What follows belongs to an exercise in optimizing a design on an open flow for small area; a production flow would make more cautious choices. Where RTL was checked, it was by simulation tests only, not by an equivalence proof against the original. Some runs may be left out. An edit can pass the tests and still lose a function that they never use. For runs 2 to 8, only the layout was checked, not whether the RTL still works. Power and IR drop assume default switching activity.

Figure 1. PDN straps and rails (run 1).
Pins as bars on the die edge.
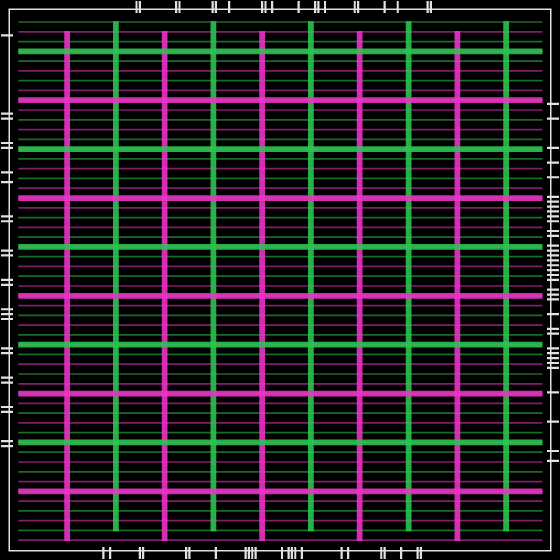
Figure 2. Cell classes on the final placement (run 1).
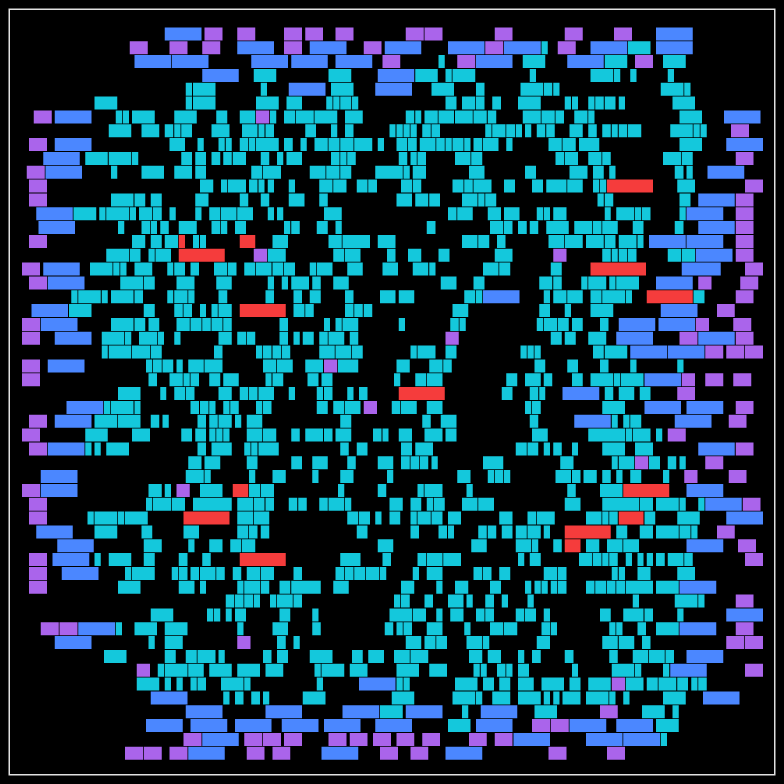
Figure 3. Clock distribution (run 1).
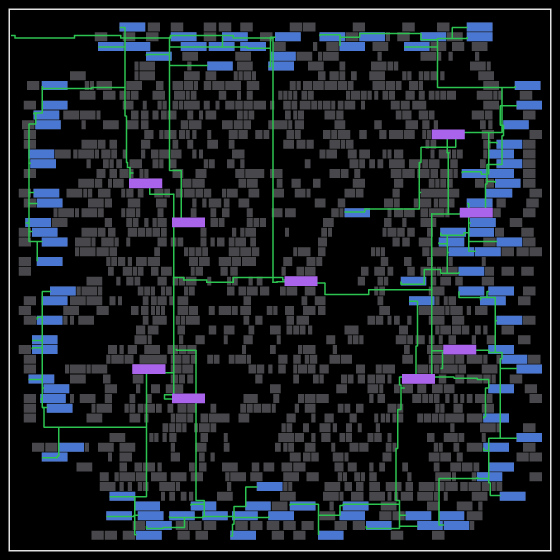
**flow/config.mk**
```make
export PLATFORM = sky130hd
export DESIGN_NAME = alu32_top
export DESIGN_NICKNAME = alu32_top
export VERILOG_FILES = /design/flow/design.v
export SDC_FILE = /design/flow/constraint.sdc
export NUM_CORES = 4
export LEC_CHECK = 0
export CAP_MARGIN = 20
export CORE_MARGIN = 2
export CORE_UTILIZATION = 40
export SLEW_MARGIN = 20
```
**flow/constraint.sdc**
```tcl
create_clock -name core_clock -period 5.0 [get_ports {clk}]
set_input_delay 1.0000 -clock core_clock [delete_from_list [all_inputs] [get_ports {clk}]]
set_output_delay 1.0000 -clock core_clock [all_outputs]
set_load 0.01 [all_outputs]
```
**flow/design.v**
```verilog
`timescale 1ns / 1ps
module alu32_top(
    input  wire        clk,
    input  wire [31:0] a,
    input  wire [31:0] b,
    input  wire [2:0]  op_code,
    output reg  [32:0] result,
    output reg         zero_flag,
    output reg         control_flag
    );
    reg  [31:0] a_q, b_q;
    reg  [2:0]  op_q;
    wire [32:0] alu_result;
    wire        alu_zero, alu_control;
    always @(posedge clk) begin
        a_q  <= a;
        b_q  <= b;
        op_q <= op_code;
        result       <= alu_result;
        zero_flag    <= alu_zero;
        control_flag <= alu_control;
    end
    ALU_8_Bit #(.WIDTH(32)) u_alu (
        .A(a_q),
        .B(b_q),
        .op_code(op_q),
        .result(alu_result),
        .zero_flag(alu_zero),
        .control_flag(alu_control)
    );
endmodule

`timescale 1ns / 1ps
module ALU_8_Bit #(parameter WIDTH = 8) (
    A,
    B,
    op_code,
    result,
    zero_flag,
    control_flag
    );
    input [WIDTH-1:0] A, B;
    input [2:0] op_code;
    output reg  zero_flag,  
                control_flag;  
    output reg [WIDTH:0] result;
    parameter [2:0] Add = 3'b000,
                    Sub = 3'b001,
                    Greater = 3'b010,
                    Equal = 3'b011,
                    Less = 3'b100,
                    And = 3'b101,
                    Or = 3'b110,
                    Xor = 3'b111;
    always @ (A or B or op_code)
    begin 
    case (op_code)
    Add: 
        begin
        result = A + B;
        control_flag = result[WIDTH];
        zero_flag = (result == 16'b0);
        end
    Sub:
        begin
        result = A-B;
        control_flag = result[WIDTH];
        zero_flag = (result == 16'b0);
        end
    Greater:
        begin
        result = (A>B);
        zero_flag = (result == 16'b0);
        control_flag = 1'b0;
        end
    Equal:
        begin
        result = (A==B);
        zero_flag = (result == 16'b0); 
        control_flag = 1'b0;
        end
    Less:
        begin
        result = (A<B);
        zero_flag = (result == 16'b0);
        control_flag = 1'b0;
        end
    And:
        begin
        result = (A & B);
        zero_flag = (result == 16'b0);
        control_flag = 1'b0;
        end
    Or:
        begin
        result = (A | B);
        zero_flag = (result == 16'b0);
        control_flag = 1'b0;
        end
    Xor:
        begin
        result = A ^ B;
        zero_flag = (result == 16'b0);
        control_flag = 1'b0;
        end
    default:
        begin
        result = 16'b0;
        control_flag = 1'b0;
        zero_flag = 1'b0;
        end
    endcase 
    end
endmodule
```
**flow/run.sh**
```bash
#!/bin/bash
# synth_recipe.tcl (not shown) runs the flow's synth.tcl, then flattens the netlist and writes it again
# the make line also repeats each setting of config.mk as NAME=value (left out here)
make -C /OpenROAD-flow-scripts/flow DESIGN_CONFIG=/design/flow/config.mk WORK_HOME=/design/flow/orfs CLKGATE_MAP_FILE= SYNTH_SCRIPT=/design/flow/synth_recipe.tcl finish
```
==> summary.md, run 1 <==
| Metric | Value |
|---|---|
| Starting Density | between 40 and 50% |
| Reg-to-reg setup timing slack | around 1000 ps |
| Power Dens Cells | 269 mW/mm2 |
| Result of the run | no timing/DRC/antenna violations |
| Post-detailed-placement half-perimeter wirelength | 24.0 mm |
| GP Congestion | slightly below 1 |
| Endpoint of the worst-slack reg-to-reg timing path | zero_flag |
| Unrepaired setup endpoints after global routing | no |
| Hold buffer count at CTS | 0 |
| Proportion of synthesized chip area in sequential cells | 23.9% |
| Router iterations before antenna repair | 7 |
| Worst Max-Slew Pin Slew | roughly 800 ps |
| Top post-synthesis cells by count | dfxtp_1 (102), ha_1 (96), inv_1 (93) |
| Die width | between 150 and 200 um |
| Worst reg2reg path depth | 12 |
| Number of maximum-capacitance violations | 0 |
| Final Power | roughly 2.7 mW |
| Number of enable flip-flop cells after synthesis | 0 |
| Share of layout cells above drive strength 1 | between 5 and 6% |
| Placed cell count | between 1000 and 1500 |
| Share of synthesized flip-flops with an asynchronous set or reset | 0% |
| Most used flip-flop cell after synthesis | dfxtp_1 |
| Total congestion overflow | 0 |
| Depth of the CTS H-tree | 3 |
| Area fraction of the dominant cell type after synthesis | 23.9% |
| Highest Clock Rate | between 200 and 300 MHz |
| Type of element launching the critical path | flip-flop |
Notes on Figure 1 above:
Key: magenta = VSS; green = VDD
54 met1 rails follow the rows. 103 signal pins sit on the boundary. 10 straps on met5. The core has 53 rows.
Max VDD drop: 0.000126 V
Die Y: 150 um

Notes on Figure 2 above:
Key: blue = flip-flops [cells 102, share of their area 21%]; red = clock drivers and dummy loads [cells 15, share of their area 3.1%]; cyan = all other logic [cells 932, share of their area 64%]; purple = other buffers and delay cells [cells 117, share of their area 12%]
Finished Core Util: 47.9%
number of placement rows: 53
cell area after layout: 0.0101 mm2
register fraction of the total cell area: 20.3%
placeable core region: 0.0210 mm2

Notes on Figure 3 above:
Key: blue = flip-flops [count 102]; purple = cells driving clock nets [count 9]; green = clock wires [length 1580 um]
Position of the flops: widely spread.
worst clock skew: 11.0 ps
proportion of power drawn by the clock network: 27.3%

[run 1: worst max-delay path by stage]
stage,end,slack (ps),startpoint
after floorplan,zero_flag,1960,a_q[0]
after global placement,zero_flag,1120,a_q[12]
after detailed placement,zero_flag,1180,a_q[3]
after CTS,zero_flag,1160,a_q[3]
after global routing,zero_flag,810,a_q[3]
final,zero_flag,1030,a_q[3]
[run 1: power breakdown]
part           switching [mW]  internal [mW]
clock network           0.337          0.404
logic                   0.642          0.425
registers              0.0284          0.877
[run 1: cell families (layout without fill, tap and decap cells)]
| group | count (synthesis) | count (layout) | share of synthesized area [%] |
|---|---|---|---|
| flops | 102 | 102 | 23.9 |
| fa+ha+maj | 98 | 98 | 14.5 |
| simple gates | 314 | 314 | 18.5 |
| buf+inv | 160 | 231 | 7.37 |
| compound gates | 326 | 326 | 25.3 |
| xor+xnor | 46 | 46 | 4.71 |
| mux | 49 | 49 | 5.78 |
[run 1: state kept, by name, indices dropped and copies added (netlist names)]
signal	cells
result	33
control_flag	1
op_q	3
b_q	32
a_q	32
zero_flag	1
[run 1: area by class of cell]
| class | count | area, um2 |
|---|---|---|
| multi-input cells | 833 | 5880 |
| clock buffers | 11 | 243 |
| inverters | 99 | 372 |
| fillers | 2095 | 11000 |
| clock inverters | 4 | 56.3 |
| flip-flops and latches | 102 | 2040 |
| well taps | 275 | 344 |
| repair buffers | 117 | 1130 |
[run 1: layout by cell type (no fill, tap or decap), types with 14 or more instances in the layout]
cell and instances:
o211ai_1 15, nor3_1 33, dfxtp_1 101, nand2_1 79, nor4_1 20, ha_1 96, nand4_1 23, o22ai_1 37
a21oi_1 80, xnor2_1 40, o21ai_0 60, nor2_1 76, clkdlybuf4s50_1 102, buf_4 15, mux2i_1 46, nand3_1 16
inv_1 93, o31ai_1 14
[run 1: layer usage]
metal	vias up	track usage, %	share of wire [%]
li1	4075	-	-
met1	4171	40.5	46
met2	497	42.4	43
met3	52	5.09	9.1
met4	0	7.55	2.1
met5	-	0	0
[run 1: worst max-delay path: cells and delay by family, from the launching register on]
family | cells | cell delay [ps]
AOI/OAI and AO/OA | 4 | 1430
adders and majority gates | 1 | 560
buffers and inverters | 1 | 60
DFF | 1 | 370
and+or+nand+nor | 6 | 1510
Figure 4. Clock nets (run 1).
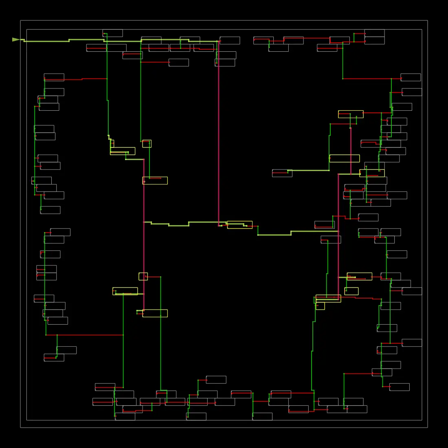

==> run 2: changes to the inputs <==
==> flow/design.v (replaced) <==
`timescale 1ns / 1ps
module alu32_top(
    input  wire        clk,
    input  wire [31:0] a,
    input  wire [31:0] b,
    input  wire [2:0]  op_code,
    output reg  [32:0] result,
    output reg         zero_flag,
    output reg         control_flag
    );
    reg  [31:0] a_q, b_q;
    reg  [2:0]  op_q;
    wire [32:0] alu_result;
    wire        alu_zero, alu_control;
    always @(posedge clk) begin
        a_q  <= a;
        b_q  <= b;
        op_q <= op_code;
        result       <= alu_result;
        zero_flag    <= alu_zero;
        control_flag <= alu_control;
    end
    ALU_8_Bit #(.WIDTH(32)) u_alu (
        .A(a_q),
        .B(b_q),
        .op_code(op_q),
        .result(alu_result),
        .zero_flag(alu_zero),
        .control_flag(alu_control)
    );
endmodule

module ALU_8_Bit #(parameter WIDTH = 8) (A, B, op_code, result, zero_flag, control_flag);
    input  [WIDTH-1:0] A, B;
    input  [2:0] op_code;
    output reg zero_flag, control_flag;
    output reg [WIDTH:0] result;
    wire sub = (op_code != 3'b000);
    wire [WIDTH-1:0] bx = B ^ {WIDTH{sub}};
    wire [WIDTH-1:0] p = A ^ bx;
    wire [WIDTH:0] c;
    assign c[0] = sub;
    genvar i;
    generate for (i = 0; i < WIDTH; i = i + 1) begin : g_c
        assign c[i+1] = p[i] ? c[i] : A[i];
    end endgenerate
    wire [WIDTH-1:0] s = p ^ c[WIDTH-1:0];
    wire z = ~|s;
    wire co = c[WIDTH];
    always @* begin
        case (op_code)
        3'b000: begin result = {co, s};  control_flag = co; end
        3'b001: begin result = {~co, s}; control_flag = ~co; end
        3'b010: begin result = {{WIDTH{1'b0}}, co & ~z}; control_flag = 1'b0; end
        3'b011: begin result = {{WIDTH{1'b0}}, z};  control_flag = 1'b0; end
        3'b100: begin result = {{WIDTH{1'b0}}, ~co}; control_flag = 1'b0; end
        3'b101: begin result = {1'b0, A & B}; control_flag = 1'b0; end
        3'b110: begin result = {1'b0, A | B}; control_flag = 1'b0; end
        default: begin result = {1'b0, p}; control_flag = 1'b0; end
        endcase
        zero_flag = ~|result;
    end
endmodule
--- a/flow/config.mk
+++ b/flow/config.mk
@@ -5,6 +5,7 @@
 export SDC_FILE = /design/flow/constraint.sdc
 export NUM_CORES = 4
 export LEC_CHECK = 0
+export ABC_AREA = 1
 export CAP_MARGIN = 20
 export CORE_MARGIN = 2
 export CORE_UTILIZATION = 40
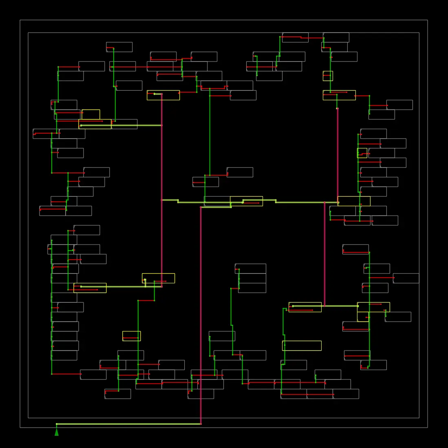
Figure 5: run 2, clock nets.
total CTS buffers: 9
CLK BUF: 11
clock network power: 706 uW

==> run 2 against run 1 <==
Global-route usage down 8.8 points. Sequential share of layout area up 9.8 points. Maximum frequency down 15%. Synthesized cell count down 42%. Total power down 16%. Setup slack worse by 700 ps. Worst hold slack worse by 190 ps. Flip-flop and latch count unchanged. Utilization up 8.7 points. Cell area down 33%. Critical endpoint is now result[0].
==> summary.md, run 2 <==
| Metric | Value |
|---|---|
| Most common cell in the netlist | nand2_1 |
| Router iterations before antenna repair | 5 (-2) |
| Area of the multi-input gates | 0.00273 mm2 (-54%) |
| Number of enable flip-flop cells after synthesis | 0 (unchanged) |
| Type of element launching the critical path | flip-flop |
| Total of fill cells in the finished design | 1119 (-47%) |
| Total congestion overflow | 0 (unchanged) |
| Largest family of logic cells by synthesized area | simple AND/OR/NAND/NOR gates |
| Highest Clock Rate | 214 MHz (-15%) |
| Post-synthesis mux area share | 0% (-5.8 points) |
| Result of the run | no timing/DRC/antenna violations |
| Endpoint of the worst-slack reg-to-reg timing path | result[0] |
| Power Dens Cells | 335 mW/mm2 (+24%) |
| Worst Max-Slew Pin Slew | 652 ps (-156 ps) |
| GP Congestion | 0.847 (-13%) |
| Worst path most repeated cell | nand3_2 |
| Share of synthesized flip-flops with an asynchronous set or reset | 0% (unchanged) |
| Area fraction in compound gates after synthesis | 9.56% (-16 points) |
| Die Y | 115 um (-23%) |
| Max VDD drop | 0.000242 V (+93%) |
| Area fraction of the dominant cell type after synthesis | 41.4% (+17 points) |
| Depth of the CTS H-tree | 3 (unchanged) |
| Area share of and/or/nand/nor cells after synthesis | 29.1% (+11 points) |
| Register bank with the most flops | result |
| Flip-flop and latch area | 0.00205 mm2 (+0.24%) |
| Post-detailed-placement half-perimeter wirelength | 9.32 mm (-61%) |
| Global Route Usage Sum | 19.2% |
| Number of failing setup endpoints in the final timing report | 0 |
| Worst reg2reg path depth | 47 (+35) |
| Hold Path Cell Cnt | 2 |
| Adder-cell area share of the yosys netlist | 0.507% (-14 points) |
| Most used flip-flop cell after synthesis | dfxtp_1 |
| Most frequent standard cell in the layout excluding fill and tap cells | nand2_1 |
| Share of the synthesized netlist area taken by xor and xnor gates | 12.0% (+7.3 points) |
| Launching instance or port of the critical path | op_q[1] |
| Hold buffer count at CTS | 0 (unchanged) |
| Registers with the most flip-flops | result x33, a_q x32, b_q x32 |
| Worst clock skew | 11.1 ps (+0.164 ps) |
| Proportion of synthesized chip area in sequential cells | 41.4% (+17 points) |
| Clk Latency, worst-skew pair | about 360 ps |
| CTS Buffer Depth | 2 |
| Finished Core Util | 56.6% (+8.7 points) |
| Die width | 115 um (-23%) |
| Starting Density | 41.1% (+0.41 points) |
| Commonest cells after routing, fill and taps aside | nand2_1 (144), clkdlybuf4s50_1 (102), dfxtp_1 (99), inv_1 (80), xnor2_1 (54) |
| Top post-synthesis cells by count | nand2_1 (150), dfxtp_1 (102), inv_1 (83) |
| Placed cell count | 876 (-39%) |
| Final Power | 2.27 mW (-16%) |
| Max incr delay on CP | 370 ps |
| Number of maximum-capacitance violations | 0 (unchanged) |
| Reg-to-reg setup timing slack | 330 ps (-700 ps) |
| Flip-flop count of the largest register after layout | 33 (unchanged) |
| Area after detailed placement | 0.00617 mm2 |
| Share of layout cells above drive strength 1 | 14.5% (+9.3 points) |
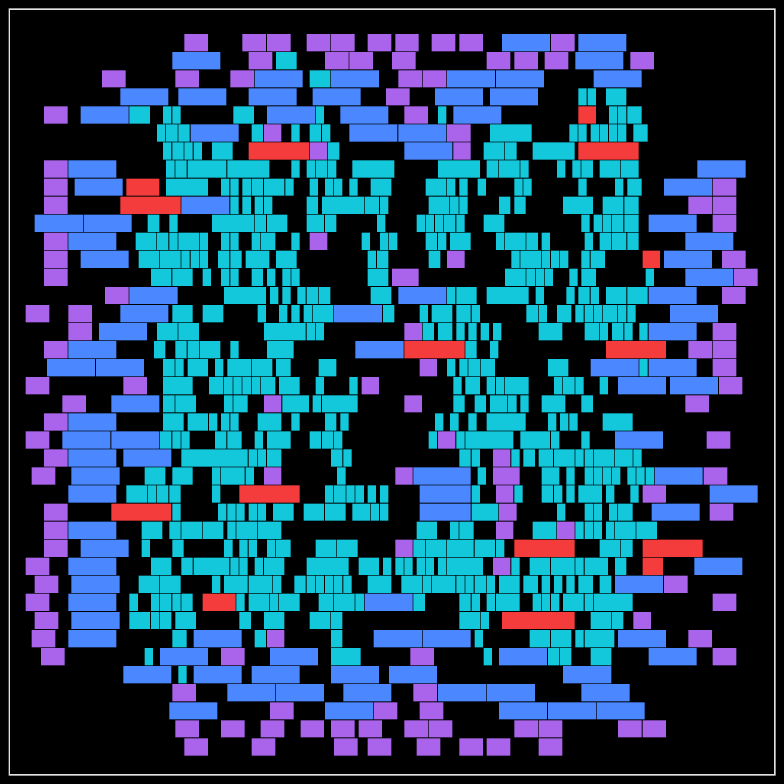
Figure 6: run 2, cell classes on the final placement.
Key: purple = other buffers and delay cells [cells 126, share of their area 18%]; blue = flip-flops [cells 102, share of their area 31%]; cyan = all other logic [cells 516, share of their area 46%]; red = clock drivers and dummy loads [cells 15, share of their area 4.6%]
number of placement rows: 40
placeable core region: 0.0120 mm2
cell area after layout: 0.00680 mm2
register fraction of the total cell area: 30.1%

## run 2: cell types whose count changed after synthesis, sizes merged, moves of 26 or more
cell    previous run  this run
a21oi             84        17
clkbuf            36        10
ha                96         2
mux2i             46         0
nand2             79       160
nand3             16        61
nor2              76        38
o21ai             65        23
o22ai             37         0
## run 2: worst max path at each step
stage | endpoint | slack, ps
final | result[0] | 330
after global routing | zero_flag | -30
after CTS | zero_flag | 50
after detailed placement | zero_flag | 3
after global placement | zero_flag | 160
after floorplan | result[0] | 980
## run 2: area by class of cell
cell class	instances	area share, %
multi-input combinational	432	40.2
sequential	102	30.1
timing repair buffer	126	17.8
inverter	84	4.68
clock buffer	11	3.72
tap	147	2.71
clock inverter	4	0.792
## run 2: timing repair
| item | 4_1_cts | 5_1_grt |
|---|---|---|
| buffers inserted | 0 | 14 |
| cloned | 0 | 1 |
| gates resized for setup | 3 | 41 |
| setup endpoints to repair | 1 | 6 |
| pin swaps | 0 | 15 |
## run 2: worst max-delay path, delay by kind of cell (launching register included)
| family | cells | cell delay, ps |
|---|---|---|
| flip-flops | 1 | 370 |
| AND/OR/NAND/NOR | 45 | 4010 |
| buffers and inverters | 2 | 170 |
## run 2: metal layers
metal	part of all wire [%]	GRT usage (%)	vias to the layer above
met4	2.1	8.11	0
met2	48	32.3	125
met5	0	0	-
met1	45	23.5	2054
li1	-	-	2295
met3	4.5	4.48	18
## run 2: cells by family after synthesis
| family | after synthesis |
|---|---|
| AND/OR/NAND/NOR | 291 |
| flip-flops | 102 |
| buffers and inverters | 97 |
| AO/OA/AOI/OAI | 71 |
| XOR/XNOR | 67 |
| adder cells (fa/ha/maj) | 2 |
## run 2: report_power, final
group          switching, mW  leakage [nW]  total [mW]  internal [mW]
sequential            0.0409         0.858       0.926          0.886
combinational          0.342          2.05       0.641          0.299
clock                  0.293         0.144       0.706          0.414
total                  0.676          3.05        2.27           1.60
Figure 7. PDN straps and rails (run 2).
Pins as bars on the die edge.
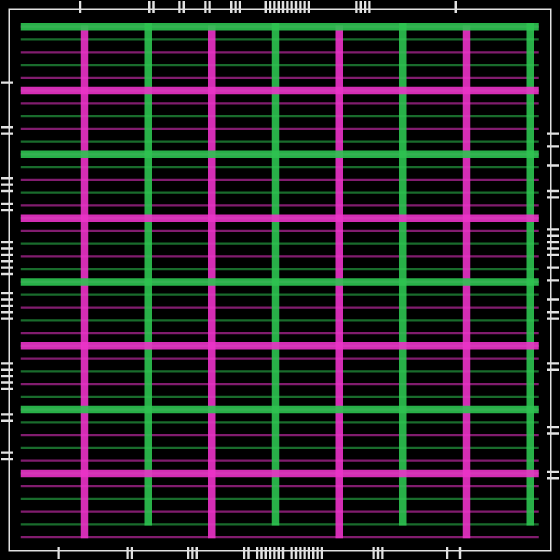

## Run 3: files that changed since run 2, shown whole
removed: flow/run.sh
==> flow/design.v <==
`timescale 1ns / 1ps
module alu32_top(
    input  wire        clk,
    input  wire [31:0] a,
    input  wire [31:0] b,
    input  wire [2:0]  op_code,
    output reg  [32:0] result,
    output reg         zero_flag,
    output reg         control_flag
    );
    reg  [31:0] a_q, b_q;
    reg  [2:0]  op_q;
    wire [32:0] alu_result;
    wire        alu_zero, alu_control;
    always @(posedge clk) begin
        a_q  <= a;
        b_q  <= b;
        op_q <= op_code;
        result       <= alu_result;
        zero_flag    <= alu_zero;
        control_flag <= alu_control;
    end
    ALU_8_Bit #(.WIDTH(32)) u_alu (
        .A(a_q),
        .B(b_q),
        .op_code(op_q),
        .result(alu_result),
        .zero_flag(alu_zero),
        .control_flag(alu_control)
    );
endmodule

`timescale 1ns / 1ps
module ALU_8_Bit #(parameter WIDTH = 8) (A, B, op_code, result, zero_flag, control_flag);
    input  [WIDTH-1:0] A, B;
    input  [2:0] op_code;
    output zero_flag, control_flag;
    output [WIDTH:0] result;
    wire inv, ar, nar, kp, kg, nkp, nkg, op_add, op_sub, op_gt, op_eq, op_lt;
    alu_decode u_dec (.op(op_code), .inv(inv), .ar(ar), .nar(nar), .kp(kp), .kg(kg),
        .nkp(nkp), .nkg(nkg), .op_add(op_add), .op_sub(op_sub), .op_gt(op_gt),
        .op_eq(op_eq), .op_lt(op_lt));
    wire [31:0] bx;    
    wire [31:0] pp;    
    wire [31:0] gg;    
    wire [31:0] sx;    
    wire [31:0] lt;    
    wire [31:0] r;
    wire [32:0] cc;      
    assign cc[0] = inv;
    alu_xor2 u_bx0 (.a(B[0]), .b(inv), .y(bx[0]));
    alu_ha u_ha0 (.a(A[0]), .b(bx[0]), .s(pp[0]), .c(gg[0]));
    alu_xor2 u_bx1 (.a(B[1]), .b(inv), .y(bx[1]));
    alu_xnor2 u_np1 (.a(A[1]), .b(bx[1]), .y(pp[1]));
    alu_nand2 u_ng1 (.a(A[1]), .b(bx[1]), .y(gg[1]));
    alu_xor2 u_bx2 (.a(B[2]), .b(inv), .y(bx[2]));
    alu_ha u_ha2 (.a(A[2]), .b(bx[2]), .s(pp[2]), .c(gg[2]));
    alu_xor2 u_bx3 (.a(B[3]), .b(inv), .y(bx[3]));
    alu_xnor2 u_np3 (.a(A[3]), .b(bx[3]), .y(pp[3]));
    alu_nand2 u_ng3 (.a(A[3]), .b(bx[3]), .y(gg[3]));
    wire P0, G0, x0a, x0b, x0c, q0;
    alu_inv u_x0a (.a(gg[0]), .y(x0a));
    alu_o21ai u_x0b (.a1(pp[1]), .a2(x0a), .b1(gg[1]), .y(x0b));
    alu_a21oi u_x0c (.a1(pp[2]), .a2(x0b), .b1(gg[2]), .y(x0c));
    alu_o21ai u_G0 (.a1(pp[3]), .a2(x0c), .b1(gg[3]), .y(G0));
    alu_nand2 u_q0 (.a(pp[0]), .b(pp[2]), .y(q0));
    alu_nor3 u_P0 (.a(q0), .b(pp[1]), .c(pp[3]), .y(P0));
    alu_a21oi u_c0 (.a1(pp[0]), .a2(cc[0]), .b1(gg[0]), .y(cc[1]));
    alu_o21ai u_c1 (.a1(pp[1]), .a2(cc[1]), .b1(gg[1]), .y(cc[2]));
    alu_a21oi u_c2 (.a1(pp[2]), .a2(cc[2]), .b1(gg[2]), .y(cc[3]));
    alu_a21oi u_gc0 (.a1(P0), .a2(cc[0]), .b1(G0), .y(cc[4]));
    alu_xor2 u_bx4 (.a(B[4]), .b(inv), .y(bx[4]));
    alu_xnor2 u_np4 (.a(A[4]), .b(bx[4]), .y(pp[4]));
    alu_nand2 u_ng4 (.a(A[4]), .b(bx[4]), .y(gg[4]));
    alu_xor2 u_bx5 (.a(B[5]), .b(inv), .y(bx[5]));
    alu_ha u_ha5 (.a(A[5]), .b(bx[5]), .s(pp[5]), .c(gg[5]));
    alu_xor2 u_bx6 (.a(B[6]), .b(inv), .y(bx[6]));
    alu_xnor2 u_np6 (.a(A[6]), .b(bx[6]), .y(pp[6]));
    alu_nand2 u_ng6 (.a(A[6]), .b(bx[6]), .y(gg[6]));
    alu_xor2 u_bx7 (.a(B[7]), .b(inv), .y(bx[7]));
    alu_ha u_ha7 (.a(A[7]), .b(bx[7]), .s(pp[7]), .c(gg[7]));
    wire P4, G4, x4a, x4b, x4c, q4;
    alu_inv u_x4a (.a(gg[4]), .y(x4a));
    alu_a21oi u_x4b (.a1(pp[5]), .a2(x4a), .b1(gg[5]), .y(x4b));
    alu_o21ai u_x4c (.a1(pp[6]), .a2(x4b), .b1(gg[6]), .y(x4c));
    alu_a21oi u_G4 (.a1(pp[7]), .a2(x4c), .b1(gg[7]), .y(G4));
    alu_nor2 u_q4 (.a(pp[4]), .b(pp[6]), .y(q4));
    alu_nand3 u_P4 (.a(q4), .b(pp[5]), .c(pp[7]), .y(P4));
    alu_o21ai u_c4 (.a1(pp[4]), .a2(cc[4]), .b1(gg[4]), .y(cc[5]));
    alu_a21oi u_c5 (.a1(pp[5]), .a2(cc[5]), .b1(gg[5]), .y(cc[6]));
    alu_o21ai u_c6 (.a1(pp[6]), .a2(cc[6]), .b1(gg[6]), .y(cc[7]));
    alu_o21ai u_gc4 (.a1(P4), .a2(cc[4]), .b1(G4), .y(cc[8]));
    alu_xor2 u_bx8 (.a(B[8]), .b(inv), .y(bx[8]));
    alu_ha u_ha8 (.a(A[8]), .b(bx[8]), .s(pp[8]), .c(gg[8]));
    alu_xor2 u_bx9 (.a(B[9]), .b(inv), .y(bx[9]));
    alu_xnor2 u_np9 (.a(A[9]), .b(bx[9]), .y(pp[9]));
    alu_nand2 u_ng9 (.a(A[9]), .b(bx[9]), .y(gg[9]));
    alu_xor2 u_bx10 (.a(B[10]), .b(inv), .y(bx[10]));
    alu_ha u_ha10 (.a(A[10]), .b(bx[10]), .s(pp[10]), .c(gg[10]));
    alu_xor2 u_bx11 (.a(B[11]), .b(inv), .y(bx[11]));
    alu_xnor2 u_np11 (.a(A[11]), .b(bx[11]), .y(pp[11]));
    alu_nand2 u_ng11 (.a(A[11]), .b(bx[11]), .y(gg[11]));
    wire P8, G8, x8a, x8b, x8c, q8;
    alu_inv u_x8a (.a(gg[8]), .y(x8a));
    alu_o21ai u_x8b (.a1(pp[9]), .a2(x8a), .b1(gg[9]), .y(x8b));
    alu_a21oi u_x8c (.a1(pp[10]), .a2(x8b), .b1(gg[10]), .y(x8c));
    alu_o21ai u_G8 (.a1(pp[11]), .a2(x8c), .b1(gg[11]), .y(G8));
    alu_nand2 u_q8 (.a(pp[8]), .b(pp[10]), .y(q8));
    alu_nor3 u_P8 (.a(q8), .b(pp[9]), .c(pp[11]), .y(P8));
    alu_a21oi u_c8 (.a1(pp[8]), .a2(cc[8]), .b1(gg[8]), .y(cc[9]));
    alu_o21ai u_c9 (.a1(pp[9]), .a2(cc[9]), .b1(gg[9]), .y(cc[10]));
    alu_a21oi u_c10 (.a1(pp[10]), .a2(cc[10]), .b1(gg[10]), .y(cc[11]));
    alu_a21oi u_gc8 (.a1(P8), .a2(cc[8]), .b1(G8), .y(cc[12]));
    alu_xor2 u_bx12 (.a(B[12]), .b(inv), .y(bx[12]));
    alu_xnor2 u_np12 (.a(A[12]), .b(bx[12]), .y(pp[12]));
    alu_nand2 u_ng12 (.a(A[12]), .b(bx[12]), .y(gg[12]));
    alu_xor2 u_bx13 (.a(B[13]), .b(inv), .y(bx[13]));
    alu_ha u_ha13 (.a(A[13]), .b(bx[13]), .s(pp[13]), .c(gg[13]));
    alu_xor2 u_bx14 (.a(B[14]), .b(inv), .y(bx[14]));
    alu_xnor2 u_np14 (.a(A[14]), .b(bx[14]), .y(pp[14]));
    alu_nand2 u_ng14 (.a(A[14]), .b(bx[14]), .y(gg[14]));
    alu_xor2 u_bx15 (.a(B[15]), .b(inv), .y(bx[15]));
    alu_ha u_ha15 (.a(A[15]), .b(bx[15]), .s(pp[15]), .c(gg[15]));
    wire P12, G12, x12a, x12b, x12c, q12;
    alu_inv u_x12a (.a(gg[12]), .y(x12a));
    alu_a21oi u_x12b (.a1(pp[13]), .a2(x12a), .b1(gg[13]), .y(x12b));
    alu_o21ai u_x12c (.a1(pp[14]), .a2(x12b), .b1(gg[14]), .y(x12c));
    alu_a21oi u_G12 (.a1(pp[15]), .a2(x12c), .b1(gg[15]), .y(G12));
    alu_nor2 u_q12 (.a(pp[12]), .b(pp[14]), .y(q12));
    alu_nand3 u_P12 (.a(q12), .b(pp[13]), .c(pp[15]), .y(P12));
    alu_o21ai u_c12 (.a1(pp[12]), .a2(cc[12]), .b1(gg[12]), .y(cc[13]));
    alu_a21oi u_c13 (.a1(pp[13]), .a2(cc[13]), .b1(gg[13]), .y(cc[14]));
    alu_o21ai u_c14 (.a1(pp[14]), .a2(cc[14]), .b1(gg[14]), .y(cc[15]));
    alu_o21ai u_gc12 (.a1(P12), .a2(cc[12]), .b1(G12), .y(cc[16]));
    alu_xor2 u_bx16 (.a(B[16]), .b(inv), .y(bx[16]));
    alu_ha u_ha16 (.a(A[16]), .b(bx[16]), .s(pp[16]), .c(gg[16]));
    alu_xor2 u_bx17 (.a(B[17]), .b(inv), .y(bx[17]));
    alu_xnor2 u_np17 (.a(A[17]), .b(bx[17]), .y(pp[17]));
    alu_nand2 u_ng17 (.a(A[17]), .b(bx[17]), .y(gg[17]));
    alu_xor2 u_bx18 (.a(B[18]), .b(inv), .y(bx[18]));
    alu_ha u_ha18 (.a(A[18]), .b(bx[18]), .s(pp[18]), .c(gg[18]));
    alu_xor2 u_bx19 (.a(B[19]), .b(inv), .y(bx[19]));
    alu_xnor2 u_np19 (.a(A[19]), .b(bx[19]), .y(pp[19]));
    alu_nand2 u_ng19 (.a(A[19]), .b(bx[19]), .y(gg[19]));
    wire P16, G16, x16a, x16b, x16c, q16;
    alu_inv u_x16a (.a(gg[16]), .y(x16a));
    alu_o21ai u_x16b (.a1(pp[17]), .a2(x16a), .b1(gg[17]), .y(x16b));
    alu_a21oi u_x16c (.a1(pp[18]), .a2(x16b), .b1(gg[18]), .y(x16c));
    alu_o21ai u_G16 (.a1(pp[19]), .a2(x16c), .b1(gg[19]), .y(G16));
    alu_nand2 u_q16 (.a(pp[16]), .b(pp[18]), .y(q16));
    alu_nor3 u_P16 (.a(q16), .b(pp[17]), .c(pp[19]), .y(P16));
    alu_a21oi u_c16 (.a1(pp[16]), .a2(cc[16]), .b1(gg[16]), .y(cc[17]));
    alu_o21ai u_c17 (.a1(pp[17]), .a2(cc[17]), .b1(gg[17]), .y(cc[18]));
    alu_a21oi u_c18 (.a1(pp[18]), .a2(cc[18]), .b1(gg[18]), .y(cc[19]));
    alu_a21oi u_gc16 (.a1(P16), .a2(cc[16]), .b1(G16), .y(cc[20]));
    alu_xor2 u_bx20 (.a(B[20]), .b(inv), .y(bx[20]));
    alu_xnor2 u_np20 (.a(A[20]), .b(bx[20]), .y(pp[20]));
    alu_nand2 u_ng20 (.a(A[20]), .b(bx[20]), .y(gg[20]));
    alu_xor2 u_bx21 (.a(B[21]), .b(inv), .y(bx[21]));
    alu_ha u_ha21 (.a(A[21]), .b(bx[21]), .s(pp[21]), .c(gg[21]));
    alu_xor2 u_bx22 (.a(B[22]), .b(inv), .y(bx[22]));
    alu_xnor2 u_np22 (.a(A[22]), .b(bx[22]), .y(pp[22]));
    alu_nand2 u_ng22 (.a(A[22]), .b(bx[22]), .y(gg[22]));
    alu_xor2 u_bx23 (.a(B[23]), .b(inv), .y(bx[23]));
    alu_ha u_ha23 (.a(A[23]), .b(bx[23]), .s(pp[23]), .c(gg[23]));
    wire P20, G20, x20a, x20b, x20c, q20;
    alu_inv u_x20a (.a(gg[20]), .y(x20a));
    alu_a21oi u_x20b (.a1(pp[21]), .a2(x20a), .b1(gg[21]), .y(x20b));
    alu_o21ai u_x20c (.a1(pp[22]), .a2(x20b), .b1(gg[22]), .y(x20c));
    alu_a21oi u_G20 (.a1(pp[23]), .a2(x20c), .b1(gg[23]), .y(G20));
    alu_nor2 u_q20 (.a(pp[20]), .b(pp[22]), .y(q20));
    alu_nand3 u_P20 (.a(q20), .b(pp[21]), .c(pp[23]), .y(P20));
    alu_o21ai u_c20 (.a1(pp[20]), .a2(cc[20]), .b1(gg[20]), .y(cc[21]));
    alu_a21oi u_c21 (.a1(pp[21]), .a2(cc[21]), .b1(gg[21]), .y(cc[22]));
    alu_o21ai u_c22 (.a1(pp[22]), .a2(cc[22]), .b1(gg[22]), .y(cc[23]));
    alu_o21ai u_gc20 (.a1(P20), .a2(cc[20]), .b1(G20), .y(cc[24]));
    alu_xor2 u_bx24 (.a(B[24]), .b(inv), .y(bx[24]));
    alu_ha u_ha24 (.a(A[24]), .b(bx[24]), .s(pp[24]), .c(gg[24]));
    alu_xor2 u_bx25 (.a(B[25]), .b(inv), .y(bx[25]));
    alu_xnor2 u_np25 (.a(A[25]), .b(bx[25]), .y(pp[25]));
    alu_nand2 u_ng25 (.a(A[25]), .b(bx[25]), .y(gg[25]));
    alu_xor2 u_bx26 (.a(B[26]), .b(inv), .y(bx[26]));
    alu_ha u_ha26 (.a(A[26]), .b(bx[26]), .s(pp[26]), .c(gg[26]));
    alu_xor2 u_bx27 (.a(B[27]), .b(inv), .y(bx[27]));
    alu_xnor2 u_np27 (.a(A[27]), .b(bx[27]), .y(pp[27]));
    alu_nand2 u_ng27 (.a(A[27]), .b(bx[27]), .y(gg[27]));
    wire P24, G24, x24a, x24b, x24c, q24;
    alu_inv u_x24a (.a(gg[24]), .y(x24a));
    alu_o21ai u_x24b (.a1(pp[25]), .a2(x24a), .b1(gg[25]), .y(x24b));
    alu_a21oi u_x24c (.a1(pp[26]), .a2(x24b), .b1(gg[26]), .y(x24c));
    alu_o21ai u_G24 (.a1(pp[27]), .a2(x24c), .b1(gg[27]), .y(G24));
    alu_nand2 u_q24 (.a(pp[24]), .b(pp[26]), .y(q24));
    alu_nor3 u_P24 (.a(q24), .b(pp[25]), .c(pp[27]), .y(P24));
    alu_a21oi u_c24 (.a1(pp[24]), .a2(cc[24]), .b1(gg[24]), .y(cc[25]));
    alu_o21ai u_c25 (.a1(pp[25]), .a2(cc[25]), .b1(gg[25]), .y(cc[26]));
    alu_a21oi u_c26 (.a1(pp[26]), .a2(cc[26]), .b1(gg[26]), .y(cc[27]));
    alu_a21oi u_gc24 (.a1(P24), .a2(cc[24]), .b1(G24), .y(cc[28]));
    alu_xor2 u_bx28 (.a(B[28]), .b(inv), .y(bx[28]));
    alu_xnor2 u_np28 (.a(A[28]), .b(bx[28]), .y(pp[28]));
    alu_nand2 u_ng28 (.a(A[28]), .b(bx[28]), .y(gg[28]));
    alu_xor2 u_bx29 (.a(B[29]), .b(inv), .y(bx[29]));
    alu_ha u_ha29 (.a(A[29]), .b(bx[29]), .s(pp[29]), .c(gg[29]));
    alu_xor2 u_bx30 (.a(B[30]), .b(inv), .y(bx[30]));
    alu_xnor2 u_np30 (.a(A[30]), .b(bx[30]), .y(pp[30]));
    alu_nand2 u_ng30 (.a(A[30]), .b(bx[30]), .y(gg[30]));
    alu_xor2 u_bx31 (.a(B[31]), .b(inv), .y(bx[31]));
    alu_ha u_ha31 (.a(A[31]), .b(bx[31]), .s(pp[31]), .c(gg[31]));
    wire P28, G28, x28a, x28b, x28c, q28;
    alu_inv u_x28a (.a(gg[28]), .y(x28a));
    alu_a21oi u_x28b (.a1(pp[29]), .a2(x28a), .b1(gg[29]), .y(x28b));
    alu_o21ai u_x28c (.a1(pp[30]), .a2(x28b), .b1(gg[30]), .y(x28c));
    alu_a21oi u_G28 (.a1(pp[31]), .a2(x28c), .b1(gg[31]), .y(G28));
    alu_nor2 u_q28 (.a(pp[28]), .b(pp[30]), .y(q28));
    alu_nand3 u_P28 (.a(q28), .b(pp[29]), .c(pp[31]), .y(P28));
    alu_o21ai u_c28 (.a1(pp[28]), .a2(cc[28]), .b1(gg[28]), .y(cc[29]));
    alu_a21oi u_c29 (.a1(pp[29]), .a2(cc[29]), .b1(gg[29]), .y(cc[30]));
    alu_o21ai u_c30 (.a1(pp[30]), .a2(cc[30]), .b1(gg[30]), .y(cc[31]));
    alu_o21ai u_gc28 (.a1(P28), .a2(cc[28]), .b1(G28), .y(cc[32]));
    alu_xnor2 u_s0 (.a(pp[0]), .b(cc[0]), .y(sx[0]));
    alu_a22oi u_l0 (.a1(pp[0]), .a2(kp), .b1(gg[0]), .b2(kg), .y(lt[0]));
    alu_xor2 u_s1 (.a(pp[1]), .b(cc[1]), .y(sx[1]));
    alu_o22ai u_l1 (.a1(pp[1]), .a2(nkp), .b1(gg[1]), .b2(nkg), .y(lt[1]));
    alu_xnor2 u_s2 (.a(pp[2]), .b(cc[2]), .y(sx[2]));
    alu_a22oi u_l2 (.a1(pp[2]), .a2(kp), .b1(gg[2]), .b2(kg), .y(lt[2]));
    alu_xor2 u_s3 (.a(pp[3]), .b(cc[3]), .y(sx[3]));
    alu_o22ai u_l3 (.a1(pp[3]), .a2(nkp), .b1(gg[3]), .b2(nkg), .y(lt[3]));
    alu_xor2 u_s4 (.a(pp[4]), .b(cc[4]), .y(sx[4]));
    alu_o22ai u_l4 (.a1(pp[4]), .a2(nkp), .b1(gg[4]), .b2(nkg), .y(lt[4]));
    alu_xnor2 u_s5 (.a(pp[5]), .b(cc[5]), .y(sx[5]));
    alu_a22oi u_l5 (.a1(pp[5]), .a2(kp), .b1(gg[5]), .b2(kg), .y(lt[5]));
    alu_xor2 u_s6 (.a(pp[6]), .b(cc[6]), .y(sx[6]));
    alu_o22ai u_l6 (.a1(pp[6]), .a2(nkp), .b1(gg[6]), .b2(nkg), .y(lt[6]));
    alu_xnor2 u_s7 (.a(pp[7]), .b(cc[7]), .y(sx[7]));
    alu_a22oi u_l7 (.a1(pp[7]), .a2(kp), .b1(gg[7]), .b2(kg), .y(lt[7]));
    alu_xnor2 u_s8 (.a(pp[8]), .b(cc[8]), .y(sx[8]));
    alu_a22oi u_l8 (.a1(pp[8]), .a2(kp), .b1(gg[8]), .b2(kg), .y(lt[8]));
    alu_xor2 u_s9 (.a(pp[9]), .b(cc[9]), .y(sx[9]));
    alu_o22ai u_l9 (.a1(pp[9]), .a2(nkp), .b1(gg[9]), .b2(nkg), .y(lt[9]));
    alu_xnor2 u_s10 (.a(pp[10]), .b(cc[10]), .y(sx[10]));
    alu_a22oi u_l10 (.a1(pp[10]), .a2(kp), .b1(gg[10]), .b2(kg), .y(lt[10]));
    alu_xor2 u_s11 (.a(pp[11]), .b(cc[11]), .y(sx[11]));
    alu_o22ai u_l11 (.a1(pp[11]), .a2(nkp), .b1(gg[11]), .b2(nkg), .y(lt[11]));
    alu_xor2 u_s12 (.a(pp[12]), .b(cc[12]), .y(sx[12]));
    alu_o22ai u_l12 (.a1(pp[12]), .a2(nkp), .b1(gg[12]), .b2(nkg), .y(lt[12]));
    alu_xnor2 u_s13 (.a(pp[13]), .b(cc[13]), .y(sx[13]));
    alu_a22oi u_l13 (.a1(pp[13]), .a2(kp), .b1(gg[13]), .b2(kg), .y(lt[13]));
    alu_xor2 u_s14 (.a(pp[14]), .b(cc[14]), .y(sx[14]));
    alu_o22ai u_l14 (.a1(pp[14]), .a2(nkp), .b1(gg[14]), .b2(nkg), .y(lt[14]));
    alu_xnor2 u_s15 (.a(pp[15]), .b(cc[15]), .y(sx[15]));
    alu_a22oi u_l15 (.a1(pp[15]), .a2(kp), .b1(gg[15]), .b2(kg), .y(lt[15]));
    alu_xnor2 u_s16 (.a(pp[16]), .b(cc[16]), .y(sx[16]));
    alu_a22oi u_l16 (.a1(pp[16]), .a2(kp), .b1(gg[16]), .b2(kg), .y(lt[16]));
    alu_xor2 u_s17 (.a(pp[17]), .b(cc[17]), .y(sx[17]));
    alu_o22ai u_l17 (.a1(pp[17]), .a2(nkp), .b1(gg[17]), .b2(nkg), .y(lt[17]));
    alu_xnor2 u_s18 (.a(pp[18]), .b(cc[18]), .y(sx[18]));
    alu_a22oi u_l18 (.a1(pp[18]), .a2(kp), .b1(gg[18]), .b2(kg), .y(lt[18]));
    alu_xor2 u_s19 (.a(pp[19]), .b(cc[19]), .y(sx[19]));
    alu_o22ai u_l19 (.a1(pp[19]), .a2(nkp), .b1(gg[19]), .b2(nkg), .y(lt[19]));
    alu_xor2 u_s20 (.a(pp[20]), .b(cc[20]), .y(sx[20]));
    alu_o22ai u_l20 (.a1(pp[20]), .a2(nkp), .b1(gg[20]), .b2(nkg), .y(lt[20]));
    alu_xnor2 u_s21 (.a(pp[21]), .b(cc[21]), .y(sx[21]));
    alu_a22oi u_l21 (.a1(pp[21]), .a2(kp), .b1(gg[21]), .b2(kg), .y(lt[21]));
    alu_xor2 u_s22 (.a(pp[22]), .b(cc[22]), .y(sx[22]));
    alu_o22ai u_l22 (.a1(pp[22]), .a2(nkp), .b1(gg[22]), .b2(nkg), .y(lt[22]));
    alu_xnor2 u_s23 (.a(pp[23]), .b(cc[23]), .y(sx[23]));
    alu_a22oi u_l23 (.a1(pp[23]), .a2(kp), .b1(gg[23]), .b2(kg), .y(lt[23]));
    alu_xnor2 u_s24 (.a(pp[24]), .b(cc[24]), .y(sx[24]));
    alu_a22oi u_l24 (.a1(pp[24]), .a2(kp), .b1(gg[24]), .b2(kg), .y(lt[24]));
    alu_xor2 u_s25 (.a(pp[25]), .b(cc[25]), .y(sx[25]));
    alu_o22ai u_l25 (.a1(pp[25]), .a2(nkp), .b1(gg[25]), .b2(nkg), .y(lt[25]));
    alu_xnor2 u_s26 (.a(pp[26]), .b(cc[26]), .y(sx[26]));
    alu_a22oi u_l26 (.a1(pp[26]), .a2(kp), .b1(gg[26]), .b2(kg), .y(lt[26]));
    alu_xor2 u_s27 (.a(pp[27]), .b(cc[27]), .y(sx[27]));
    alu_o22ai u_l27 (.a1(pp[27]), .a2(nkp), .b1(gg[27]), .b2(nkg), .y(lt[27]));
    alu_xor2 u_s28 (.a(pp[28]), .b(cc[28]), .y(sx[28]));
    alu_o22ai u_l28 (.a1(pp[28]), .a2(nkp), .b1(gg[28]), .b2(nkg), .y(lt[28]));
    alu_xnor2 u_s29 (.a(pp[29]), .b(cc[29]), .y(sx[29]));
    alu_a22oi u_l29 (.a1(pp[29]), .a2(kp), .b1(gg[29]), .b2(kg), .y(lt[29]));
    alu_xor2 u_s30 (.a(pp[30]), .b(cc[30]), .y(sx[30]));
    alu_o22ai u_l30 (.a1(pp[30]), .a2(nkp), .b1(gg[30]), .b2(nkg), .y(lt[30]));
    alu_xnor2 u_s31 (.a(pp[31]), .b(cc[31]), .y(sx[31]));
    alu_a22oi u_l31 (.a1(pp[31]), .a2(kp), .b1(gg[31]), .b2(kg), .y(lt[31]));
    wire eq, hi, cmp, ncmp;
    alu_and #(.N(8), .INV(8'b10101010)) u_eq (.a({P28, P24, P20, P16, P12, P8, P4, P0}), .y(eq));
    alu_flags #(.CINV(0)) u_fl (.ci(cc[32]), .eq(eq), .op_add(op_add), .op_sub(op_sub), .op_gt(op_gt),
        .op_eq(op_eq), .op_lt(op_lt), .hi(hi), .cmp(cmp), .ncmp(ncmp));
    alu_o211ai u_r0 (.a1(sx[0]), .a2(nar), .b1(lt[0]), .c1(ncmp), .y(r[0]));
    alu_a21o u_r1 (.a1(sx[1]), .a2(ar), .b1(lt[1]), .y(r[1]));
    alu_o21ai u_r2 (.a1(sx[2]), .a2(nar), .b1(lt[2]), .y(r[2]));
    alu_a21o u_r3 (.a1(sx[3]), .a2(ar), .b1(lt[3]), .y(r[3]));
    alu_a21o u_r4 (.a1(sx[4]), .a2(ar), .b1(lt[4]), .y(r[4]));
    alu_o21ai u_r5 (.a1(sx[5]), .a2(nar), .b1(lt[5]), .y(r[5]));
    alu_a21o u_r6 (.a1(sx[6]), .a2(ar), .b1(lt[6]), .y(r[6]));
    alu_o21ai u_r7 (.a1(sx[7]), .a2(nar), .b1(lt[7]), .y(r[7]));
    alu_o21ai u_r8 (.a1(sx[8]), .a2(nar), .b1(lt[8]), .y(r[8]));
    alu_a21o u_r9 (.a1(sx[9]), .a2(ar), .b1(lt[9]), .y(r[9]));
    alu_o21ai u_r10 (.a1(sx[10]), .a2(nar), .b1(lt[10]), .y(r[10]));
    alu_a21o u_r11 (.a1(sx[11]), .a2(ar), .b1(lt[11]), .y(r[11]));
    alu_a21o u_r12 (.a1(sx[12]), .a2(ar), .b1(lt[12]), .y(r[12]));
    alu_o21ai u_r13 (.a1(sx[13]), .a2(nar), .b1(lt[13]), .y(r[13]));
    alu_a21o u_r14 (.a1(sx[14]), .a2(ar), .b1(lt[14]), .y(r[14]));
    alu_o21ai u_r15 (.a1(sx[15]), .a2(nar), .b1(lt[15]), .y(r[15]));
    alu_o21ai u_r16 (.a1(sx[16]), .a2(nar), .b1(lt[16]), .y(r[16]));
    alu_a21o u_r17 (.a1(sx[17]), .a2(ar), .b1(lt[17]), .y(r[17]));
    alu_o21ai u_r18 (.a1(sx[18]), .a2(nar), .b1(lt[18]), .y(r[18]));
    alu_a21o u_r19 (.a1(sx[19]), .a2(ar), .b1(lt[19]), .y(r[19]));
    alu_a21o u_r20 (.a1(sx[20]), .a2(ar), .b1(lt[20]), .y(r[20]));
    alu_o21ai u_r21 (.a1(sx[21]), .a2(nar), .b1(lt[21]), .y(r[21]));
    alu_a21o u_r22 (.a1(sx[22]), .a2(ar), .b1(lt[22]), .y(r[22]));
    alu_o21ai u_r23 (.a1(sx[23]), .a2(nar), .b1(lt[23]), .y(r[23]));
    alu_o21ai u_r24 (.a1(sx[24]), .a2(nar), .b1(lt[24]), .y(r[24]));
    alu_a21o u_r25 (.a1(sx[25]), .a2(ar), .b1(lt[25]), .y(r[25]));
    alu_o21ai u_r26 (.a1(sx[26]), .a2(nar), .b1(lt[26]), .y(r[26]));
    alu_a21o u_r27 (.a1(sx[27]), .a2(ar), .b1(lt[27]), .y(r[27]));
    alu_a21o u_r28 (.a1(sx[28]), .a2(ar), .b1(lt[28]), .y(r[28]));
    alu_o21ai u_r29 (.a1(sx[29]), .a2(nar), .b1(lt[29]), .y(r[29]));
    alu_a21o u_r30 (.a1(sx[30]), .a2(ar), .b1(lt[30]), .y(r[30]));
    alu_o21ai u_r31 (.a1(sx[31]), .a2(nar), .b1(lt[31]), .y(r[31]));
    assign result = {hi, r};
    assign control_flag = hi;
    wire ze;
    alu_nor #(.N(19)) u_zlo (.a(r[19:1]), .y(ze));
    wire zp0;
    alu_nor2 u_zp0 (.a(r[20]), .b(r[21]), .y(zp0));
    wire zp1;
    alu_nor2 u_zp1 (.a(r[22]), .b(r[23]), .y(zp1));
    wire zp2;
    alu_nor2 u_zp2 (.a(r[24]), .b(r[25]), .y(zp2));
    wire zp3;
    alu_nor2 u_zp3 (.a(r[26]), .b(r[27]), .y(zp3));
    wire zp4;
    alu_nor2 u_zp4 (.a(r[28]), .b(r[29]), .y(zp4));
    wire zp5;
    alu_nor2 u_zp5 (.a(r[30]), .b(r[31]), .y(zp5));
    wire zp6;
    alu_nor2 u_zp6 (.a(hi), .b(r[0]), .y(zp6));
    wire zn0;
    alu_nand #(.N(4)) u_zn0 (.a({ze, zp0, zp1, zp2}), .y(zn0));
    wire zn1;
    alu_nand #(.N(4)) u_zn1 (.a({zp3, zp4, zp5, zp6}), .y(zn1));
    alu_nor #(.N(2)) u_z (.a({zn0, zn1}), .y(zero_flag));
endmodule
module alu_xor2 (input a, input b, output y);
    assign y = a ^ b;
endmodule
module alu_xnor2 (input a, input b, output y);
    assign y = ~(a ^ b);
endmodule
module alu_ha (input a, input b, output s, output c);
    assign s = a ^ b;
    assign c = a & b;
endmodule
module alu_nand2 (input a, input b, output y);
    assign y = ~(a & b);
endmodule
module alu_nor2 (input a, input b, output y);
    assign y = ~(a | b);
endmodule
module alu_nor3 (input a, input b, input c, output y);
    assign y = ~(a | b | c);
endmodule
module alu_nand3 (input a, input b, input c, output y);
    assign y = ~(a & b & c);
endmodule
module alu_inv (input a, output y);
    assign y = ~a;
endmodule
module alu_a21oi (input a1, input a2, input b1, output y);
    assign y = ~((a1 & a2) | b1);
endmodule
module alu_o21ai (input a1, input a2, input b1, output y);
    assign y = ~((a1 | a2) & b1);
endmodule
module alu_a21o (input a1, input a2, input b1, output y);
    assign y = (a1 & a2) | b1;
endmodule
module alu_a22oi (input a1, input a2, input b1, input b2, output y);
    assign y = ~((a1 & a2) | (b1 & b2));
endmodule
module alu_o22ai (input a1, input a2, input b1, input b2, output y);
    assign y = ~((a1 | a2) & (b1 | b2));
endmodule
module alu_o211ai (input a1, input a2, input b1, input c1, output y);
    assign y = ~((a1 | a2) & b1 & c1);
endmodule
module alu_a211o (input a1, input a2, input b1, input c1, output y);
    assign y = (a1 & a2) | b1 | c1;
endmodule
module alu_and #(parameter N = 8, parameter [N-1:0] INV = 0) (input [N-1:0] a, output y);
    assign y = &(a ^ INV);
endmodule
module alu_nor #(parameter N = 8) (input [N-1:0] a, output y);
    assign y = ~|a;
endmodule
module alu_nand #(parameter N = 4) (input [N-1:0] a, output y);
    assign y = ~&a;
endmodule
module alu_decode (input [2:0] op, output inv, output ar, output nar, output kp, output kg,
                   output nkp, output nkg, output op_add, output op_sub, output op_gt,
                   output op_eq, output op_lt);
    assign op_add = (op == 3'b000);
    assign op_sub = (op == 3'b001);
    assign op_gt  = (op == 3'b010);
    assign op_eq  = (op == 3'b011);
    assign op_lt  = (op == 3'b100);
    assign inv = op_sub | op_gt | op_eq | op_lt;
    assign ar  = op_add | op_sub;
    assign nar = ~ar;
    assign kp  = (op == 3'b110) | (op == 3'b111);
    assign kg  = (op == 3'b101) | (op == 3'b110);
    assign nkp = ~kp;
    assign nkg = ~kg;
endmodule
module alu_flags #(parameter CINV = 0) (input ci, input eq, input op_add, input op_sub, input op_gt, input op_eq,
                  input op_lt, output hi, output cmp, output ncmp);
    wire co = ci ^ CINV;
    assign hi = (op_add & co) | (op_sub & ~co);
    assign cmp = (op_gt & co & ~eq) | (op_eq & eq) | (op_lt & ~co);
    assign ncmp = ~cmp;
endmodule
==> flow/flow/run.sh <==
#!/bin/bash
# Standard ORFS layout with these changes: the port buffers use the smallest buffer cell;
# every combinational cell is put at its smallest drive strength after floorplanning (the
# repair steps then size up only what timing needs); clock tree synthesis adds no dummy
# loads; power recovery downsizes non-critical cells after global routing.
set -euo pipefail
W=$(pwd)
bash standard.sh BUFFER_PORTS_ARGS="-buffer_cell sky130_fd_sc_hd__buf_1" \
  POST_FLOORPLAN_TCL="$W/flow/downsize.tcl" \
  CTS_ARGS="-sink_clustering_enable -repair_clock_nets -dont_use_dummy_load" \
  RECOVER_POWER=100 finish > make_finish.log 2>&1
==> flow/flow/downsize.tcl <==
# POST_FLOORPLAN hook: put every combinational cell at the smallest drive strength of its
# family; the later repair steps size up what timing needs.
set n 0
foreach inst [[ord::get_db_block] getInsts] {
  set m [$inst getMaster]
  set name [$m getName]
  if {![regexp {^(sky130_fd_sc_hd__[a-z0-9]+)_([0-9]+)$} $name -> base sz]} { continue }
  if {[string match {*df*} $base] || [string match {*clk*} $base] || [string match {*tap*} $base]
      || [string match {*conb*} $base] || [string match {*dl*} $base]} { continue }
  set best ""
  set best_a 1e9
  foreach lc [get_lib_cells ${base}_*] {
    set ln [get_name $lc]
    if {![regexp "^${base}_\[0-9\]+\$" $ln]} { continue }
    if {[get_property $lc dont_use]} { continue }
    set a [get_property $lc area]
    if {$a < $best_a} { set best_a $a; set best $ln }
  }
  if {$best ne "" && $best ne $name} {
    $inst swapMaster [[ord::get_db] findMaster $best]
    incr n
  }
}
puts "downsize: replaced $n cells"
==> flow/standard.sh <==
#!/bin/bash
# synth_recipe.tcl (not shown) runs the flow's synth.tcl, then flattens the netlist and writes it again
# the make line also repeats each setting of config.mk as NAME=value (left out here)
make -C /OpenROAD-flow-scripts/flow DESIGN_CONFIG=/design/flow/config.mk WORK_HOME=/design/flow/orfs CLKGATE_MAP_FILE= SYNTH_SCRIPT=/design/flow/synth_recipe.tcl "${@:-finish}"
==> flow/config.mk <==
export PLATFORM = sky130hd
export DESIGN_NAME = alu32_top
export DESIGN_NICKNAME = alu32_top
export VERILOG_FILES = /design/flow/design.v
export SDC_FILE = /design/flow/constraint.sdc
export NUM_CORES = 4
export LEC_CHECK = 0
export CAP_MARGIN = 20
export CORE_MARGIN = 2
export CORE_UTILIZATION = 40
export SLEW_MARGIN = 20
export SYNTH_HIERARCHICAL = 1
export SYNTH_MINIMUM_KEEP_SIZE = 0
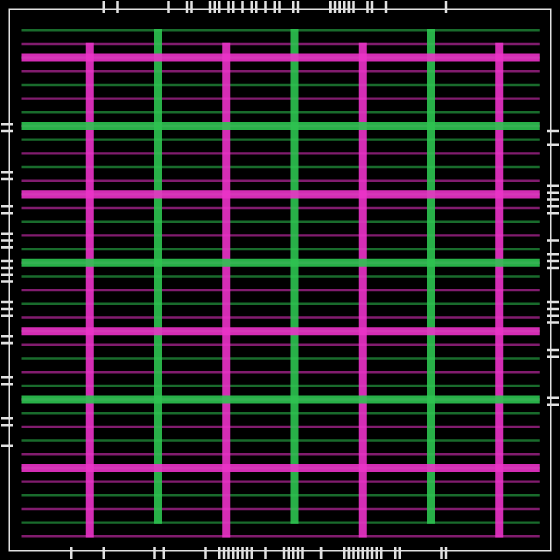
Figure 8: run 3, PDN straps and rails.
Pins as bars on the die edge.
Key: green = VDD; magenta = VSS
38 met1 rails follow the rows. The core has 37 rows. 103 signal pins sit on the boundary. 7 straps on met4.
placeable core region: 0.0104 mm2
die width: 107 um
Die Y: 107 um
Max VDD drop: 0.000140 V

==> run 3 against run 2 <==
Synthesized cell count fell by 37%. Clock-buffer cell count fell by 2. Sequential power barely moved. Register-to-register slack improved by 50 ps. Critical path depth fell by 25. Sequential share of layout area rose by 13 points. Via count fell by 29%. Setup slack improved by 46 ps. Global-route usage fell by 2.5 points. Non-clock buffer count fell by 18. Maximum frequency rose by 1.0%. Critical path type unchanged. Largest cell class is now sequential cells. Largest power group unchanged.
==> summary.md, run 3 <==
| Metric | Value |
|---|---|
| Result of the run | no timing/DRC/antenna violations |
| CTS Buffer Depth | 2 (unchanged) |
| Maximum fanout count along the critical path | 8 |
| Starting Density | 41.2% (+0.13 points) |
| Post-detailed-placement half-perimeter wirelength | 6.85 mm (-27%) |
| Hold buffer count at CTS | 0 (unchanged) |
| Total of fill cells in the finished design | 1034 (-7.6%) |
| Router iterations before antenna repair | 5 (unchanged) |
| Type of element launching the critical path | flip-flop |
| Number of failing setup endpoints in the final timing report | 0 (unchanged) |
| Total CTS buffers | 9 (unchanged) |
| Number of placement rows | 37 (-7.5%) |
| Leakage | between 1.5 and 2 nW |
| Global Route Usage Sum | 16.6% (-2.5 points) |
| Worst Max-Slew Pin Slew | 1080 ps (+428 ps) |
| Registers with the most flip-flops | result x33, a_q x32, b_q x32 |
| Share of layout cells above drive strength 1 | 3.70% (-11 points) |
| Register bank with the most flops | result |
| Final Power | 1.84 mW (-19%) |
| Crit. End Element | flip-flop |
| Number of maximum-capacitance violations | 0 (unchanged) |
| Area of the multi-input gates | 0.00197 mm2 (-28%) |
| GP Congestion | 0.867 (+2.3%) |
| Power Dens Cells | 386 mW/mm2 (+15%) |
| Flip-flop and latch area | 0.00204 mm2 (-0.31%) |
| Depth of the CTS H-tree | 3 (unchanged) |
| Total congestion overflow | 0 (unchanged) |
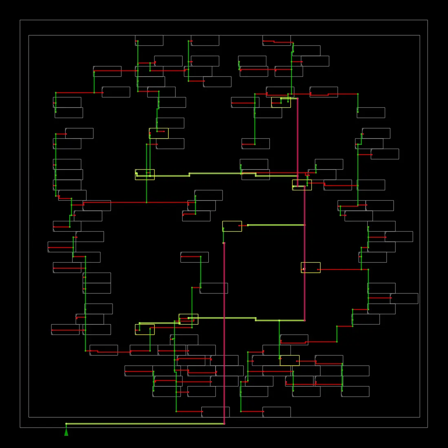
Figure 9: run 3, clock nets.
CTS sink count: 102
CLK BUF: 9
clock network power: 397 uW
worst clock skew: 18.5 ps
Clk Latency, worst-skew pair: 360 ps

run 3: per-stage QoR:
step | std cells | util, % | hold slack (ps) | instance area [um2]
floorplan | 398 | - | 617 | 4280
global placement | 639 | 44.6 | 661 | 4620
detailed placement | 639 | 44.6 | 674 | 4620
CTS | 648 | 45.8 | 694 | 4750
global route | 649 | 46.0 | 696 | 4770
finish | 649 | 46.0 | 688 | 4770
run 3: routing by layer:
metal	up-vias	GRT usage, %	routed length, um	part of all wire (%)
li1	1625	-	-	-
met1	1450	20.5	4190	44
met2	103	27.2	4550	48
met3	17	4.72	536	5.7
met4	0	6.87	174	1.8
met5	-	0	0	0
run 3: cell type report:
type	instances	area share (%)
flip-flops and latches	102	42.8
multi-input cells	283	41.3
well taps	136	3.57
clock buffers	9	2.60
inverters	11	0.865
repair buffers	108	8.89
run 3: critical path, cell delays in order, from the launching register on:
cell and delay [ps]:
dfxtp_1 390, o21a_1 250, nor2_4 220, xor2_1 310, xnor2_2 210, o21ai_0 120
a21oi_1 130, o21ai_0 100, a21oi_1 260, o21ai_0 190, a21oi_1 320, o21ai_1 190
a21oi_1 290, o21ai_1 200, a21oi_2 210, o21ai_0 170, a21oi_1 230, o21ai_0 140
xnor2_1 200, o21ai_0 110, nor2_1 130, nand4_1 90, nor2_1 100
run 3: final timing paths:
check | startpoint | end | slack [ps] | depth (start not counted)
worst max-delay path | op_q[1] | zero_flag | 380 | 22
worst min-delay path | a_q[27] | result[27] | 690 | 3
worst max register to register | op_q[1] | zero_flag | 380 | 22
worst min register to register | a_q[27] | result[27] | 690 | 3
run 3: power by group:
part           total [mW]  internal (mW)  switching, mW
Clock               0.397          0.162          0.235
Combinational       0.520          0.211          0.309
Sequential          0.925          0.894         0.0305
run 3: what timing repair did:
action,in CTS,in global routing
resized for setup,0,6
buffers inserted,0,1
setup endpoints to repair,0,2
Figure 10. Routed metal, one color a layer (run 3).
Only two layers are drawn.
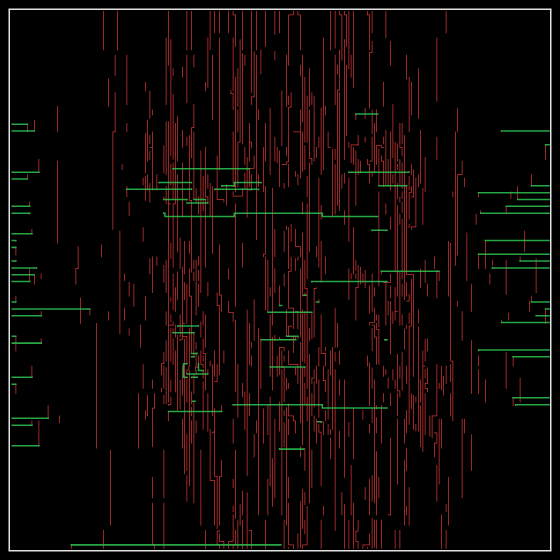

==> run 4: changes to the inputs <==
--- a/flow/design.v
+++ b/flow/design.v
@@ -50,46 +50,32 @@
     assign cc[0] = inv;
     alu_xor2 u_bx0 (.a(B[0]), .b(inv), .y(bx[0]));
     alu_ha u_ha0 (.a(A[0]), .b(bx[0]), .s(pp[0]), .c(gg[0]));
+    alu_a21oi u_c0 (.a1(pp[0]), .a2(cc[0]), .b1(gg[0]), .y(cc[1]));
     alu_xor2 u_bx1 (.a(B[1]), .b(inv), .y(bx[1]));
     alu_xnor2 u_np1 (.a(A[1]), .b(bx[1]), .y(pp[1]));
     alu_nand2 u_ng1 (.a(A[1]), .b(bx[1]), .y(gg[1]));
+    alu_o21ai u_c1 (.a1(pp[1]), .a2(cc[1]), .b1(gg[1]), .y(cc[2]));
     alu_xor2 u_bx2 (.a(B[2]), .b(inv), .y(bx[2]));
     alu_ha u_ha2 (.a(A[2]), .b(bx[2]), .s(pp[2]), .c(gg[2]));
+    alu_a21oi u_c2 (.a1(pp[2]), .a2(cc[2]), .b1(gg[2]), .y(cc[3]));
     alu_xor2 u_bx3 (.a(B[3]), .b(inv), .y(bx[3]));
     alu_xnor2 u_np3 (.a(A[3]), .b(bx[3]), .y(pp[3]));
     alu_nand2 u_ng3 (.a(A[3]), .b(bx[3]), .y(gg[3]));
-    wire P0, G0, x0a, x0b, x0c, q0;
-    alu_inv u_x0a (.a(gg[0]), .y(x0a));
-    alu_o21ai u_x0b (.a1(pp[1]), .a2(x0a), .b1(gg[1]), .y(x0b));
-    alu_a21oi u_x0c (.a1(pp[2]), .a2(x0b), .b1(gg[2]), .y(x0c));
-    alu_o21ai u_G0 (.a1(pp[3]), .a2(x0c), .b1(gg[3]), .y(G0));
-    alu_nand2 u_q0 (.a(pp[0]), .b(pp[2]), .y(q0));
-    alu_nor3 u_P0 (.a(q0), .b(pp[1]), .c(pp[3]), .y(P0));
-    alu_a21oi u_c0 (.a1(pp[0]), .a2(cc[0]), .b1(gg[0]), .y(cc[1]));
-    alu_o21ai u_c1 (.a1(pp[1]), .a2(cc[1]), .b1(gg[1]), .y(cc[2]));
-    alu_a21oi u_c2 (.a1(pp[2]), .a2(cc[2]), .b1(gg[2]), .y(cc[3]));
-    alu_a21oi u_gc0 (.a1(P0), .a2(cc[0]), .b1(G0), .y(cc[4]));
+    alu_o21ai u_c3 (.a1(pp[3]), .a2(cc[3]), .b1(gg[3]), .y(cc[4]));
     alu_xor2 u_bx4 (.a(B[4]), .b(inv), .y(bx[4]));
-    alu_xnor2 u_np4 (.a(A[4]), .b(bx[4]), .y(pp[4]));
-    alu_nand2 u_ng4 (.a(A[4]), .b(bx[4]), .y(gg[4]));
+    alu_ha u_ha4 (.a(A[4]), .b(bx[4]), .s(pp[4]), .c(gg[4]));
+    alu_a21oi u_c4 (.a1(pp[4]), .a2(cc[4]), .b1(gg[4]), .y(cc[5]));
     alu_xor2 u_bx5 (.a(B[5]), .b(inv), .y(bx[5]));
-    alu_ha u_ha5 (.a(A[5]), .b(bx[5]), .s(pp[5]), .c(gg[5]));
+    alu_xnor2 u_np5 (.a(A[5]), .b(bx[5]), .y(pp[5]));
+    alu_nand2 u_ng5 (.a(A[5]), .b(bx[5]), .y(gg[5]));
+    alu_o21ai u_c5 (.a1(pp[5]), .a2(cc[5]), .b1(gg[5]), .y(cc[6]));
     alu_xor2 u_bx6 (.a(B[6]), .b(inv), .y(bx[6]));
-    alu_xnor2 u_np6 (.a(A[6]), .b(bx[6]), .y(pp[6]));
-    alu_nand2 u_ng6 (.a(A[6]), .b(bx[6]), .y(gg[6]));
+    alu_ha u_ha6 (.a(A[6]), .b(bx[6]), .s(pp[6]), .c(gg[6]));
+    alu_a21oi u_c6 (.a1(pp[6]), .a2(cc[6]), .b1(gg[6]), .y(cc[7]));
     alu_xor2 u_bx7 (.a(B[7]), .b(inv), .y(bx[7]));
-    alu_ha u_ha7 (.a(A[7]), .b(bx[7]), .s(pp[7]), .c(gg[7]));
-    wire P4, G4, x4a, x4b, x4c, q4;
-    alu_inv u_x4a (.a(gg[4]), .y(x4a));
-    alu_a21oi u_x4b (.a1(pp[5]), .a2(x4a), .b1(gg[5]), .y(x4b));
-    alu_o21ai u_x4c (.a1(pp[6]), .a2(x4b), .b1(gg[6]), .y(x4c));
-    alu_a21oi u_G4 (.a1(pp[7]), .a2(x4c), .b1(gg[7]), .y(G4));
-    alu_nor2 u_q4 (.a(pp[4]), .b(pp[6]), .y(q4));
-    alu_nand3 u_P4 (.a(q4), .b(pp[5]), .c(pp[7]), .y(P4));
-    alu_o21ai u_c4 (.a1(pp[4]), .a2(cc[4]), .b1(gg[4]), .y(cc[5]));
-    alu_a21oi u_c5 (.a1(pp[5]), .a2(cc[5]), .b1(gg[5]), .y(cc[6]));
-    alu_o21ai u_c6 (.a1(pp[6]), .a2(cc[6]), .b1(gg[6]), .y(cc[7]));
-    alu_o21ai u_gc4 (.a1(P4), .a2(cc[4]), .b1(G4), .y(cc[8]));
+    alu_xnor2 u_np7 (.a(A[7]), .b(bx[7]), .y(pp[7]));
+    alu_nand2 u_ng7 (.a(A[7]), .b(bx[7]), .y(gg[7]));
+    alu_o21ai u_c7 (.a1(pp[7]), .a2(cc[7]), .b1(gg[7]), .y(cc[8]));
     alu_xor2 u_bx8 (.a(B[8]), .b(inv), .y(bx[8]));
     alu_ha u_ha8 (.a(A[8]), .b(bx[8]), .s(pp[8]), .c(gg[8]));
     alu_xor2 u_bx9 (.a(B[9]), .b(inv), .y(bx[9]));
@@ -224,14 +210,14 @@
     alu_a22oi u_l2 (.a1(pp[2]), .a2(kp), .b1(gg[2]), .b2(kg), .y(lt[2]));
     alu_xor2 u_s3 (.a(pp[3]), .b(cc[3]), .y(sx[3]));
     alu_o22ai u_l3 (.a1(pp[3]), .a2(nkp), .b1(gg[3]), .b2(nkg), .y(lt[3]));
-    alu_xor2 u_s4 (.a(pp[4]), .b(cc[4]), .y(sx[4]));
-    alu_o22ai u_l4 (.a1(pp[4]), .a2(nkp), .b1(gg[4]), .b2(nkg), .y(lt[4]));
-    alu_xnor2 u_s5 (.a(pp[5]), .b(cc[5]), .y(sx[5]));
-    alu_a22oi u_l5 (.a1(pp[5]), .a2(kp), .b1(gg[5]), .b2(kg), .y(lt[5]));
-    alu_xor2 u_s6 (.a(pp[6]), .b(cc[6]), .y(sx[6]));
-    alu_o22ai u_l6 (.a1(pp[6]), .a2(nkp), .b1(gg[6]), .b2(nkg), .y(lt[6]));
-    alu_xnor2 u_s7 (.a(pp[7]), .b(cc[7]), .y(sx[7]));
-    alu_a22oi u_l7 (.a1(pp[7]), .a2(kp), .b1(gg[7]), .b2(kg), .y(lt[7]));
+    alu_xnor2 u_s4 (.a(pp[4]), .b(cc[4]), .y(sx[4]));
+    alu_a22oi u_l4 (.a1(pp[4]), .a2(kp), .b1(gg[4]), .b2(kg), .y(lt[4]));
+    alu_xor2 u_s5 (.a(pp[5]), .b(cc[5]), .y(sx[5]));
+    alu_o22ai u_l5 (.a1(pp[5]), .a2(nkp), .b1(gg[5]), .b2(nkg), .y(lt[5]));
+    alu_xnor2 u_s6 (.a(pp[6]), .b(cc[6]), .y(sx[6]));
+    alu_a22oi u_l6 (.a1(pp[6]), .a2(kp), .b1(gg[6]), .b2(kg), .y(lt[6]));
+    alu_xor2 u_s7 (.a(pp[7]), .b(cc[7]), .y(sx[7]));
+    alu_o22ai u_l7 (.a1(pp[7]), .a2(nkp), .b1(gg[7]), .b2(nkg), .y(lt[7]));
     alu_xnor2 u_s8 (.a(pp[8]), .b(cc[8]), .y(sx[8]));
     alu_a22oi u_l8 (.a1(pp[8]), .a2(kp), .b1(gg[8]), .b2(kg), .y(lt[8]));
     alu_xor2 u_s9 (.a(pp[9]), .b(cc[9]), .y(sx[9]));
@@ -281,17 +267,17 @@
     alu_xnor2 u_s31 (.a(pp[31]), .b(cc[31]), .y(sx[31]));
     alu_a22oi u_l31 (.a1(pp[31]), .a2(kp), .b1(gg[31]), .b2(kg), .y(lt[31]));
     wire eq, hi, cmp, ncmp;
-    alu_and #(.N(8), .INV(8'b10101010)) u_eq (.a({P28, P24, P20, P16, P12, P8, P4, P0}), .y(eq));
+    alu_and #(.N(14), .INV(14'b10101010101010)) u_eq (.a({pp[7], pp[6], pp[5], pp[4], pp[3], pp[2], pp[1], pp[0], P28, P24, P20, P16, P12, P8}), .y(eq));
     alu_flags #(.CINV(0)) u_fl (.ci(cc[32]), .eq(eq), .op_add(op_add), .op_sub(op_sub), .op_gt(op_gt),
         .op_eq(op_eq), .op_lt(op_lt), .hi(hi), .cmp(cmp), .ncmp(ncmp));
     alu_o211ai u_r0 (.a1(sx[0]), .a2(nar), .b1(lt[0]), .c1(ncmp), .y(r[0]));
     alu_a21o u_r1 (.a1(sx[1]), .a2(ar), .b1(lt[1]), .y(r[1]));
     alu_o21ai u_r2 (.a1(sx[2]), .a2(nar), .b1(lt[2]), .y(r[2]));
     alu_a21o u_r3 (.a1(sx[3]), .a2(ar), .b1(lt[3]), .y(r[3]));
-    alu_a21o u_r4 (.a1(sx[4]), .a2(ar), .b1(lt[4]), .y(r[4]));
-    alu_o21ai u_r5 (.a1(sx[5]), .a2(nar), .b1(lt[5]), .y(r[5]));
-    alu_a21o u_r6 (.a1(sx[6]), .a2(ar), .b1(lt[6]), .y(r[6]));
-    alu_o21ai u_r7 (.a1(sx[7]), .a2(nar), .b1(lt[7]), .y(r[7]));
+    alu_o21ai u_r4 (.a1(sx[4]), .a2(nar), .b1(lt[4]), .y(r[4]));
+    alu_a21o u_r5 (.a1(sx[5]), .a2(ar), .b1(lt[5]), .y(r[5]));
+    alu_o21ai u_r6 (.a1(sx[6]), .a2(nar), .b1(lt[6]), .y(r[6]));
+    alu_a21o u_r7 (.a1(sx[7]), .a2(ar), .b1(lt[7]), .y(r[7]));
     alu_o21ai u_r8 (.a1(sx[8]), .a2(nar), .b1(lt[8]), .y(r[8]));
     alu_a21o u_r9 (.a1(sx[9]), .a2(ar), .b1(lt[9]), .y(r[9]));
     alu_o21ai u_r10 (.a1(sx[10]), .a2(nar), .b1(lt[10]), .y(r[10]));
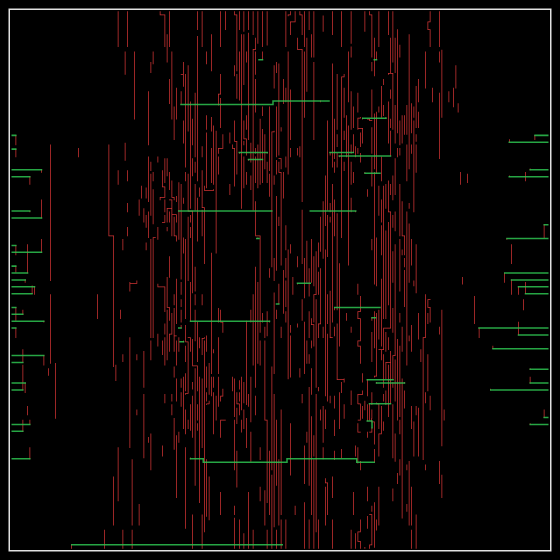
Figure 11: run 4, routed metal, one color a layer.
Only two layers are drawn.
Key: red = met2 [wire length 4340 um]; green = met3 [wire length 395 um]
Global Route Usage Sum: 16.8%
mean routed wirelength per cell: 14.4 um
aggregate routed wire length: 9.36 mm
total number of vias: 3137

==> run 4 against run 3 <==
Maximum frequency decreased by 2.1%. Clock power increased by 1%. Via count decreased by 1.8%. Highest routed layer unchanged.
==> summary.md, run 4 <==
| Metric | Value |
|---|---|
| Result of the run | no timing/DRC/antenna violations |
| GP Congestion | 0.922 (+6.4%) |
| Synthesized netlist cell count | between 300 and 400 |
| Post-Route Setup TNS | 0 ps |
| Maximum fanout count along the critical path | 4 (-4) |
| Die Y | 107 um (-0.62%) |
| Number of failing setup endpoints in the final timing report | 0 (unchanged) |
| Cell area after layout | 0.00485 mm2 (+1.6%) |
| Synth Net Count | ~470 |
| Worst Max-Slew Pin Slew | 962 ps (-117 ps) |
| Highest-delay cell along the critical path | dfxtp_1 |
| CTS Buffer Depth | 2 (unchanged) |
| Hold buffer count at CTS | 0 (unchanged) |
| Number of maximum-capacitance violations | 0 (unchanged) |
| Post-detailed-placement half-perimeter wirelength | 6.93 mm (+1.2%) |
| Number of placement rows | 37 (unchanged) |
| Placeable core region | 0.0103 mm2 (-0.89%) |
| Max VDD drop | 0.000123 V (-12%) |
| Area of the multi-input gates | 0.00196 mm2 (-0.63%) |
| Router iterations before antenna repair | 4 (-1) |
| Die width | 107 um (-0.62%) |
| Flip-flop and latch area | 0.00204 mm2 (about the same) |
| CP bufs+invs | 1 (+1) |
| Total internal power | 1.29 mW (+1.6%) |
| Crit. End Element | flip-flop |
| Iteration-0 DRC Markers | about 150 |
| Area after detailed placement | 0.00467 mm2 (+1.1%) |
| Reg-to-reg setup timing slack | 280 ps (-100 ps) |
| Worst reg2reg path depth | 26 (+18%) |
| Hold Path Cell Cnt | 3 (unchanged) |
| Most frequent standard cell in the layout excluding fill and tap cells | buf_1 |
| Placed cell count | 641 (+0.31%) |
| Total CTS buffers | 9 (unchanged) |
| Number of non-filler instances in the completed layout | 652 (+0.46%) |
| Endpoint, Worst Hold | result[11] |
| Startpoint of the lowest-slack hold path | a_q[11] |
| Type of element launching the critical path | flip-flop |
| CTS sink count | 102 (unchanged) |
| Clock-pin slew on the worst setup and hold paths | 90 ps |
| Sw Pwr | 580 uW (+0.88%) |
| Combinational Power Share | 29.0% (+0.8 points) |
| Leakage | 1.94 nW (+1.8%) |
| Register bank with the most flops | result |
| Total number of yosys warnings | 7 |
| Switching power as a share of total power | 31.0% (-0.16 points) |
| Power Dens Cells | 385 mW/mm2 (-0.18%) |
| Final worst hold slack | 677 ps (-11.8 ps) |
| CP Class | flip-flop to flip-flop |
| Endpoint of the worst-slack reg-to-reg timing path | zero_flag |
| Depth of the CTS H-tree | 3 (unchanged) |
| Starting Density | 41.1% (-0.16 points) |
| Registers with the most flip-flops | result x33, a_q x32, b_q x32 |
| Share of layout cells above drive strength 1 | 7.36% (+3.7 points) |
| Total of fill cells in the finished design | 1011 (-2.2%) |
| Sequential fraction of design power | 49.5% (-0.7 points) |
| Startpoint of the most critical register-to-register path | op_q[2] |
| Proportion of power drawn by the clock network | 21.5% (about the same) |
| Max incr delay on CP | 360 ps (-30 ps) |
| Total congestion overflow | 0 (unchanged) |
| Gate family responsible for the most delay along the worst path | compound AO/OA/AOI/OAI gates |
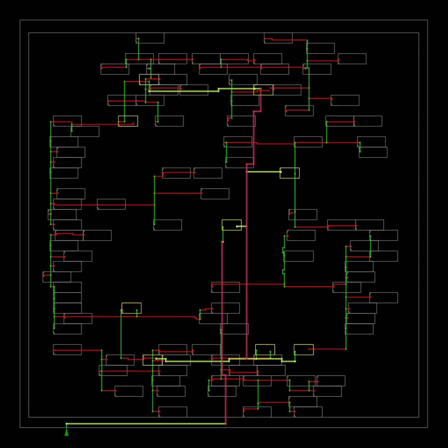
Figure 12: run 4, clock nets.
Clk Latency, worst-skew pair: 370 ps
clock network power: 401 uW
final sequential cell count: 102
worst clock skew: 20.5 ps

==> run 4: final cells by class <==
type                    count  area share, %
repair buffers            121           10.7
well taps                 136           3.51
multi-input cells         275           40.4
inverters                   9          0.697
clock buffers               9           2.56
flip-flops and latches    102           42.2
==> run 4: power by group through the flow <==
stage / Combinational (mW) / Sequential, mW / Clock [mW]
3_5_place_dp: 0.519 / 0.944 / 0
6_report: 0.542 / 0.925 / 0.401
5_1_grt: 0.597 / 0.932 / 0.444
4_1_cts: 0.525 / 0.926 / 0.417
2_1_floorplan: 0.402 / 0.966 / 0
3_3_place_gp: 0.515 / 0.944 / 0
==> run 4: worst register-to-register path, cell delays in order, from the launching register on <==
cell and delay [ps]:
dfxtp_1 360, buf_4 140, o21a_1 150, nor2_4 60
xor2_1 160, ha_1 290, a21oi_1 240, o21ai_0 160
a21oi_1 230, o21ai_1 150, a21oi_2 200, o21ai_1 140
a21oi_2 200, o21ai_0 160, a21oi_2 270, o21ai_2 130
a21oi_2 200, o21ai_2 110, a21oi_1 220, o21ai_1 140
a21oi_1 220, o21ai_0 140, xnor2_1 140, o21ai_0 210
nor2_1 90, nand4_1 70, nor2_1 40
==> run 4: worst max-delay path by stage <==
stage / start / to / slack, ps / cells after the start
detailed placement: op_q[0] / zero_flag / -310 / 25
global placement: op_q[2] / zero_flag / -30 / 25
finish: op_q[2] / zero_flag / 280 / 26
floorplan: op_q[1] / zero_flag / 60 / 26
global route: op_q[2] / zero_flag / -30 / 24
CTS: op_q[0] / zero_flag / 20 / 25
==> run 4: repair_timing <==
| item | in CTS | in global routing |
|---|---|---|
| buffers inserted | 0 | 2 |
| gates resized for setup | 5 | 16 |
| pin swaps | 0 | 3 |
| setup endpoints to repair | 5 | 7 |
==> run 4: layer usage <==
layer  vias to the layer above  share of wire (%)  routed length [um]  global-route usage (%)
met4                         0                2.5                 238                    7.79
met5                         -                  0                   0                       0
met2                        83                 46                4340                    26.7
met3                        14                4.2                 395                    3.71
met1                      1414                 47                4380                    21.8
li1                       1626                  -                   -                       -
==> run 4: per-stage QoR <==
step / util (%) / total power, mW / setup slack [ps]
floorplan: - / 1.37 / 59.2
global placement: 45.5 / 1.46 / -27.5
detailed placement: 45.5 / 1.46 / -309
CTS: 46.8 / 1.87 / 16.3
global route: 47.2 / 1.97 / -26.3
finish: 47.2 / 1.87 / 278
Figure 13. Cell classes on the final placement (run 4).
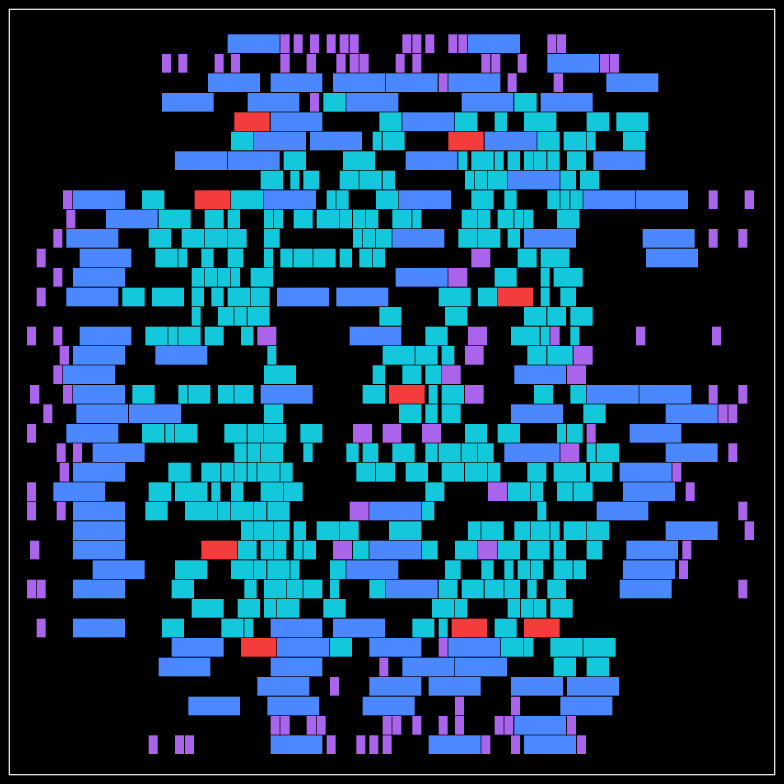

==> run 5: changes to the inputs <==
--- a/flow/design.v
+++ b/flow/design.v
@@ -305,26 +305,36 @@
     assign result = {hi, r};
     assign control_flag = hi;
     wire ze;
-    alu_nor #(.N(19)) u_zlo (.a(r[19:1]), .y(ze));
+    alu_nor #(.N(11)) u_zlo (.a(r[11:1]), .y(ze));
     wire zp0;
-    alu_nor2 u_zp0 (.a(r[20]), .b(r[21]), .y(zp0));
+    alu_nor2 u_zp0 (.a(r[12]), .b(r[13]), .y(zp0));
     wire zp1;
-    alu_nor2 u_zp1 (.a(r[22]), .b(r[23]), .y(zp1));
+    alu_nor2 u_zp1 (.a(r[14]), .b(r[15]), .y(zp1));
     wire zp2;
-    alu_nor2 u_zp2 (.a(r[24]), .b(r[25]), .y(zp2));
+    alu_nor2 u_zp2 (.a(r[16]), .b(r[17]), .y(zp2));
     wire zp3;
-    alu_nor2 u_zp3 (.a(r[26]), .b(r[27]), .y(zp3));
+    alu_nor2 u_zp3 (.a(r[18]), .b(r[19]), .y(zp3));
     wire zp4;
-    alu_nor2 u_zp4 (.a(r[28]), .b(r[29]), .y(zp4));
+    alu_nor2 u_zp4 (.a(r[20]), .b(r[21]), .y(zp4));
     wire zp5;
-    alu_nor2 u_zp5 (.a(r[30]), .b(r[31]), .y(zp5));
+    alu_nor2 u_zp5 (.a(r[22]), .b(r[23]), .y(zp5));
     wire zp6;
-    alu_nor2 u_zp6 (.a(hi), .b(r[0]), .y(zp6));
+    alu_nor2 u_zp6 (.a(r[24]), .b(r[25]), .y(zp6));
+    wire zp7;
+    alu_nor2 u_zp7 (.a(r[26]), .b(r[27]), .y(zp7));
+    wire zp8;
+    alu_nor2 u_zp8 (.a(r[28]), .b(r[29]), .y(zp8));
+    wire zp9;
+    alu_nor2 u_zp9 (.a(r[30]), .b(r[31]), .y(zp9));
+    wire zp10;
+    alu_nor2 u_zp10 (.a(hi), .b(r[0]), .y(zp10));
     wire zn0;
     alu_nand #(.N(4)) u_zn0 (.a({ze, zp0, zp1, zp2}), .y(zn0));
     wire zn1;
     alu_nand #(.N(4)) u_zn1 (.a({zp3, zp4, zp5, zp6}), .y(zn1));
-    alu_nor #(.N(2)) u_z (.a({zn0, zn1}), .y(zero_flag));
+    wire zn2;
+    alu_nand #(.N(4)) u_zn2 (.a({zp7, zp8, zp9, zp10}), .y(zn2));
+    alu_nor #(.N(3)) u_z (.a({zn0, zn1, zn2}), .y(zero_flag));
 endmodule
 module alu_xor2 (input a, input b, output y);
     assign y = a ^ b;
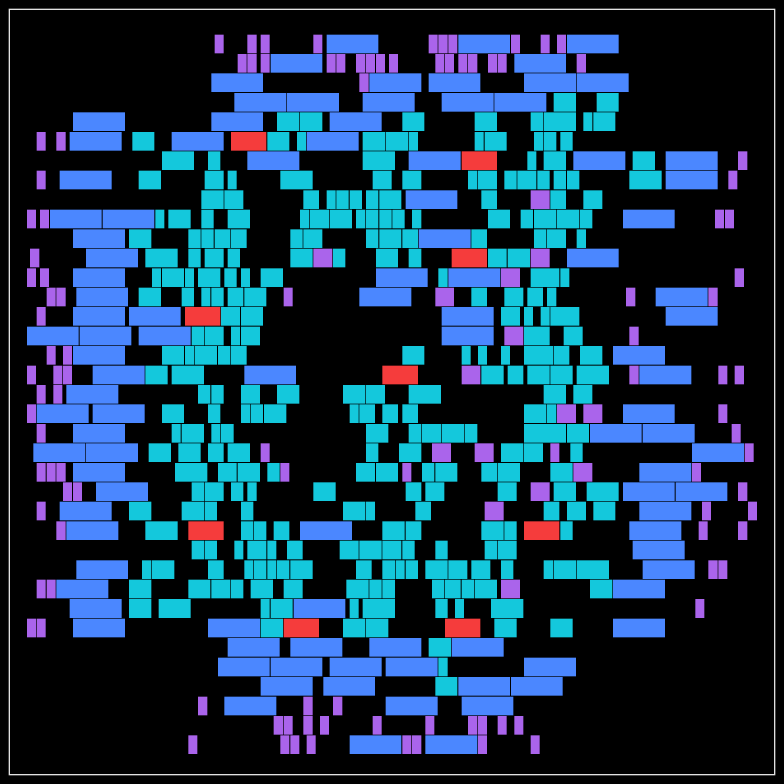
Figure 14: run 5, cell classes on the final placement.
Key: red = cells driving clock nets [cells 9, share of their area 2.6%]; purple = other buffers and delay cells [cells 122, share of their area 11%]; cyan = all other logic [cells 287, share of their area 43%]; blue = flip-flops [cells 102, share of their area 44%]
cell area after layout: 0.00485 mm2
register fraction of the total cell area: 42.1%
Finished Core Util: 47.2%

==> run 5 against run 4 <==
Sequential share of layout area barely moved. First-iteration DRC count fell by 0.66%. Critical path depth did not move. Total power barely moved. Clock power fell by 2%. Register-to-register slack improved by 130 ps. Maximum frequency rose by 2.8%. Utilization barely moved. Synthesized cell count rose by 0.77%. Worst hold slack improved by 17 ps. Critical path type unchanged.
==> summary.md, run 5 <==
| Metric | Value |
|---|---|
| Proportion of power drawn by the clock network | 21.0% (-0.5 points) |
| Switching power as a share of total power | 31.0% (about the same) |
| Mean routed wirelength per cell | 14.6 um (+1.3%) |
| Sw Pwr | 579 uW (-0.12%) |
| Hold Path Cell Cnt | 3 (unchanged) |
| Number of non-filler instances in the completed layout | 656 (+0.61%) |
| Type of element launching the critical path | flip-flop |
| GP Congestion | 0.842 (-8.7%) |
| Worst reg2reg path depth | 26 (unchanged) |
| Area after detailed placement | 0.00467 mm2 (about the same) |
| Max incr delay on CP | 360 ps (about the same) |
| Worst slack, placed | -219 ps (+89.6 ps) |
| Final Power | 1.87 mW (about the same) |
| Capturing instance or port of the critical path | zero_flag |
| Clk Latency, worst-skew pair | 360 ps (about the same) |
| Crit. End Element | flip-flop |
| Maximum fanout count along the critical path | 8 (+4) |
| Leakage | 1.95 nW (+0.22%) |
| Result of the run | no timing/DRC/antenna violations |
| Total CTS buffers | 9 (unchanged) |
| Number of placement rows | 37 (unchanged) |
| Depth of the CTS H-tree | 3 (unchanged) |
| Total number of vias | 3276 (+4.4%) |
| Reg-to-reg setup timing slack | 410 ps (+130 ps) |
| Power Dens Cells | 385 mW/mm2 (about the same) |
| CP Class | flip-flop to flip-flop |
| Synth Net Count | 475 (+0.64%) |
| Total congestion overflow | 0 (unchanged) |
| Number of maximum-capacitance violations | 0 (unchanged) |
| Endpoint of the worst-slack reg-to-reg timing path | zero_flag |
| Router iterations before antenna repair | 5 (+1) |
| Number of failing setup endpoints in the final timing report | 0 (unchanged) |
| Total number of yosys warnings | 7 (unchanged) |
| Hold buffer count at CTS | 0 (unchanged) |
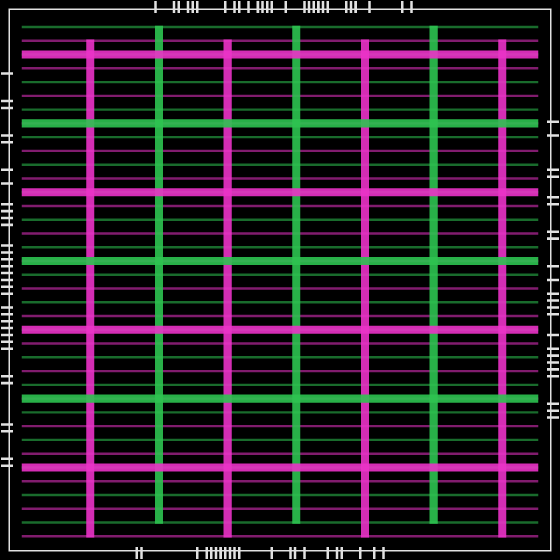
Figure 15: run 5, PDN straps and rails.
Pins as bars on the die edge.
Key: green = VDD; magenta = VSS
The core has 37 rows. 7 straps on met5. 103 signal pins sit on the boundary. 7 straps on met4.
Max VDD drop: 0.000185 V
Die Y: 107 um
placeable core region: 0.0103 mm2

-- run 5: worst min-delay path by stage --
stage / start / end / slack (ps)
2_1_floorplan: a_q[5] / result[5] / 620
3_3_place_gp: a_q[27] / result[27] / 660
3_5_place_dp: a_q[31] / result[31] / 680
4_1_cts: a[30] / a_q[30] / 700
5_1_grt: a[17] / a_q[17] / 690
6_report: a_q[9] / result[9] / 690
-- run 5: timing repair --
item                                    in CTS  in global routing
resized for setup                            5                 12
buffers inserted                             0                  4
pin swaps                                    0                  8
endpoints found under the setup margin       1                  7
-- run 5: cell type report --
| cell class | count | area [um2] |
|---|---|---|
| sequential | 102 | 2040 |
| multi-input combinational | 278 | 1960 |
| inverter | 9 | 33.8 |
| tap | 136 | 170 |
| fill | 1038 | 5430 |
| timing repair buffer | 122 | 514 |
| clock buffer | 9 | 124 |
-- run 5: critical path, delay by kind of cell (launching register included) --
| family | cells | cell delay, ps |
|---|---|---|
| AO/OA/AOI/OAI | 17 | 2800 |
| flip-flops | 1 | 360 |
| buffers and inverters | 2 | 310 |
| AND/OR/NAND/NOR | 4 | 440 |
| XOR/XNOR | 2 | 310 |
| adder cells (fa/ha/maj) | 1 | 310 |
-- run 5: power by group through the flow --
stage               clock, mW  combinational [mW]  sequential, mW
floorplan                   0               0.404           0.966
global placement            0               0.519           0.942
detailed placement          0               0.527           0.943
CTS                     0.407               0.534           0.925
global route            0.441               0.608           0.932
finish                  0.392               0.551           0.924
-- run 5: layer usage --
metal | up-vias | track usage (%) | share of wire (%)
met5 | - | 0 | 0
met4 | 0 | 5.38 | 1.4
met3 | 13 | 5.53 | 7.9
met2 | 160 | 27.6 | 45
met1 | 1468 | 22.6 | 46
li1 | 1635 | - | -
Figure 16. Clock distribution (run 5).
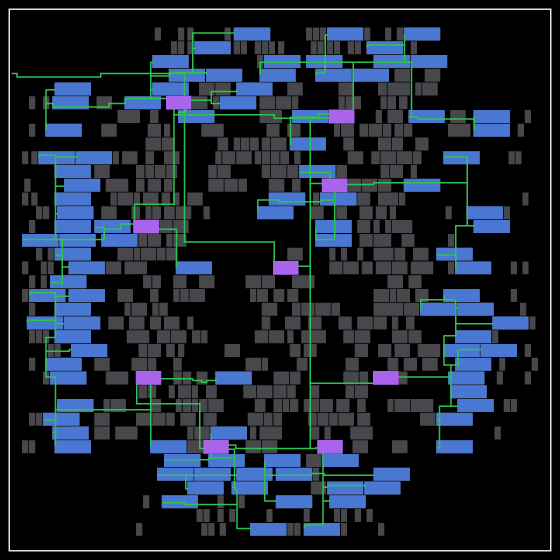

==> run 6: changes to the inputs <==
--- a/flow/config.mk
+++ b/flow/config.mk
@@ -8,6 +8,7 @@
 export CAP_MARGIN = 20
 export CORE_MARGIN = 2
 export CORE_UTILIZATION = 40
+export GPL_TIMING_DRIVEN = 0
 export SLEW_MARGIN = 20
 export SYNTH_HIERARCHICAL = 1
 export SYNTH_MINIMUM_KEEP_SIZE = 0
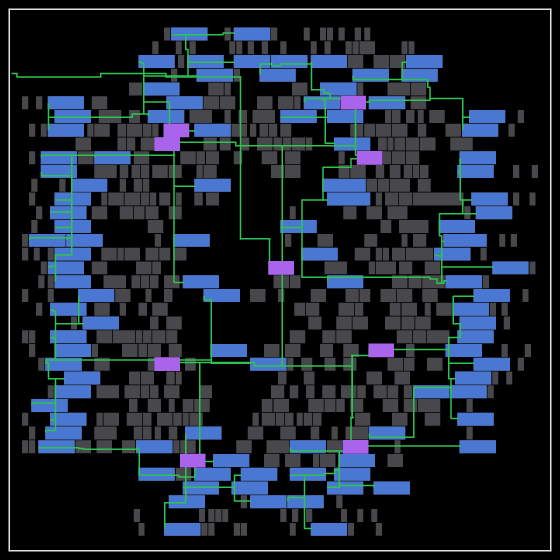
Figure 17: run 6, clock distribution.
Key: blue = flip-flops [count 102]; purple = cells driving clock nets [count 9]; green = clock wires [length 1070 um]
Position of the flops: widely spread.
worst clock skew: 23.1 ps
clock network power: 399 uW

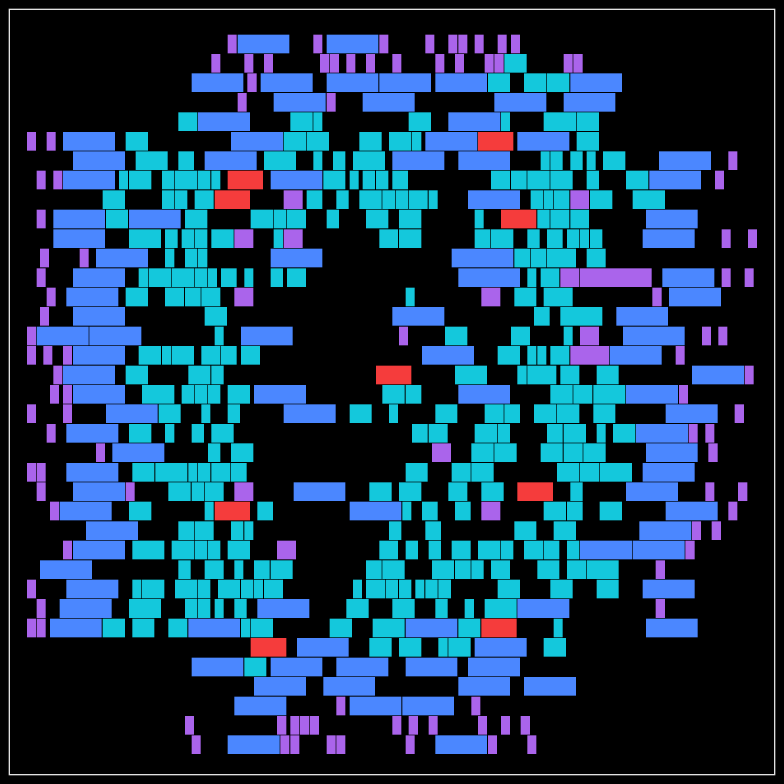
Figure 18: run 6, cell classes on the final placement.
Key: red = cells driving clock nets [cells 9, share of their area 2.6%]; cyan = all other logic [cells 287, share of their area 43%]; blue = flip-flops [cells 102, share of their area 43%]; purple = other buffers and delay cells [cells 117, share of their area 11%]
number of placement rows: 37
register fraction of the total cell area: 41.9%

==> run 6 against run 5 <==
Still clean. Utilization rose by 0.52 points. First-iteration DRC count fell by 26%. Register-to-register slack got worse by 190 ps. Total power rose by 0.94%. Via count fell by 2.4%.
==> summary.md, run 6 <==
| Metric | Value |
|---|---|
| Total CTS buffers | 9 (unchanged) |
| Mean routed wirelength per cell | 14.3 um (-1.7%) |
| GP Congestion | 0.775 (-7.9%) |
| Number of maximum-capacitance violations | 0 (unchanged) |
| Area after detailed placement | 0.00461 mm2 (-1.4%) |
| Total number of yosys warnings | 7 (unchanged) |
| Post-detailed-placement half-perimeter wirelength | 6.59 mm |
| Post-Route Setup TNS | 0 ps |
| Leakage | 1.96 nW (+0.65%) |
| Number of antenna-violating nets in the routed design | 0 |
| Total number of vias | 3196 (-2.4%) |
| Number of non-filler instances in the completed layout | 652 (-0.61%) |
| Number of antenna violations at the first check in global routing | 0 |
| Highest Clock Rate | ~210 MHz |
| Worst Max-Slew Pin Slew | 1140 ps |
| Maximum fanout count along the critical path | 12 (+4) |
| CP Class | flip-flop to flip-flop |
| CTS sink count | between 100 and 150 |
| Registers with the most flip-flops | result x33, a_q x32, b_q x32 |
| Boundary pin count | approximately 100 |
| Class of the tightest hold or removal check | flip-flop to flip-flop |
| Final Power | 1.88 mW (+0.94%) |
| # port buffers | 102 |
| Cell area after layout | 0.00490 mm2 (+1.1%) |
| Placeable core region | 0.0103 mm2 (unchanged) |
| Router iterations before antenna repair | 4 (-1) |
| Crit. End Element | flip-flop |
| Clk Latency, worst-skew pair | 360 ps (about the same) |
| Total number of nets in the final design | approximately 600 |
| Number of failing setup endpoints in the final timing report | 0 (unchanged) |
| Starting Density | between 40% and 50% |
| Die Y | 107 um (unchanged) |
| Largest net degree at the start of global routing | 19 |
| Data arrival at the endpoint of the critical path | 5070 ps |
| Full die area | around 0.011 mm2 |
| Cell area after synthesis | around 0.0042 mm2 |
| Aggregate routed wire length | about 9.3 mm |
| Flip-flop count of the largest register after layout | 33 |
| Final-report hold violation count | 0 |
| CTS Buffer Depth | 2 |
| Normalized max-slew margin | between 20% and 30% |
| Synth Net Count | 475 (unchanged) |
| Most frequent standard cell in the layout excluding fill and tap cells | buf_1 |
| Die width | 107 um |
| Depth of the CTS H-tree | 3 (unchanged) |
| Final number of max-transition violations | 0 |
| Type of element launching the critical path | flip-flop |
| Clock-pin slew on the worst setup and hold paths | roughly 90 ps |
| Critical path required time | ~5300 ps |
| Average footprint of a synthesized cell | 10.8 um2 |
| Via count of the first global-routing pass | approximately 3100 |
| Power Dens Cells | 384 mW/mm2 (-0.16%) |
| Max VDD drop | 0.000147 V (-21%) |
| Clk root buf | clkbuf_8 |
| Post-route minimum period | around 4800 ps |
| Final clock period utilization by the worst path | between 90% and 100% |
| Register bank with the most flops | result |
| Result of the run | no timing/DRC/antenna violations |
| Synthesis-to-layout area growth | 16.1% |
| Total congestion overflow | 0 (unchanged) |
==> run 6: worst paths after layout <==
path | from | to | slack, ps | depth (start not counted)
setup / recovery | op_q[0] | zero_flag | 220 | 25
hold reg to reg | a_q[27] | result[27] | 690 | 3
hold / removal | a_q[27] | result[27] | 690 | 3
setup reg to reg | op_q[0] | zero_flag | 220 | 25
==> run 6: metal layers <==
layer	GRT usage [%]	vias up	routed length (um)
met1	21.4	1438	4250
met2	26.8	119	4310
met4	6.40	0	102
li1	-	1629	-
met5	0	-	0
met3	4.19	10	668
==> run 6: report_power, final <==
part | total (mW) | internal, mW | switching (mW)
Combinational | 0.561 | 0.240 | 0.321
Clock | 0.399 | 0.162 | 0.237
Sequential | 0.925 | 0.894 | 0.0310
==> run 6: through the flow <==
stage          setup slack, ps  hold slack [ps]  utilization, %
2_1_floorplan             45.3              616               -
3_3_place_gp             -4010              644            44.3
3_5_place_dp             -1770              667            44.8
4_1_cts                   4.28              685            46.6
5_1_grt                  -27.7              699            47.7
6_report                   220              687            47.7
==> run 6: cell type report <==
class | instances | area [um2]
buffer | 1 | 3.75
sequential | 102 | 2050
tap | 136 | 170
antenna | 1 | 2.50
multi-input combinational | 278 | 2000
inverter | 9 | 33.8
clock buffer | 9 | 124
fill | 1051 | 5380
timing repair buffer | 116 | 515
==> run 6: critical path: stages (launching register included) <==
cell	delay [ps]
dfxtp_4	380
nor3_4	230
nor2_4	70
buf_8	160
xor2_1	160
ha_1	370
a21oi_2	220
o21ai_2	110
a21oi_2	240
o21ai_2	110
a21oi_2	210
o21ai_2	100
a21oi_2	190
o21ai_2	110
a21oi_2	240
o21ai_2	100
a21oi_2	220
o21ai_2	100
a21oi_2	240
o21ai_0	210
nand2_1	100
o221a_1	170
o211ai_1	110
nor2_1	200
nand4_1	150
nor3_1	190
==> run 6: repair_timing <==
| action | in CTS | in global routing |
|---|---|---|
| endpoints found under the hold margin | 0 | 0 |
| gates cloned | 0 | 0 |
| setup endpoints to repair | 21 | 3 |
| buffers inserted | 2 | 10 |
| resized for setup | 21 | 12 |
| pin swaps | 3 | 18 |
| hold buffers | 0 | 0 |
Figure 19. Clock nets (run 6).
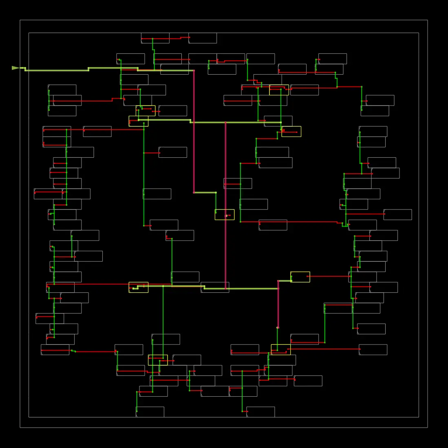

==> run 7: changes to the inputs <==
--- a/flow/design.v
+++ b/flow/design.v
@@ -36,10 +36,9 @@
     input  [2:0] op_code;
     output zero_flag, control_flag;
     output [WIDTH:0] result;
-    wire inv, ar, nar, kp, kg, nkp, nkg, op_add, op_sub, op_gt, op_eq, op_lt;
+    wire inv, ar, nar, kp, kg, nkp, nkg;
     alu_decode u_dec (.op(op_code), .inv(inv), .ar(ar), .nar(nar), .kp(kp), .kg(kg),
-        .nkp(nkp), .nkg(nkg), .op_add(op_add), .op_sub(op_sub), .op_gt(op_gt),
-        .op_eq(op_eq), .op_lt(op_lt));
+        .nkp(nkp), .nkg(nkg));
     wire [31:0] bx;    
     wire [31:0] pp;    
     wire [31:0] gg;    
@@ -268,8 +267,8 @@
     alu_a22oi u_l31 (.a1(pp[31]), .a2(kp), .b1(gg[31]), .b2(kg), .y(lt[31]));
     wire eq, hi, cmp, ncmp;
     alu_and #(.N(14), .INV(14'b10101010101010)) u_eq (.a({pp[7], pp[6], pp[5], pp[4], pp[3], pp[2], pp[1], pp[0], P28, P24, P20, P16, P12, P8}), .y(eq));
-    alu_flags #(.CINV(0)) u_fl (.ci(cc[32]), .eq(eq), .op_add(op_add), .op_sub(op_sub), .op_gt(op_gt),
-        .op_eq(op_eq), .op_lt(op_lt), .hi(hi), .cmp(cmp), .ncmp(ncmp));
+    alu_flags #(.CINV(0)) u_fl (.op(op_code), .ci(cc[32]), .eq(eq),
+        .hi(hi), .cmp(cmp), .ncmp(ncmp));
     alu_o211ai u_r0 (.a1(sx[0]), .a2(nar), .b1(lt[0]), .c1(ncmp), .y(r[0]));
     alu_a21o u_r1 (.a1(sx[1]), .a2(ar), .b1(lt[1]), .y(r[1]));
     alu_o21ai u_r2 (.a1(sx[2]), .a2(nar), .b1(lt[2]), .y(r[2]));
@@ -392,25 +391,19 @@
     assign y = ~&a;
 endmodule
 module alu_decode (input [2:0] op, output inv, output ar, output nar, output kp, output kg,
-                   output nkp, output nkg, output op_add, output op_sub, output op_gt,
-                   output op_eq, output op_lt);
-    assign op_add = (op == 3'b000);
-    assign op_sub = (op == 3'b001);
-    assign op_gt  = (op == 3'b010);
-    assign op_eq  = (op == 3'b011);
-    assign op_lt  = (op == 3'b100);
-    assign inv = op_sub | op_gt | op_eq | op_lt;
-    assign ar  = op_add | op_sub;
-    assign nar = ~ar;
-    assign kp  = (op == 3'b110) | (op == 3'b111);
-    assign kg  = (op == 3'b101) | (op == 3'b110);
+                   output nkp, output nkg);
+    assign inv = op[2] ^ (op[1] | op[0]);      
+    assign nar = op[2] | op[1];
+    assign ar  = ~nar;                         
+    assign kp  = op[2] & op[1];                
+    assign kg  = op[2] & (op[1] ^ op[0]);      
     assign nkp = ~kp;
     assign nkg = ~kg;
 endmodule
-module alu_flags #(parameter CINV = 0) (input ci, input eq, input op_add, input op_sub, input op_gt, input op_eq,
-                  input op_lt, output hi, output cmp, output ncmp);
+module alu_flags #(parameter CINV = 0) (input [2:0] op, input ci, input eq, output hi,
+                                        output cmp, output ncmp);
     wire co = ci ^ CINV;
-    assign hi = (op_add & co) | (op_sub & ~co);
-    assign cmp = (op_gt & co & ~eq) | (op_eq & eq) | (op_lt & ~co);
+    assign hi = ~op[2] & ~op[1] & (co ^ op[0]);    
+    assign cmp = ((op == 3'b010) & co & ~eq) | ((op == 3'b011) & eq) | ((op == 3'b100) & ~co);
     assign ncmp = ~cmp;
 endmodule
--- a/flow/config.mk
+++ b/flow/config.mk
@@ -8,7 +8,6 @@
 export CAP_MARGIN = 20
 export CORE_MARGIN = 2
 export CORE_UTILIZATION = 40
-export GPL_TIMING_DRIVEN = 0
 export SLEW_MARGIN = 20
 export SYNTH_HIERARCHICAL = 1
 export SYNTH_MINIMUM_KEEP_SIZE = 0
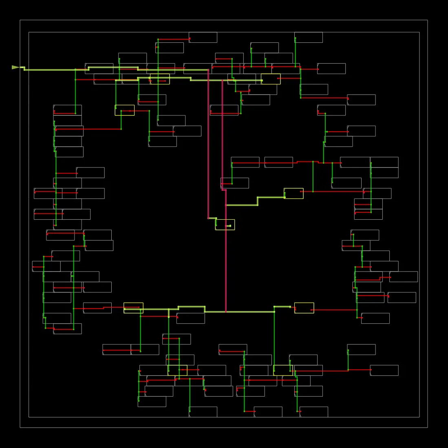
Figure 20: run 7, clock nets.
clock network power: 394 uW
Clk Latency, worst-skew pair: 360 ps

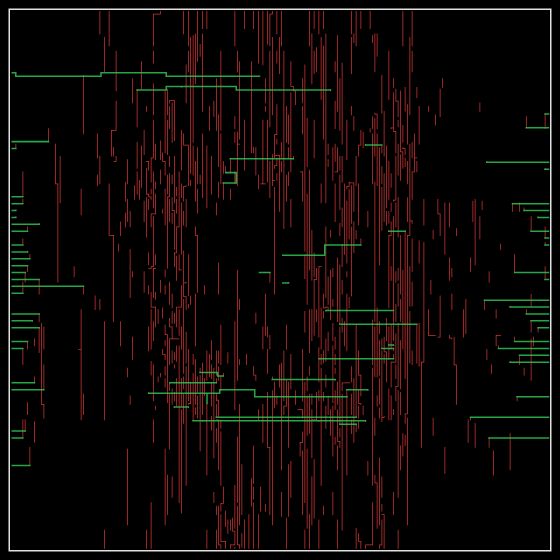
Figure 21: run 7, routed metal, one color a layer.
Only two layers are drawn.
Key: red = met2 [wire length 4360 um]; green = met3 [wire length 558 um]
Global Route Usage Sum: 17.2%
aggregate routed wire length: 9.33 mm
mean routed wirelength per cell: 14.3 um
total number of vias: 3182

==> run 7 against run 6 <==
Worst hold slack got worse by 80 ps. Wire length about the same. Still clean. Setup slack gained 220 ps. Clock skew increased by 1.1 ps. Critical path depth unchanged.
==> summary.md, run 7 <==
| Metric | Value |
|---|---|
| Final number of max-transition violations | 0 (unchanged) |
| Full die area | 0.0114 mm2 (-0.34%) |
| Number of maximum-capacitance violations | 0 (unchanged) |
| Post-Route Setup TNS | 0 ps (unchanged) |
| Most frequent standard cell in the layout excluding fill and tap cells | buf_1 |
| Sequential fraction of design power | 48.2% (-0.9 points) |
| Total number of yosys warnings | 7 (unchanged) |
| Data arrival at the endpoint of the critical path | 4820 ps (-250 ps) |
| Class of the tightest hold or removal check | flip-flop to flip-flop |
| # port buffers | 102 (unchanged) |
| Sw Pwr | 612 uW (+4.0%) |
| Final worst hold slack | 607 ps (-79.9 ps) |
| Starting Density | 40.9% (-0.15 points) |
| Registers with the most flip-flops | result x33, a_q x32, b_q x32 |
| Normalized max-slew margin | 24.0% (+0.10 points) |
| Final Power | 1.93 mW (+2.5%) |
| Power Dens Cells | 399 mW/mm2 (+3.9%) |
| Type of element launching the critical path | flip-flop |
| Finished Core Util | 47.1% (-0.61 points) |
| Die width | 107 um (-0.17%) |
| Total congestion overflow | 0 (unchanged) |
| Result of the run | no timing/DRC/antenna violations |
| Number of antenna-violating nets in the routed design | 0 (unchanged) |
| Number of placement rows | 37 (unchanged) |
| Via count of the first global-routing pass | 3199 (+2.8%) |
| Reg-to-reg setup timing slack | 440 ps (+220 ps) |
| Depth of the CTS H-tree | 3 (unchanged) |
| CTS sink count | 102 (unchanged) |
| Largest net degree at the start of global routing | 23 (+4) |
| Maximum fanout count along the critical path | 3 (-9) |
| Final antenna diode count | 0 (-1) |
| Synth Net Count | 473 (-0.42%) |
| Clk root buf | clkbuf_8 |
| Proportion of power drawn by the clock network | 20.4% (-0.8 points) |
| Flip-flop count of the largest register after layout | 33 (unchanged) |
| Number of antenna violations at the first check in global routing | 0 (unchanged) |
| CP Class | flip-flop to flip-flop |
| GP Congestion | 0.839 (+8.2%) |
| Average footprint of a synthesized cell | 10.8 um2 (+0.41%) |
| Placeable core region | 0.0103 mm2 (unchanged) |
| Final clock period utilization by the worst path | 91.2% (-4.4 points) |
| Number of failing setup endpoints in the final timing report | 0 (unchanged) |
| Crit. End Element | flip-flop |
| Final-report hold violation count | 0 (unchanged) |
| Clock-pin slew on the worst setup and hold paths | 80 ps (about the same) |
| Total internal power | 1.32 mW (+1.9%) |
| Max VDD drop | 0.000147 V (about the same) |
| Total number of nets in the final design | 602 (+0.17%) |
| Cell area after synthesis | 0.00421 mm2 (-0.36%) |
| CTS Buffer Depth | 2 (unchanged) |
| Worst Max-Slew Pin Slew | 1140 ps (-1.53 ps) |
| Router iterations before antenna repair | 4 (unchanged) |
| Total CTS buffers | 9 (unchanged) |
==> run 7: power groups by stage <==
| stage | Clock, mW | Combinational [mW] | Sequential (mW) |
|---|---|---|---|
| floorplan | 0 | 0.459 | 0.976 |
| global placement | 0 | 0.576 | 0.948 |
| detailed placement | 0 | 0.582 | 0.949 |
| CTS | 0.414 | 0.592 | 0.932 |
| global route | 0.450 | 0.672 | 0.939 |
| finish | 0.394 | 0.608 | 0.930 |
==> run 7: what timing repair did <==
| action | 4_1_cts | 5_1_grt |
|---|---|---|
| gates resized for setup | 6 | 11 |
| hold buffers | 0 | 0 |
| setup endpoints to repair | 1 | 4 |
| pin swaps | 2 | 3 |
| setup buffers | 0 | 1 |
==> run 7: area by class of cell <==
class	instances	area (um2)
Clock buffer	9	124
Inverter	8	30.0
Tap cell	136	170
Fill cell	1017	5440
Timing Repair Buffer	119	510
Multi-Input combinational cell	277	1960
Sequential cell	102	2040
==> run 7: final timing paths <==
path / start / endpoint / cells past startpoint
setup / recovery: op_q[0] / zero_flag / 25
hold / removal: op_q[1] / control_flag / 2
setup reg to reg: op_q[0] / zero_flag / 25
hold reg to reg: op_q[1] / control_flag / 2
==> run 7: routing by layer <==
| layer | track usage (%) | part of all wire (%) | wire [um] |
|---|---|---|---|
| met1 | 21.8 | 46 | 4310 |
| met2 | 27.7 | 47 | 4360 |
| met3 | 5.76 | 6.0 | 557 |
| met4 | 5.66 | 1.1 | 100 |
| met5 | 0 | 0 | 0 |
==> run 7: through the flow <==
step | instances | worst slack (ps) | area (um2)
floorplan | 388 | 10.2 | 4270
finish | 651 | 440 | 4840
detailed placement | 641 | -293 | 4670
CTS | 650 | 14.6 | 4810
global route | 651 | -15.1 | 4840
global placement | 641 | 25.3 | 4670
==> run 7: critical path, stage by stage, from the launching register on <==
cell and delay (ps):
dfxtp_2 340, inv_1 50, ha_1 230, xnor2_2 220
xor2_1 180, ha_1 270, a21oi_2 190, o21ai_2 90
a21oi_2 180, o21ai_1 110, a21oi_2 200, o21ai_2 100
a21oi_2 200, o21ai_1 110, a21oi_2 200, o21ai_1 110
a21oi_2 180, o21ai_2 100, a21oi_2 200, o21ai_0 170
or4b_1 540, o21a_1 120, o211ai_1 110, nor2_1 80
nand4_1 100, nor3_1 60
Figure 22. Clock distribution (run 7).
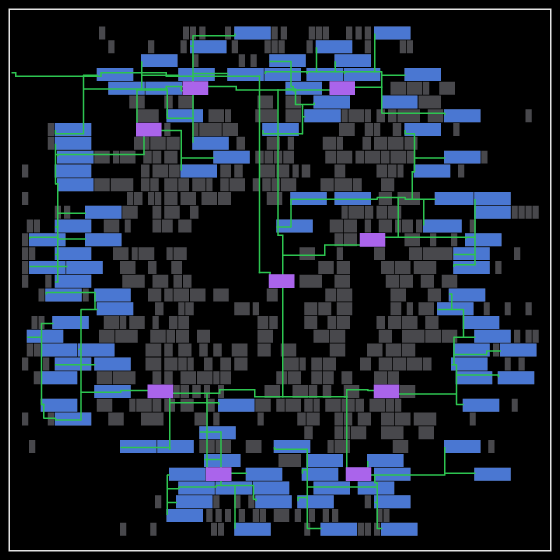

## Run 8: large edit since run 7, in outline
flow/design.v: 409 -> 383 lines; modules unchanged: 17
  ALU_8_Bit: edited, 304 -> 265 lines
  alu_gp: new, 13 lines
  alu_decode: edited, 10 -> 16 lines
  alu_flags: edited, 7 -> 7 lines
  removed: alu_nor3, alu_nand3
==> module alu_decode as of run 8 <==
module alu_decode (input [2:0] op, output inv, output ar, output nar, output kp, output kg,
                   output nkp, output nkg, output op_add, output op_sub, output op_gt,
                   output op_eq, output op_lt);
    assign op_add = (op == 3'b000);
    assign op_sub = (op == 3'b001);
    assign op_gt  = (op == 3'b010);
    assign op_eq  = (op == 3'b011);
    assign op_lt  = (op == 3'b100);
    assign inv = op_sub | op_gt | op_eq | op_lt;
    assign ar  = op_add | op_sub;
    assign nar = ~ar;
    assign kp  = (op == 3'b110) | (op == 3'b111);
    assign kg  = (op == 3'b101) | (op == 3'b110);
    assign nkp = ~kp;
    assign nkg = ~kg;
endmodule
==> module alu_flags as of run 8 <==
module alu_flags #(parameter CINV = 0) (input ci, input eq, input op_add, input op_sub, input op_gt, input op_eq,
                  input op_lt, output hi, output cmp, output ncmp);
    wire co = ci ^ CINV;
    assign hi = (op_add & co) | (op_sub & ~co);
    assign cmp = (op_gt & co & ~eq) | (op_eq & eq) | (op_lt & ~co);
    assign ncmp = ~cmp;
endmodule
==> module alu_gp as of run 8 <==
module alu_gp #(parameter N = 4, parameter [N-1:0] INV = 0, parameter OINV = 0)
               (input [N-1:0] pi, input [N-1:0] gi, output P, output G);
    wire [N-1:0] p = pi ^ INV;
    wire [N-1:0] g = gi ^ INV;
    integer k;
    reg gg;
    always @* begin
        gg = g[0];
        for (k = 1; k < N; k = k + 1) gg = g[k] | (p[k] & gg);
    end
    assign G = gg ^ OINV;
    assign P = (&p) ^ OINV;
endmodule
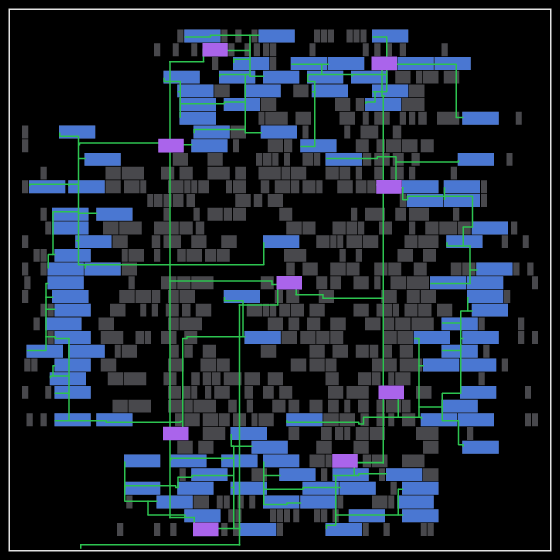
Figure 23: run 8, clock distribution.
Key: green = clock wires [length 1130 um]; blue = flip-flops [count 102]; purple = cells driving clock nets [count 9]
There are 10 routed clock nets. Position of the flops: widely spread.
proportion of power drawn by the clock network: 21.5%
worst clock skew: 13.6 ps
Clk Latency, worst-skew pair: 380 ps
clock network power: 406 uW

==> run 8 against run 7 <==
Cell count is 0.92% higher. First-iteration DRC count shrank 26%. Synthesized cell count is 1.5% higher. Critical path type unchanged. Flip-flop and latch count did not move. Largest power group unchanged.
==> summary.md, run 8 <==
| Metric | Value |
|---|---|
| Power Dens Cells | 383 mW/mm2 (-4.1%) |
| Number of placement rows | 37 (unchanged) |
| Maximum fanout count along the critical path | 8 (+5) |
| Max incr delay on CP | 360 ps (-180 ps) |
| Worst Max-Slew Pin Slew | 1060 ps (-83.5 ps) |
| Depth of the CTS H-tree | 3 (unchanged) |
| Largest net degree at the start of global routing | 18 (-22%) |
| Via count of the first global-routing pass | 3108 (-2.8%) |
| Final clock period utilization by the worst path | 92.3% (+1.1 points) |
| Worst path most repeated cell | a21oi_2 |
| GP Congestion | 0.885 (+5.4%) |
| Worst reg2reg path depth | 25 (unchanged) |
| Router iterations before antenna repair | 4 (unchanged) |
| Die Y | roughly 110 um |
| Starting Density | 41.2% (+0.31 points) |
| Placed cell count | 645 (+0.62%) |
| Commonest cells after routing, fill and taps aside | dfxtp_1 (102), buf_1 (102), xor2_1 (49), xnor2_1 (32), o21ai_0 (27) |
| Die width | 107 um (+0.58%) |
| Data arrival at the endpoint of the critical path | 4920 ps (+100 ps) |
| CTS sink count | 102 (unchanged) |
| Clock-pin slew on the worst setup and hold paths | 80 ps (about the same) |
| Number of maximum-capacitance violations | 0 (unchanged) |
| Global Route Usage Sum | 17.0% (-0.19 points) |
| Capturing instance or port of the critical path | zero_flag |
| Type of element launching the critical path | flip-flop |
| Number of non-filler instances in the completed layout | 657 (+0.92%) |
| Total congestion overflow | 0 (unchanged) |
| Final number of max-transition violations | 0 (unchanged) |
| Total number of vias | 3221 (+1.2%) |
| Result of the run | no timing/DRC/antenna violations |
| Max VDD drop | 0.000130 V (-11%) |
| CP Class | flip-flop to flip-flop |
| Reg-to-reg setup timing slack | 390 ps (-50 ps) |
| Gate family responsible for the most delay along the worst path | compound AO/OA/AOI/OAI gates |
| Normalized max-slew margin | 29.6% (+5.6 points) |
| Launching instance or port of the critical path | op_q[2] |
| Synth Net Count | 478 (+1.1%) |
| Full die area | 0.0115 mm2 (+1.2%) |
| Final-report hold violation count | 0 (unchanged) |
| Number of antenna-violating nets in the routed design | 0 (unchanged) |
| Startpoint of the most critical register-to-register path | op_q[2] |
| Total number of yosys warnings | 9 (+2) |
| Aggregate routed wire length | 9.70 mm (+3.9%) |
| Area after detailed placement | 0.00474 mm2 (+1.5%) |
| Class of the tightest hold or removal check | flip-flop to flip-flop |
| Number of failing setup endpoints in the final timing report | 0 (unchanged) |
| Registers with the most flip-flops | result x33, a_q x32, b_q x32 |
| Average footprint of a synthesized cell | 10.8 um2 (-0.32%) |
| Post-Route Setup TNS | 0 ps (unchanged) |
| Crit. End Element | flip-flop |
| Total CTS buffers | 9 (unchanged) |
| Endpoint of the worst-slack reg-to-reg timing path | zero_flag |
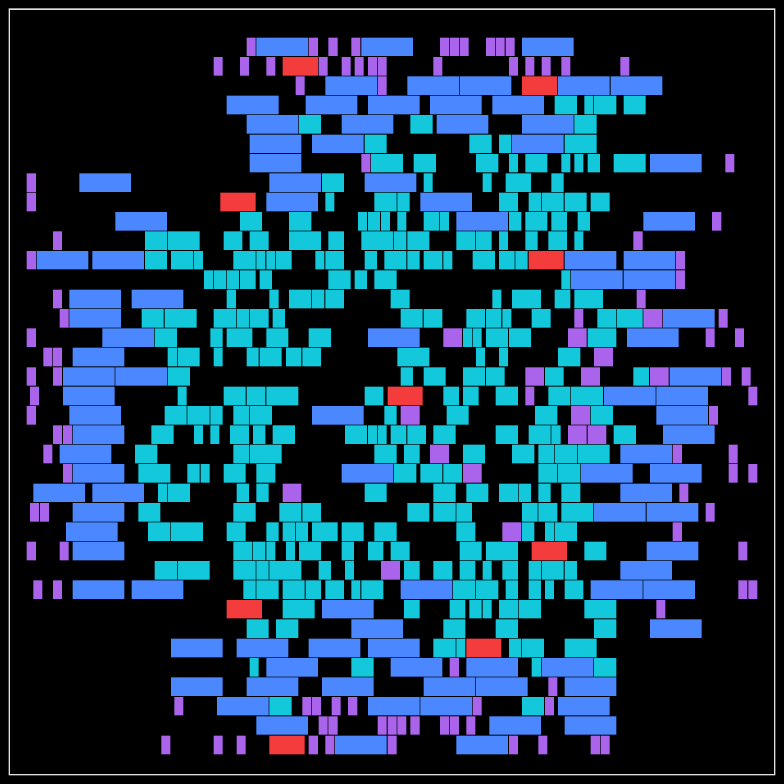
Figure 24: run 8, cell classes on the final placement.
Key: red = cells driving clock nets [cells 9, share of their area 2.6%]; cyan = all other logic [cells 290, share of their area 44%]; blue = flip-flops [cells 102, share of their area 43%]; purple = other buffers and delay cells [cells 120, share of their area 11%]
placeable core region: 0.0103 mm2
cell area after layout: 0.00495 mm2
register fraction of the total cell area: 41.3%
Finished Core Util: 47.9%

[run 8: layout make-up]
class | instances | area [um2]
Clock buffer | 9 | 124
Fill cell | 1016 | 5380
Inverter | 21 | 78.8
Multi-Input combinational cell | 269 | 2020
Sequential cell | 102 | 2040
Tap cell | 136 | 170
Timing Repair Buffer | 120 | 510
[run 8: worst reg2reg max path, stage by stage (launching register included)]
cell and delay (ps):
dfxtp_1 360, buf_4 160, o21a_1 160, nor2_4 60, xor2_1 160, ha_1 300, a21oi_2 180, o21ai_2 100
a21oi_2 180, o21ai_1 120, a21oi_2 210, o21ai_2 100, a21oi_2 210, o21ai_2 100, a21oi_2 230, o21ai_2 110
buf_4 150, a21oi_2 160, o21ai_1 130, xnor2_1 160, o21ai_1 120, nor4_2 270, nand4_1 210, nor4_2 320
nand4_1 170, nor2_1 130
[run 8: worst min-delay path by stage]
| stage | from | slack, ps | endpoint | cells past startpoint |
|---|---|---|---|---|
| after floorplan | a_q[27] | 610 | result[27] | 3 |
| after global placement | a_q[11] | 640 | result[11] | 3 |
| after detailed placement | a_q[27] | 660 | result[27] | 3 |
| after CTS | a_q[11] | 670 | result[11] | 3 |
| after global routing | b[16] | 690 | b_q[16] | 1 |
| final | a_q[11] | 670 | result[11] | 3 |
[run 8: metal layers]
layer	vias to the layer above	share of wire [%]	GRT usage, %
li1	1644	-	-
met1	1477	46	21.7
met2	88	47	27.4
met3	12	4.5	3.16
met4	0	2.2	8.91
met5	-	0	0
[run 8: what timing repair did]
| action | CTS | global route |
|---|---|---|
| buffers inserted | 0 | 3 |
| pin swaps | 0 | 9 |
| endpoints found under the setup margin | 3 | 7 |
| gates resized for setup | 7 | 19 |
| hold buffers | 0 | 0 |
[run 8: metrics by stage]
step | worst slack, ps | total power, mW | hold slack [ps]
5_1_grt | -18.9 | 2.00 | 695
4_1_cts | 25.0 | 1.88 | 668
6_report | 387 | 1.89 | 668
2_1_floorplan | 59.3 | 1.37 | 614
3_5_place_dp | -362 | 1.47 | 659
3_3_place_gp | -33.1 | 1.46 | 641
[run 8: report_power, final]
group | switching [mW] | total [mW] | internal, mW | leakage [nW]
Sequential | 0.0282 | 0.923 | 0.894 | 0.857
Clock | 0.245 | 0.406 | 0.162 | 0.0647
Combinational | 0.324 | 0.564 | 0.240 | 1.10

-- static timing again, ports no longer ideal --
How much do the figures lean on ideal ports? The routed layouts below were timed once more, with nothing changed but the port constraints.
Step 1 assumes that a clkbuf_16 drives the clock port and a buf_2 every other input.
Step 2 moves the port delays by t, midway between the first and last clock arrival at a register: inputs arrive t later, outputs are due t later. That takes back most of the time a late clock gives input paths.
Three values: ideal ports, drivers, drivers and shift; two values: the first two.
run	t (ns)	slack for setup (ns)	worst setup path at the end	worst data-port slew with drivers (ns)	pins driven straight from the clock port
run 1	0.408	1.029 / 1.029 / 1.029	register to register	0.04	1
run 2	0.390	0.332 / 0.332 / 0.332	register to register	0.04	1
run 3	0.386	0.378 / 0.378 / 0.378	register to register	0.03	1
run 4	0.387	0.278 / 0.278 / 0.278	register to register	0.04	1
run 5	0.383	0.409 / 0.409 / 0.409	register to register	0.03	1
run 6	0.378	0.220 / 0.220 / 0.220	register to register	0.05	1
run 7	0.383	0.440 / 0.440 / 0.440	register to register	0.04	1
run 8	0.408	0.387 / 0.387 / 0.387	register to register	0.04	1
After both steps every run listed still meets setup and hold.
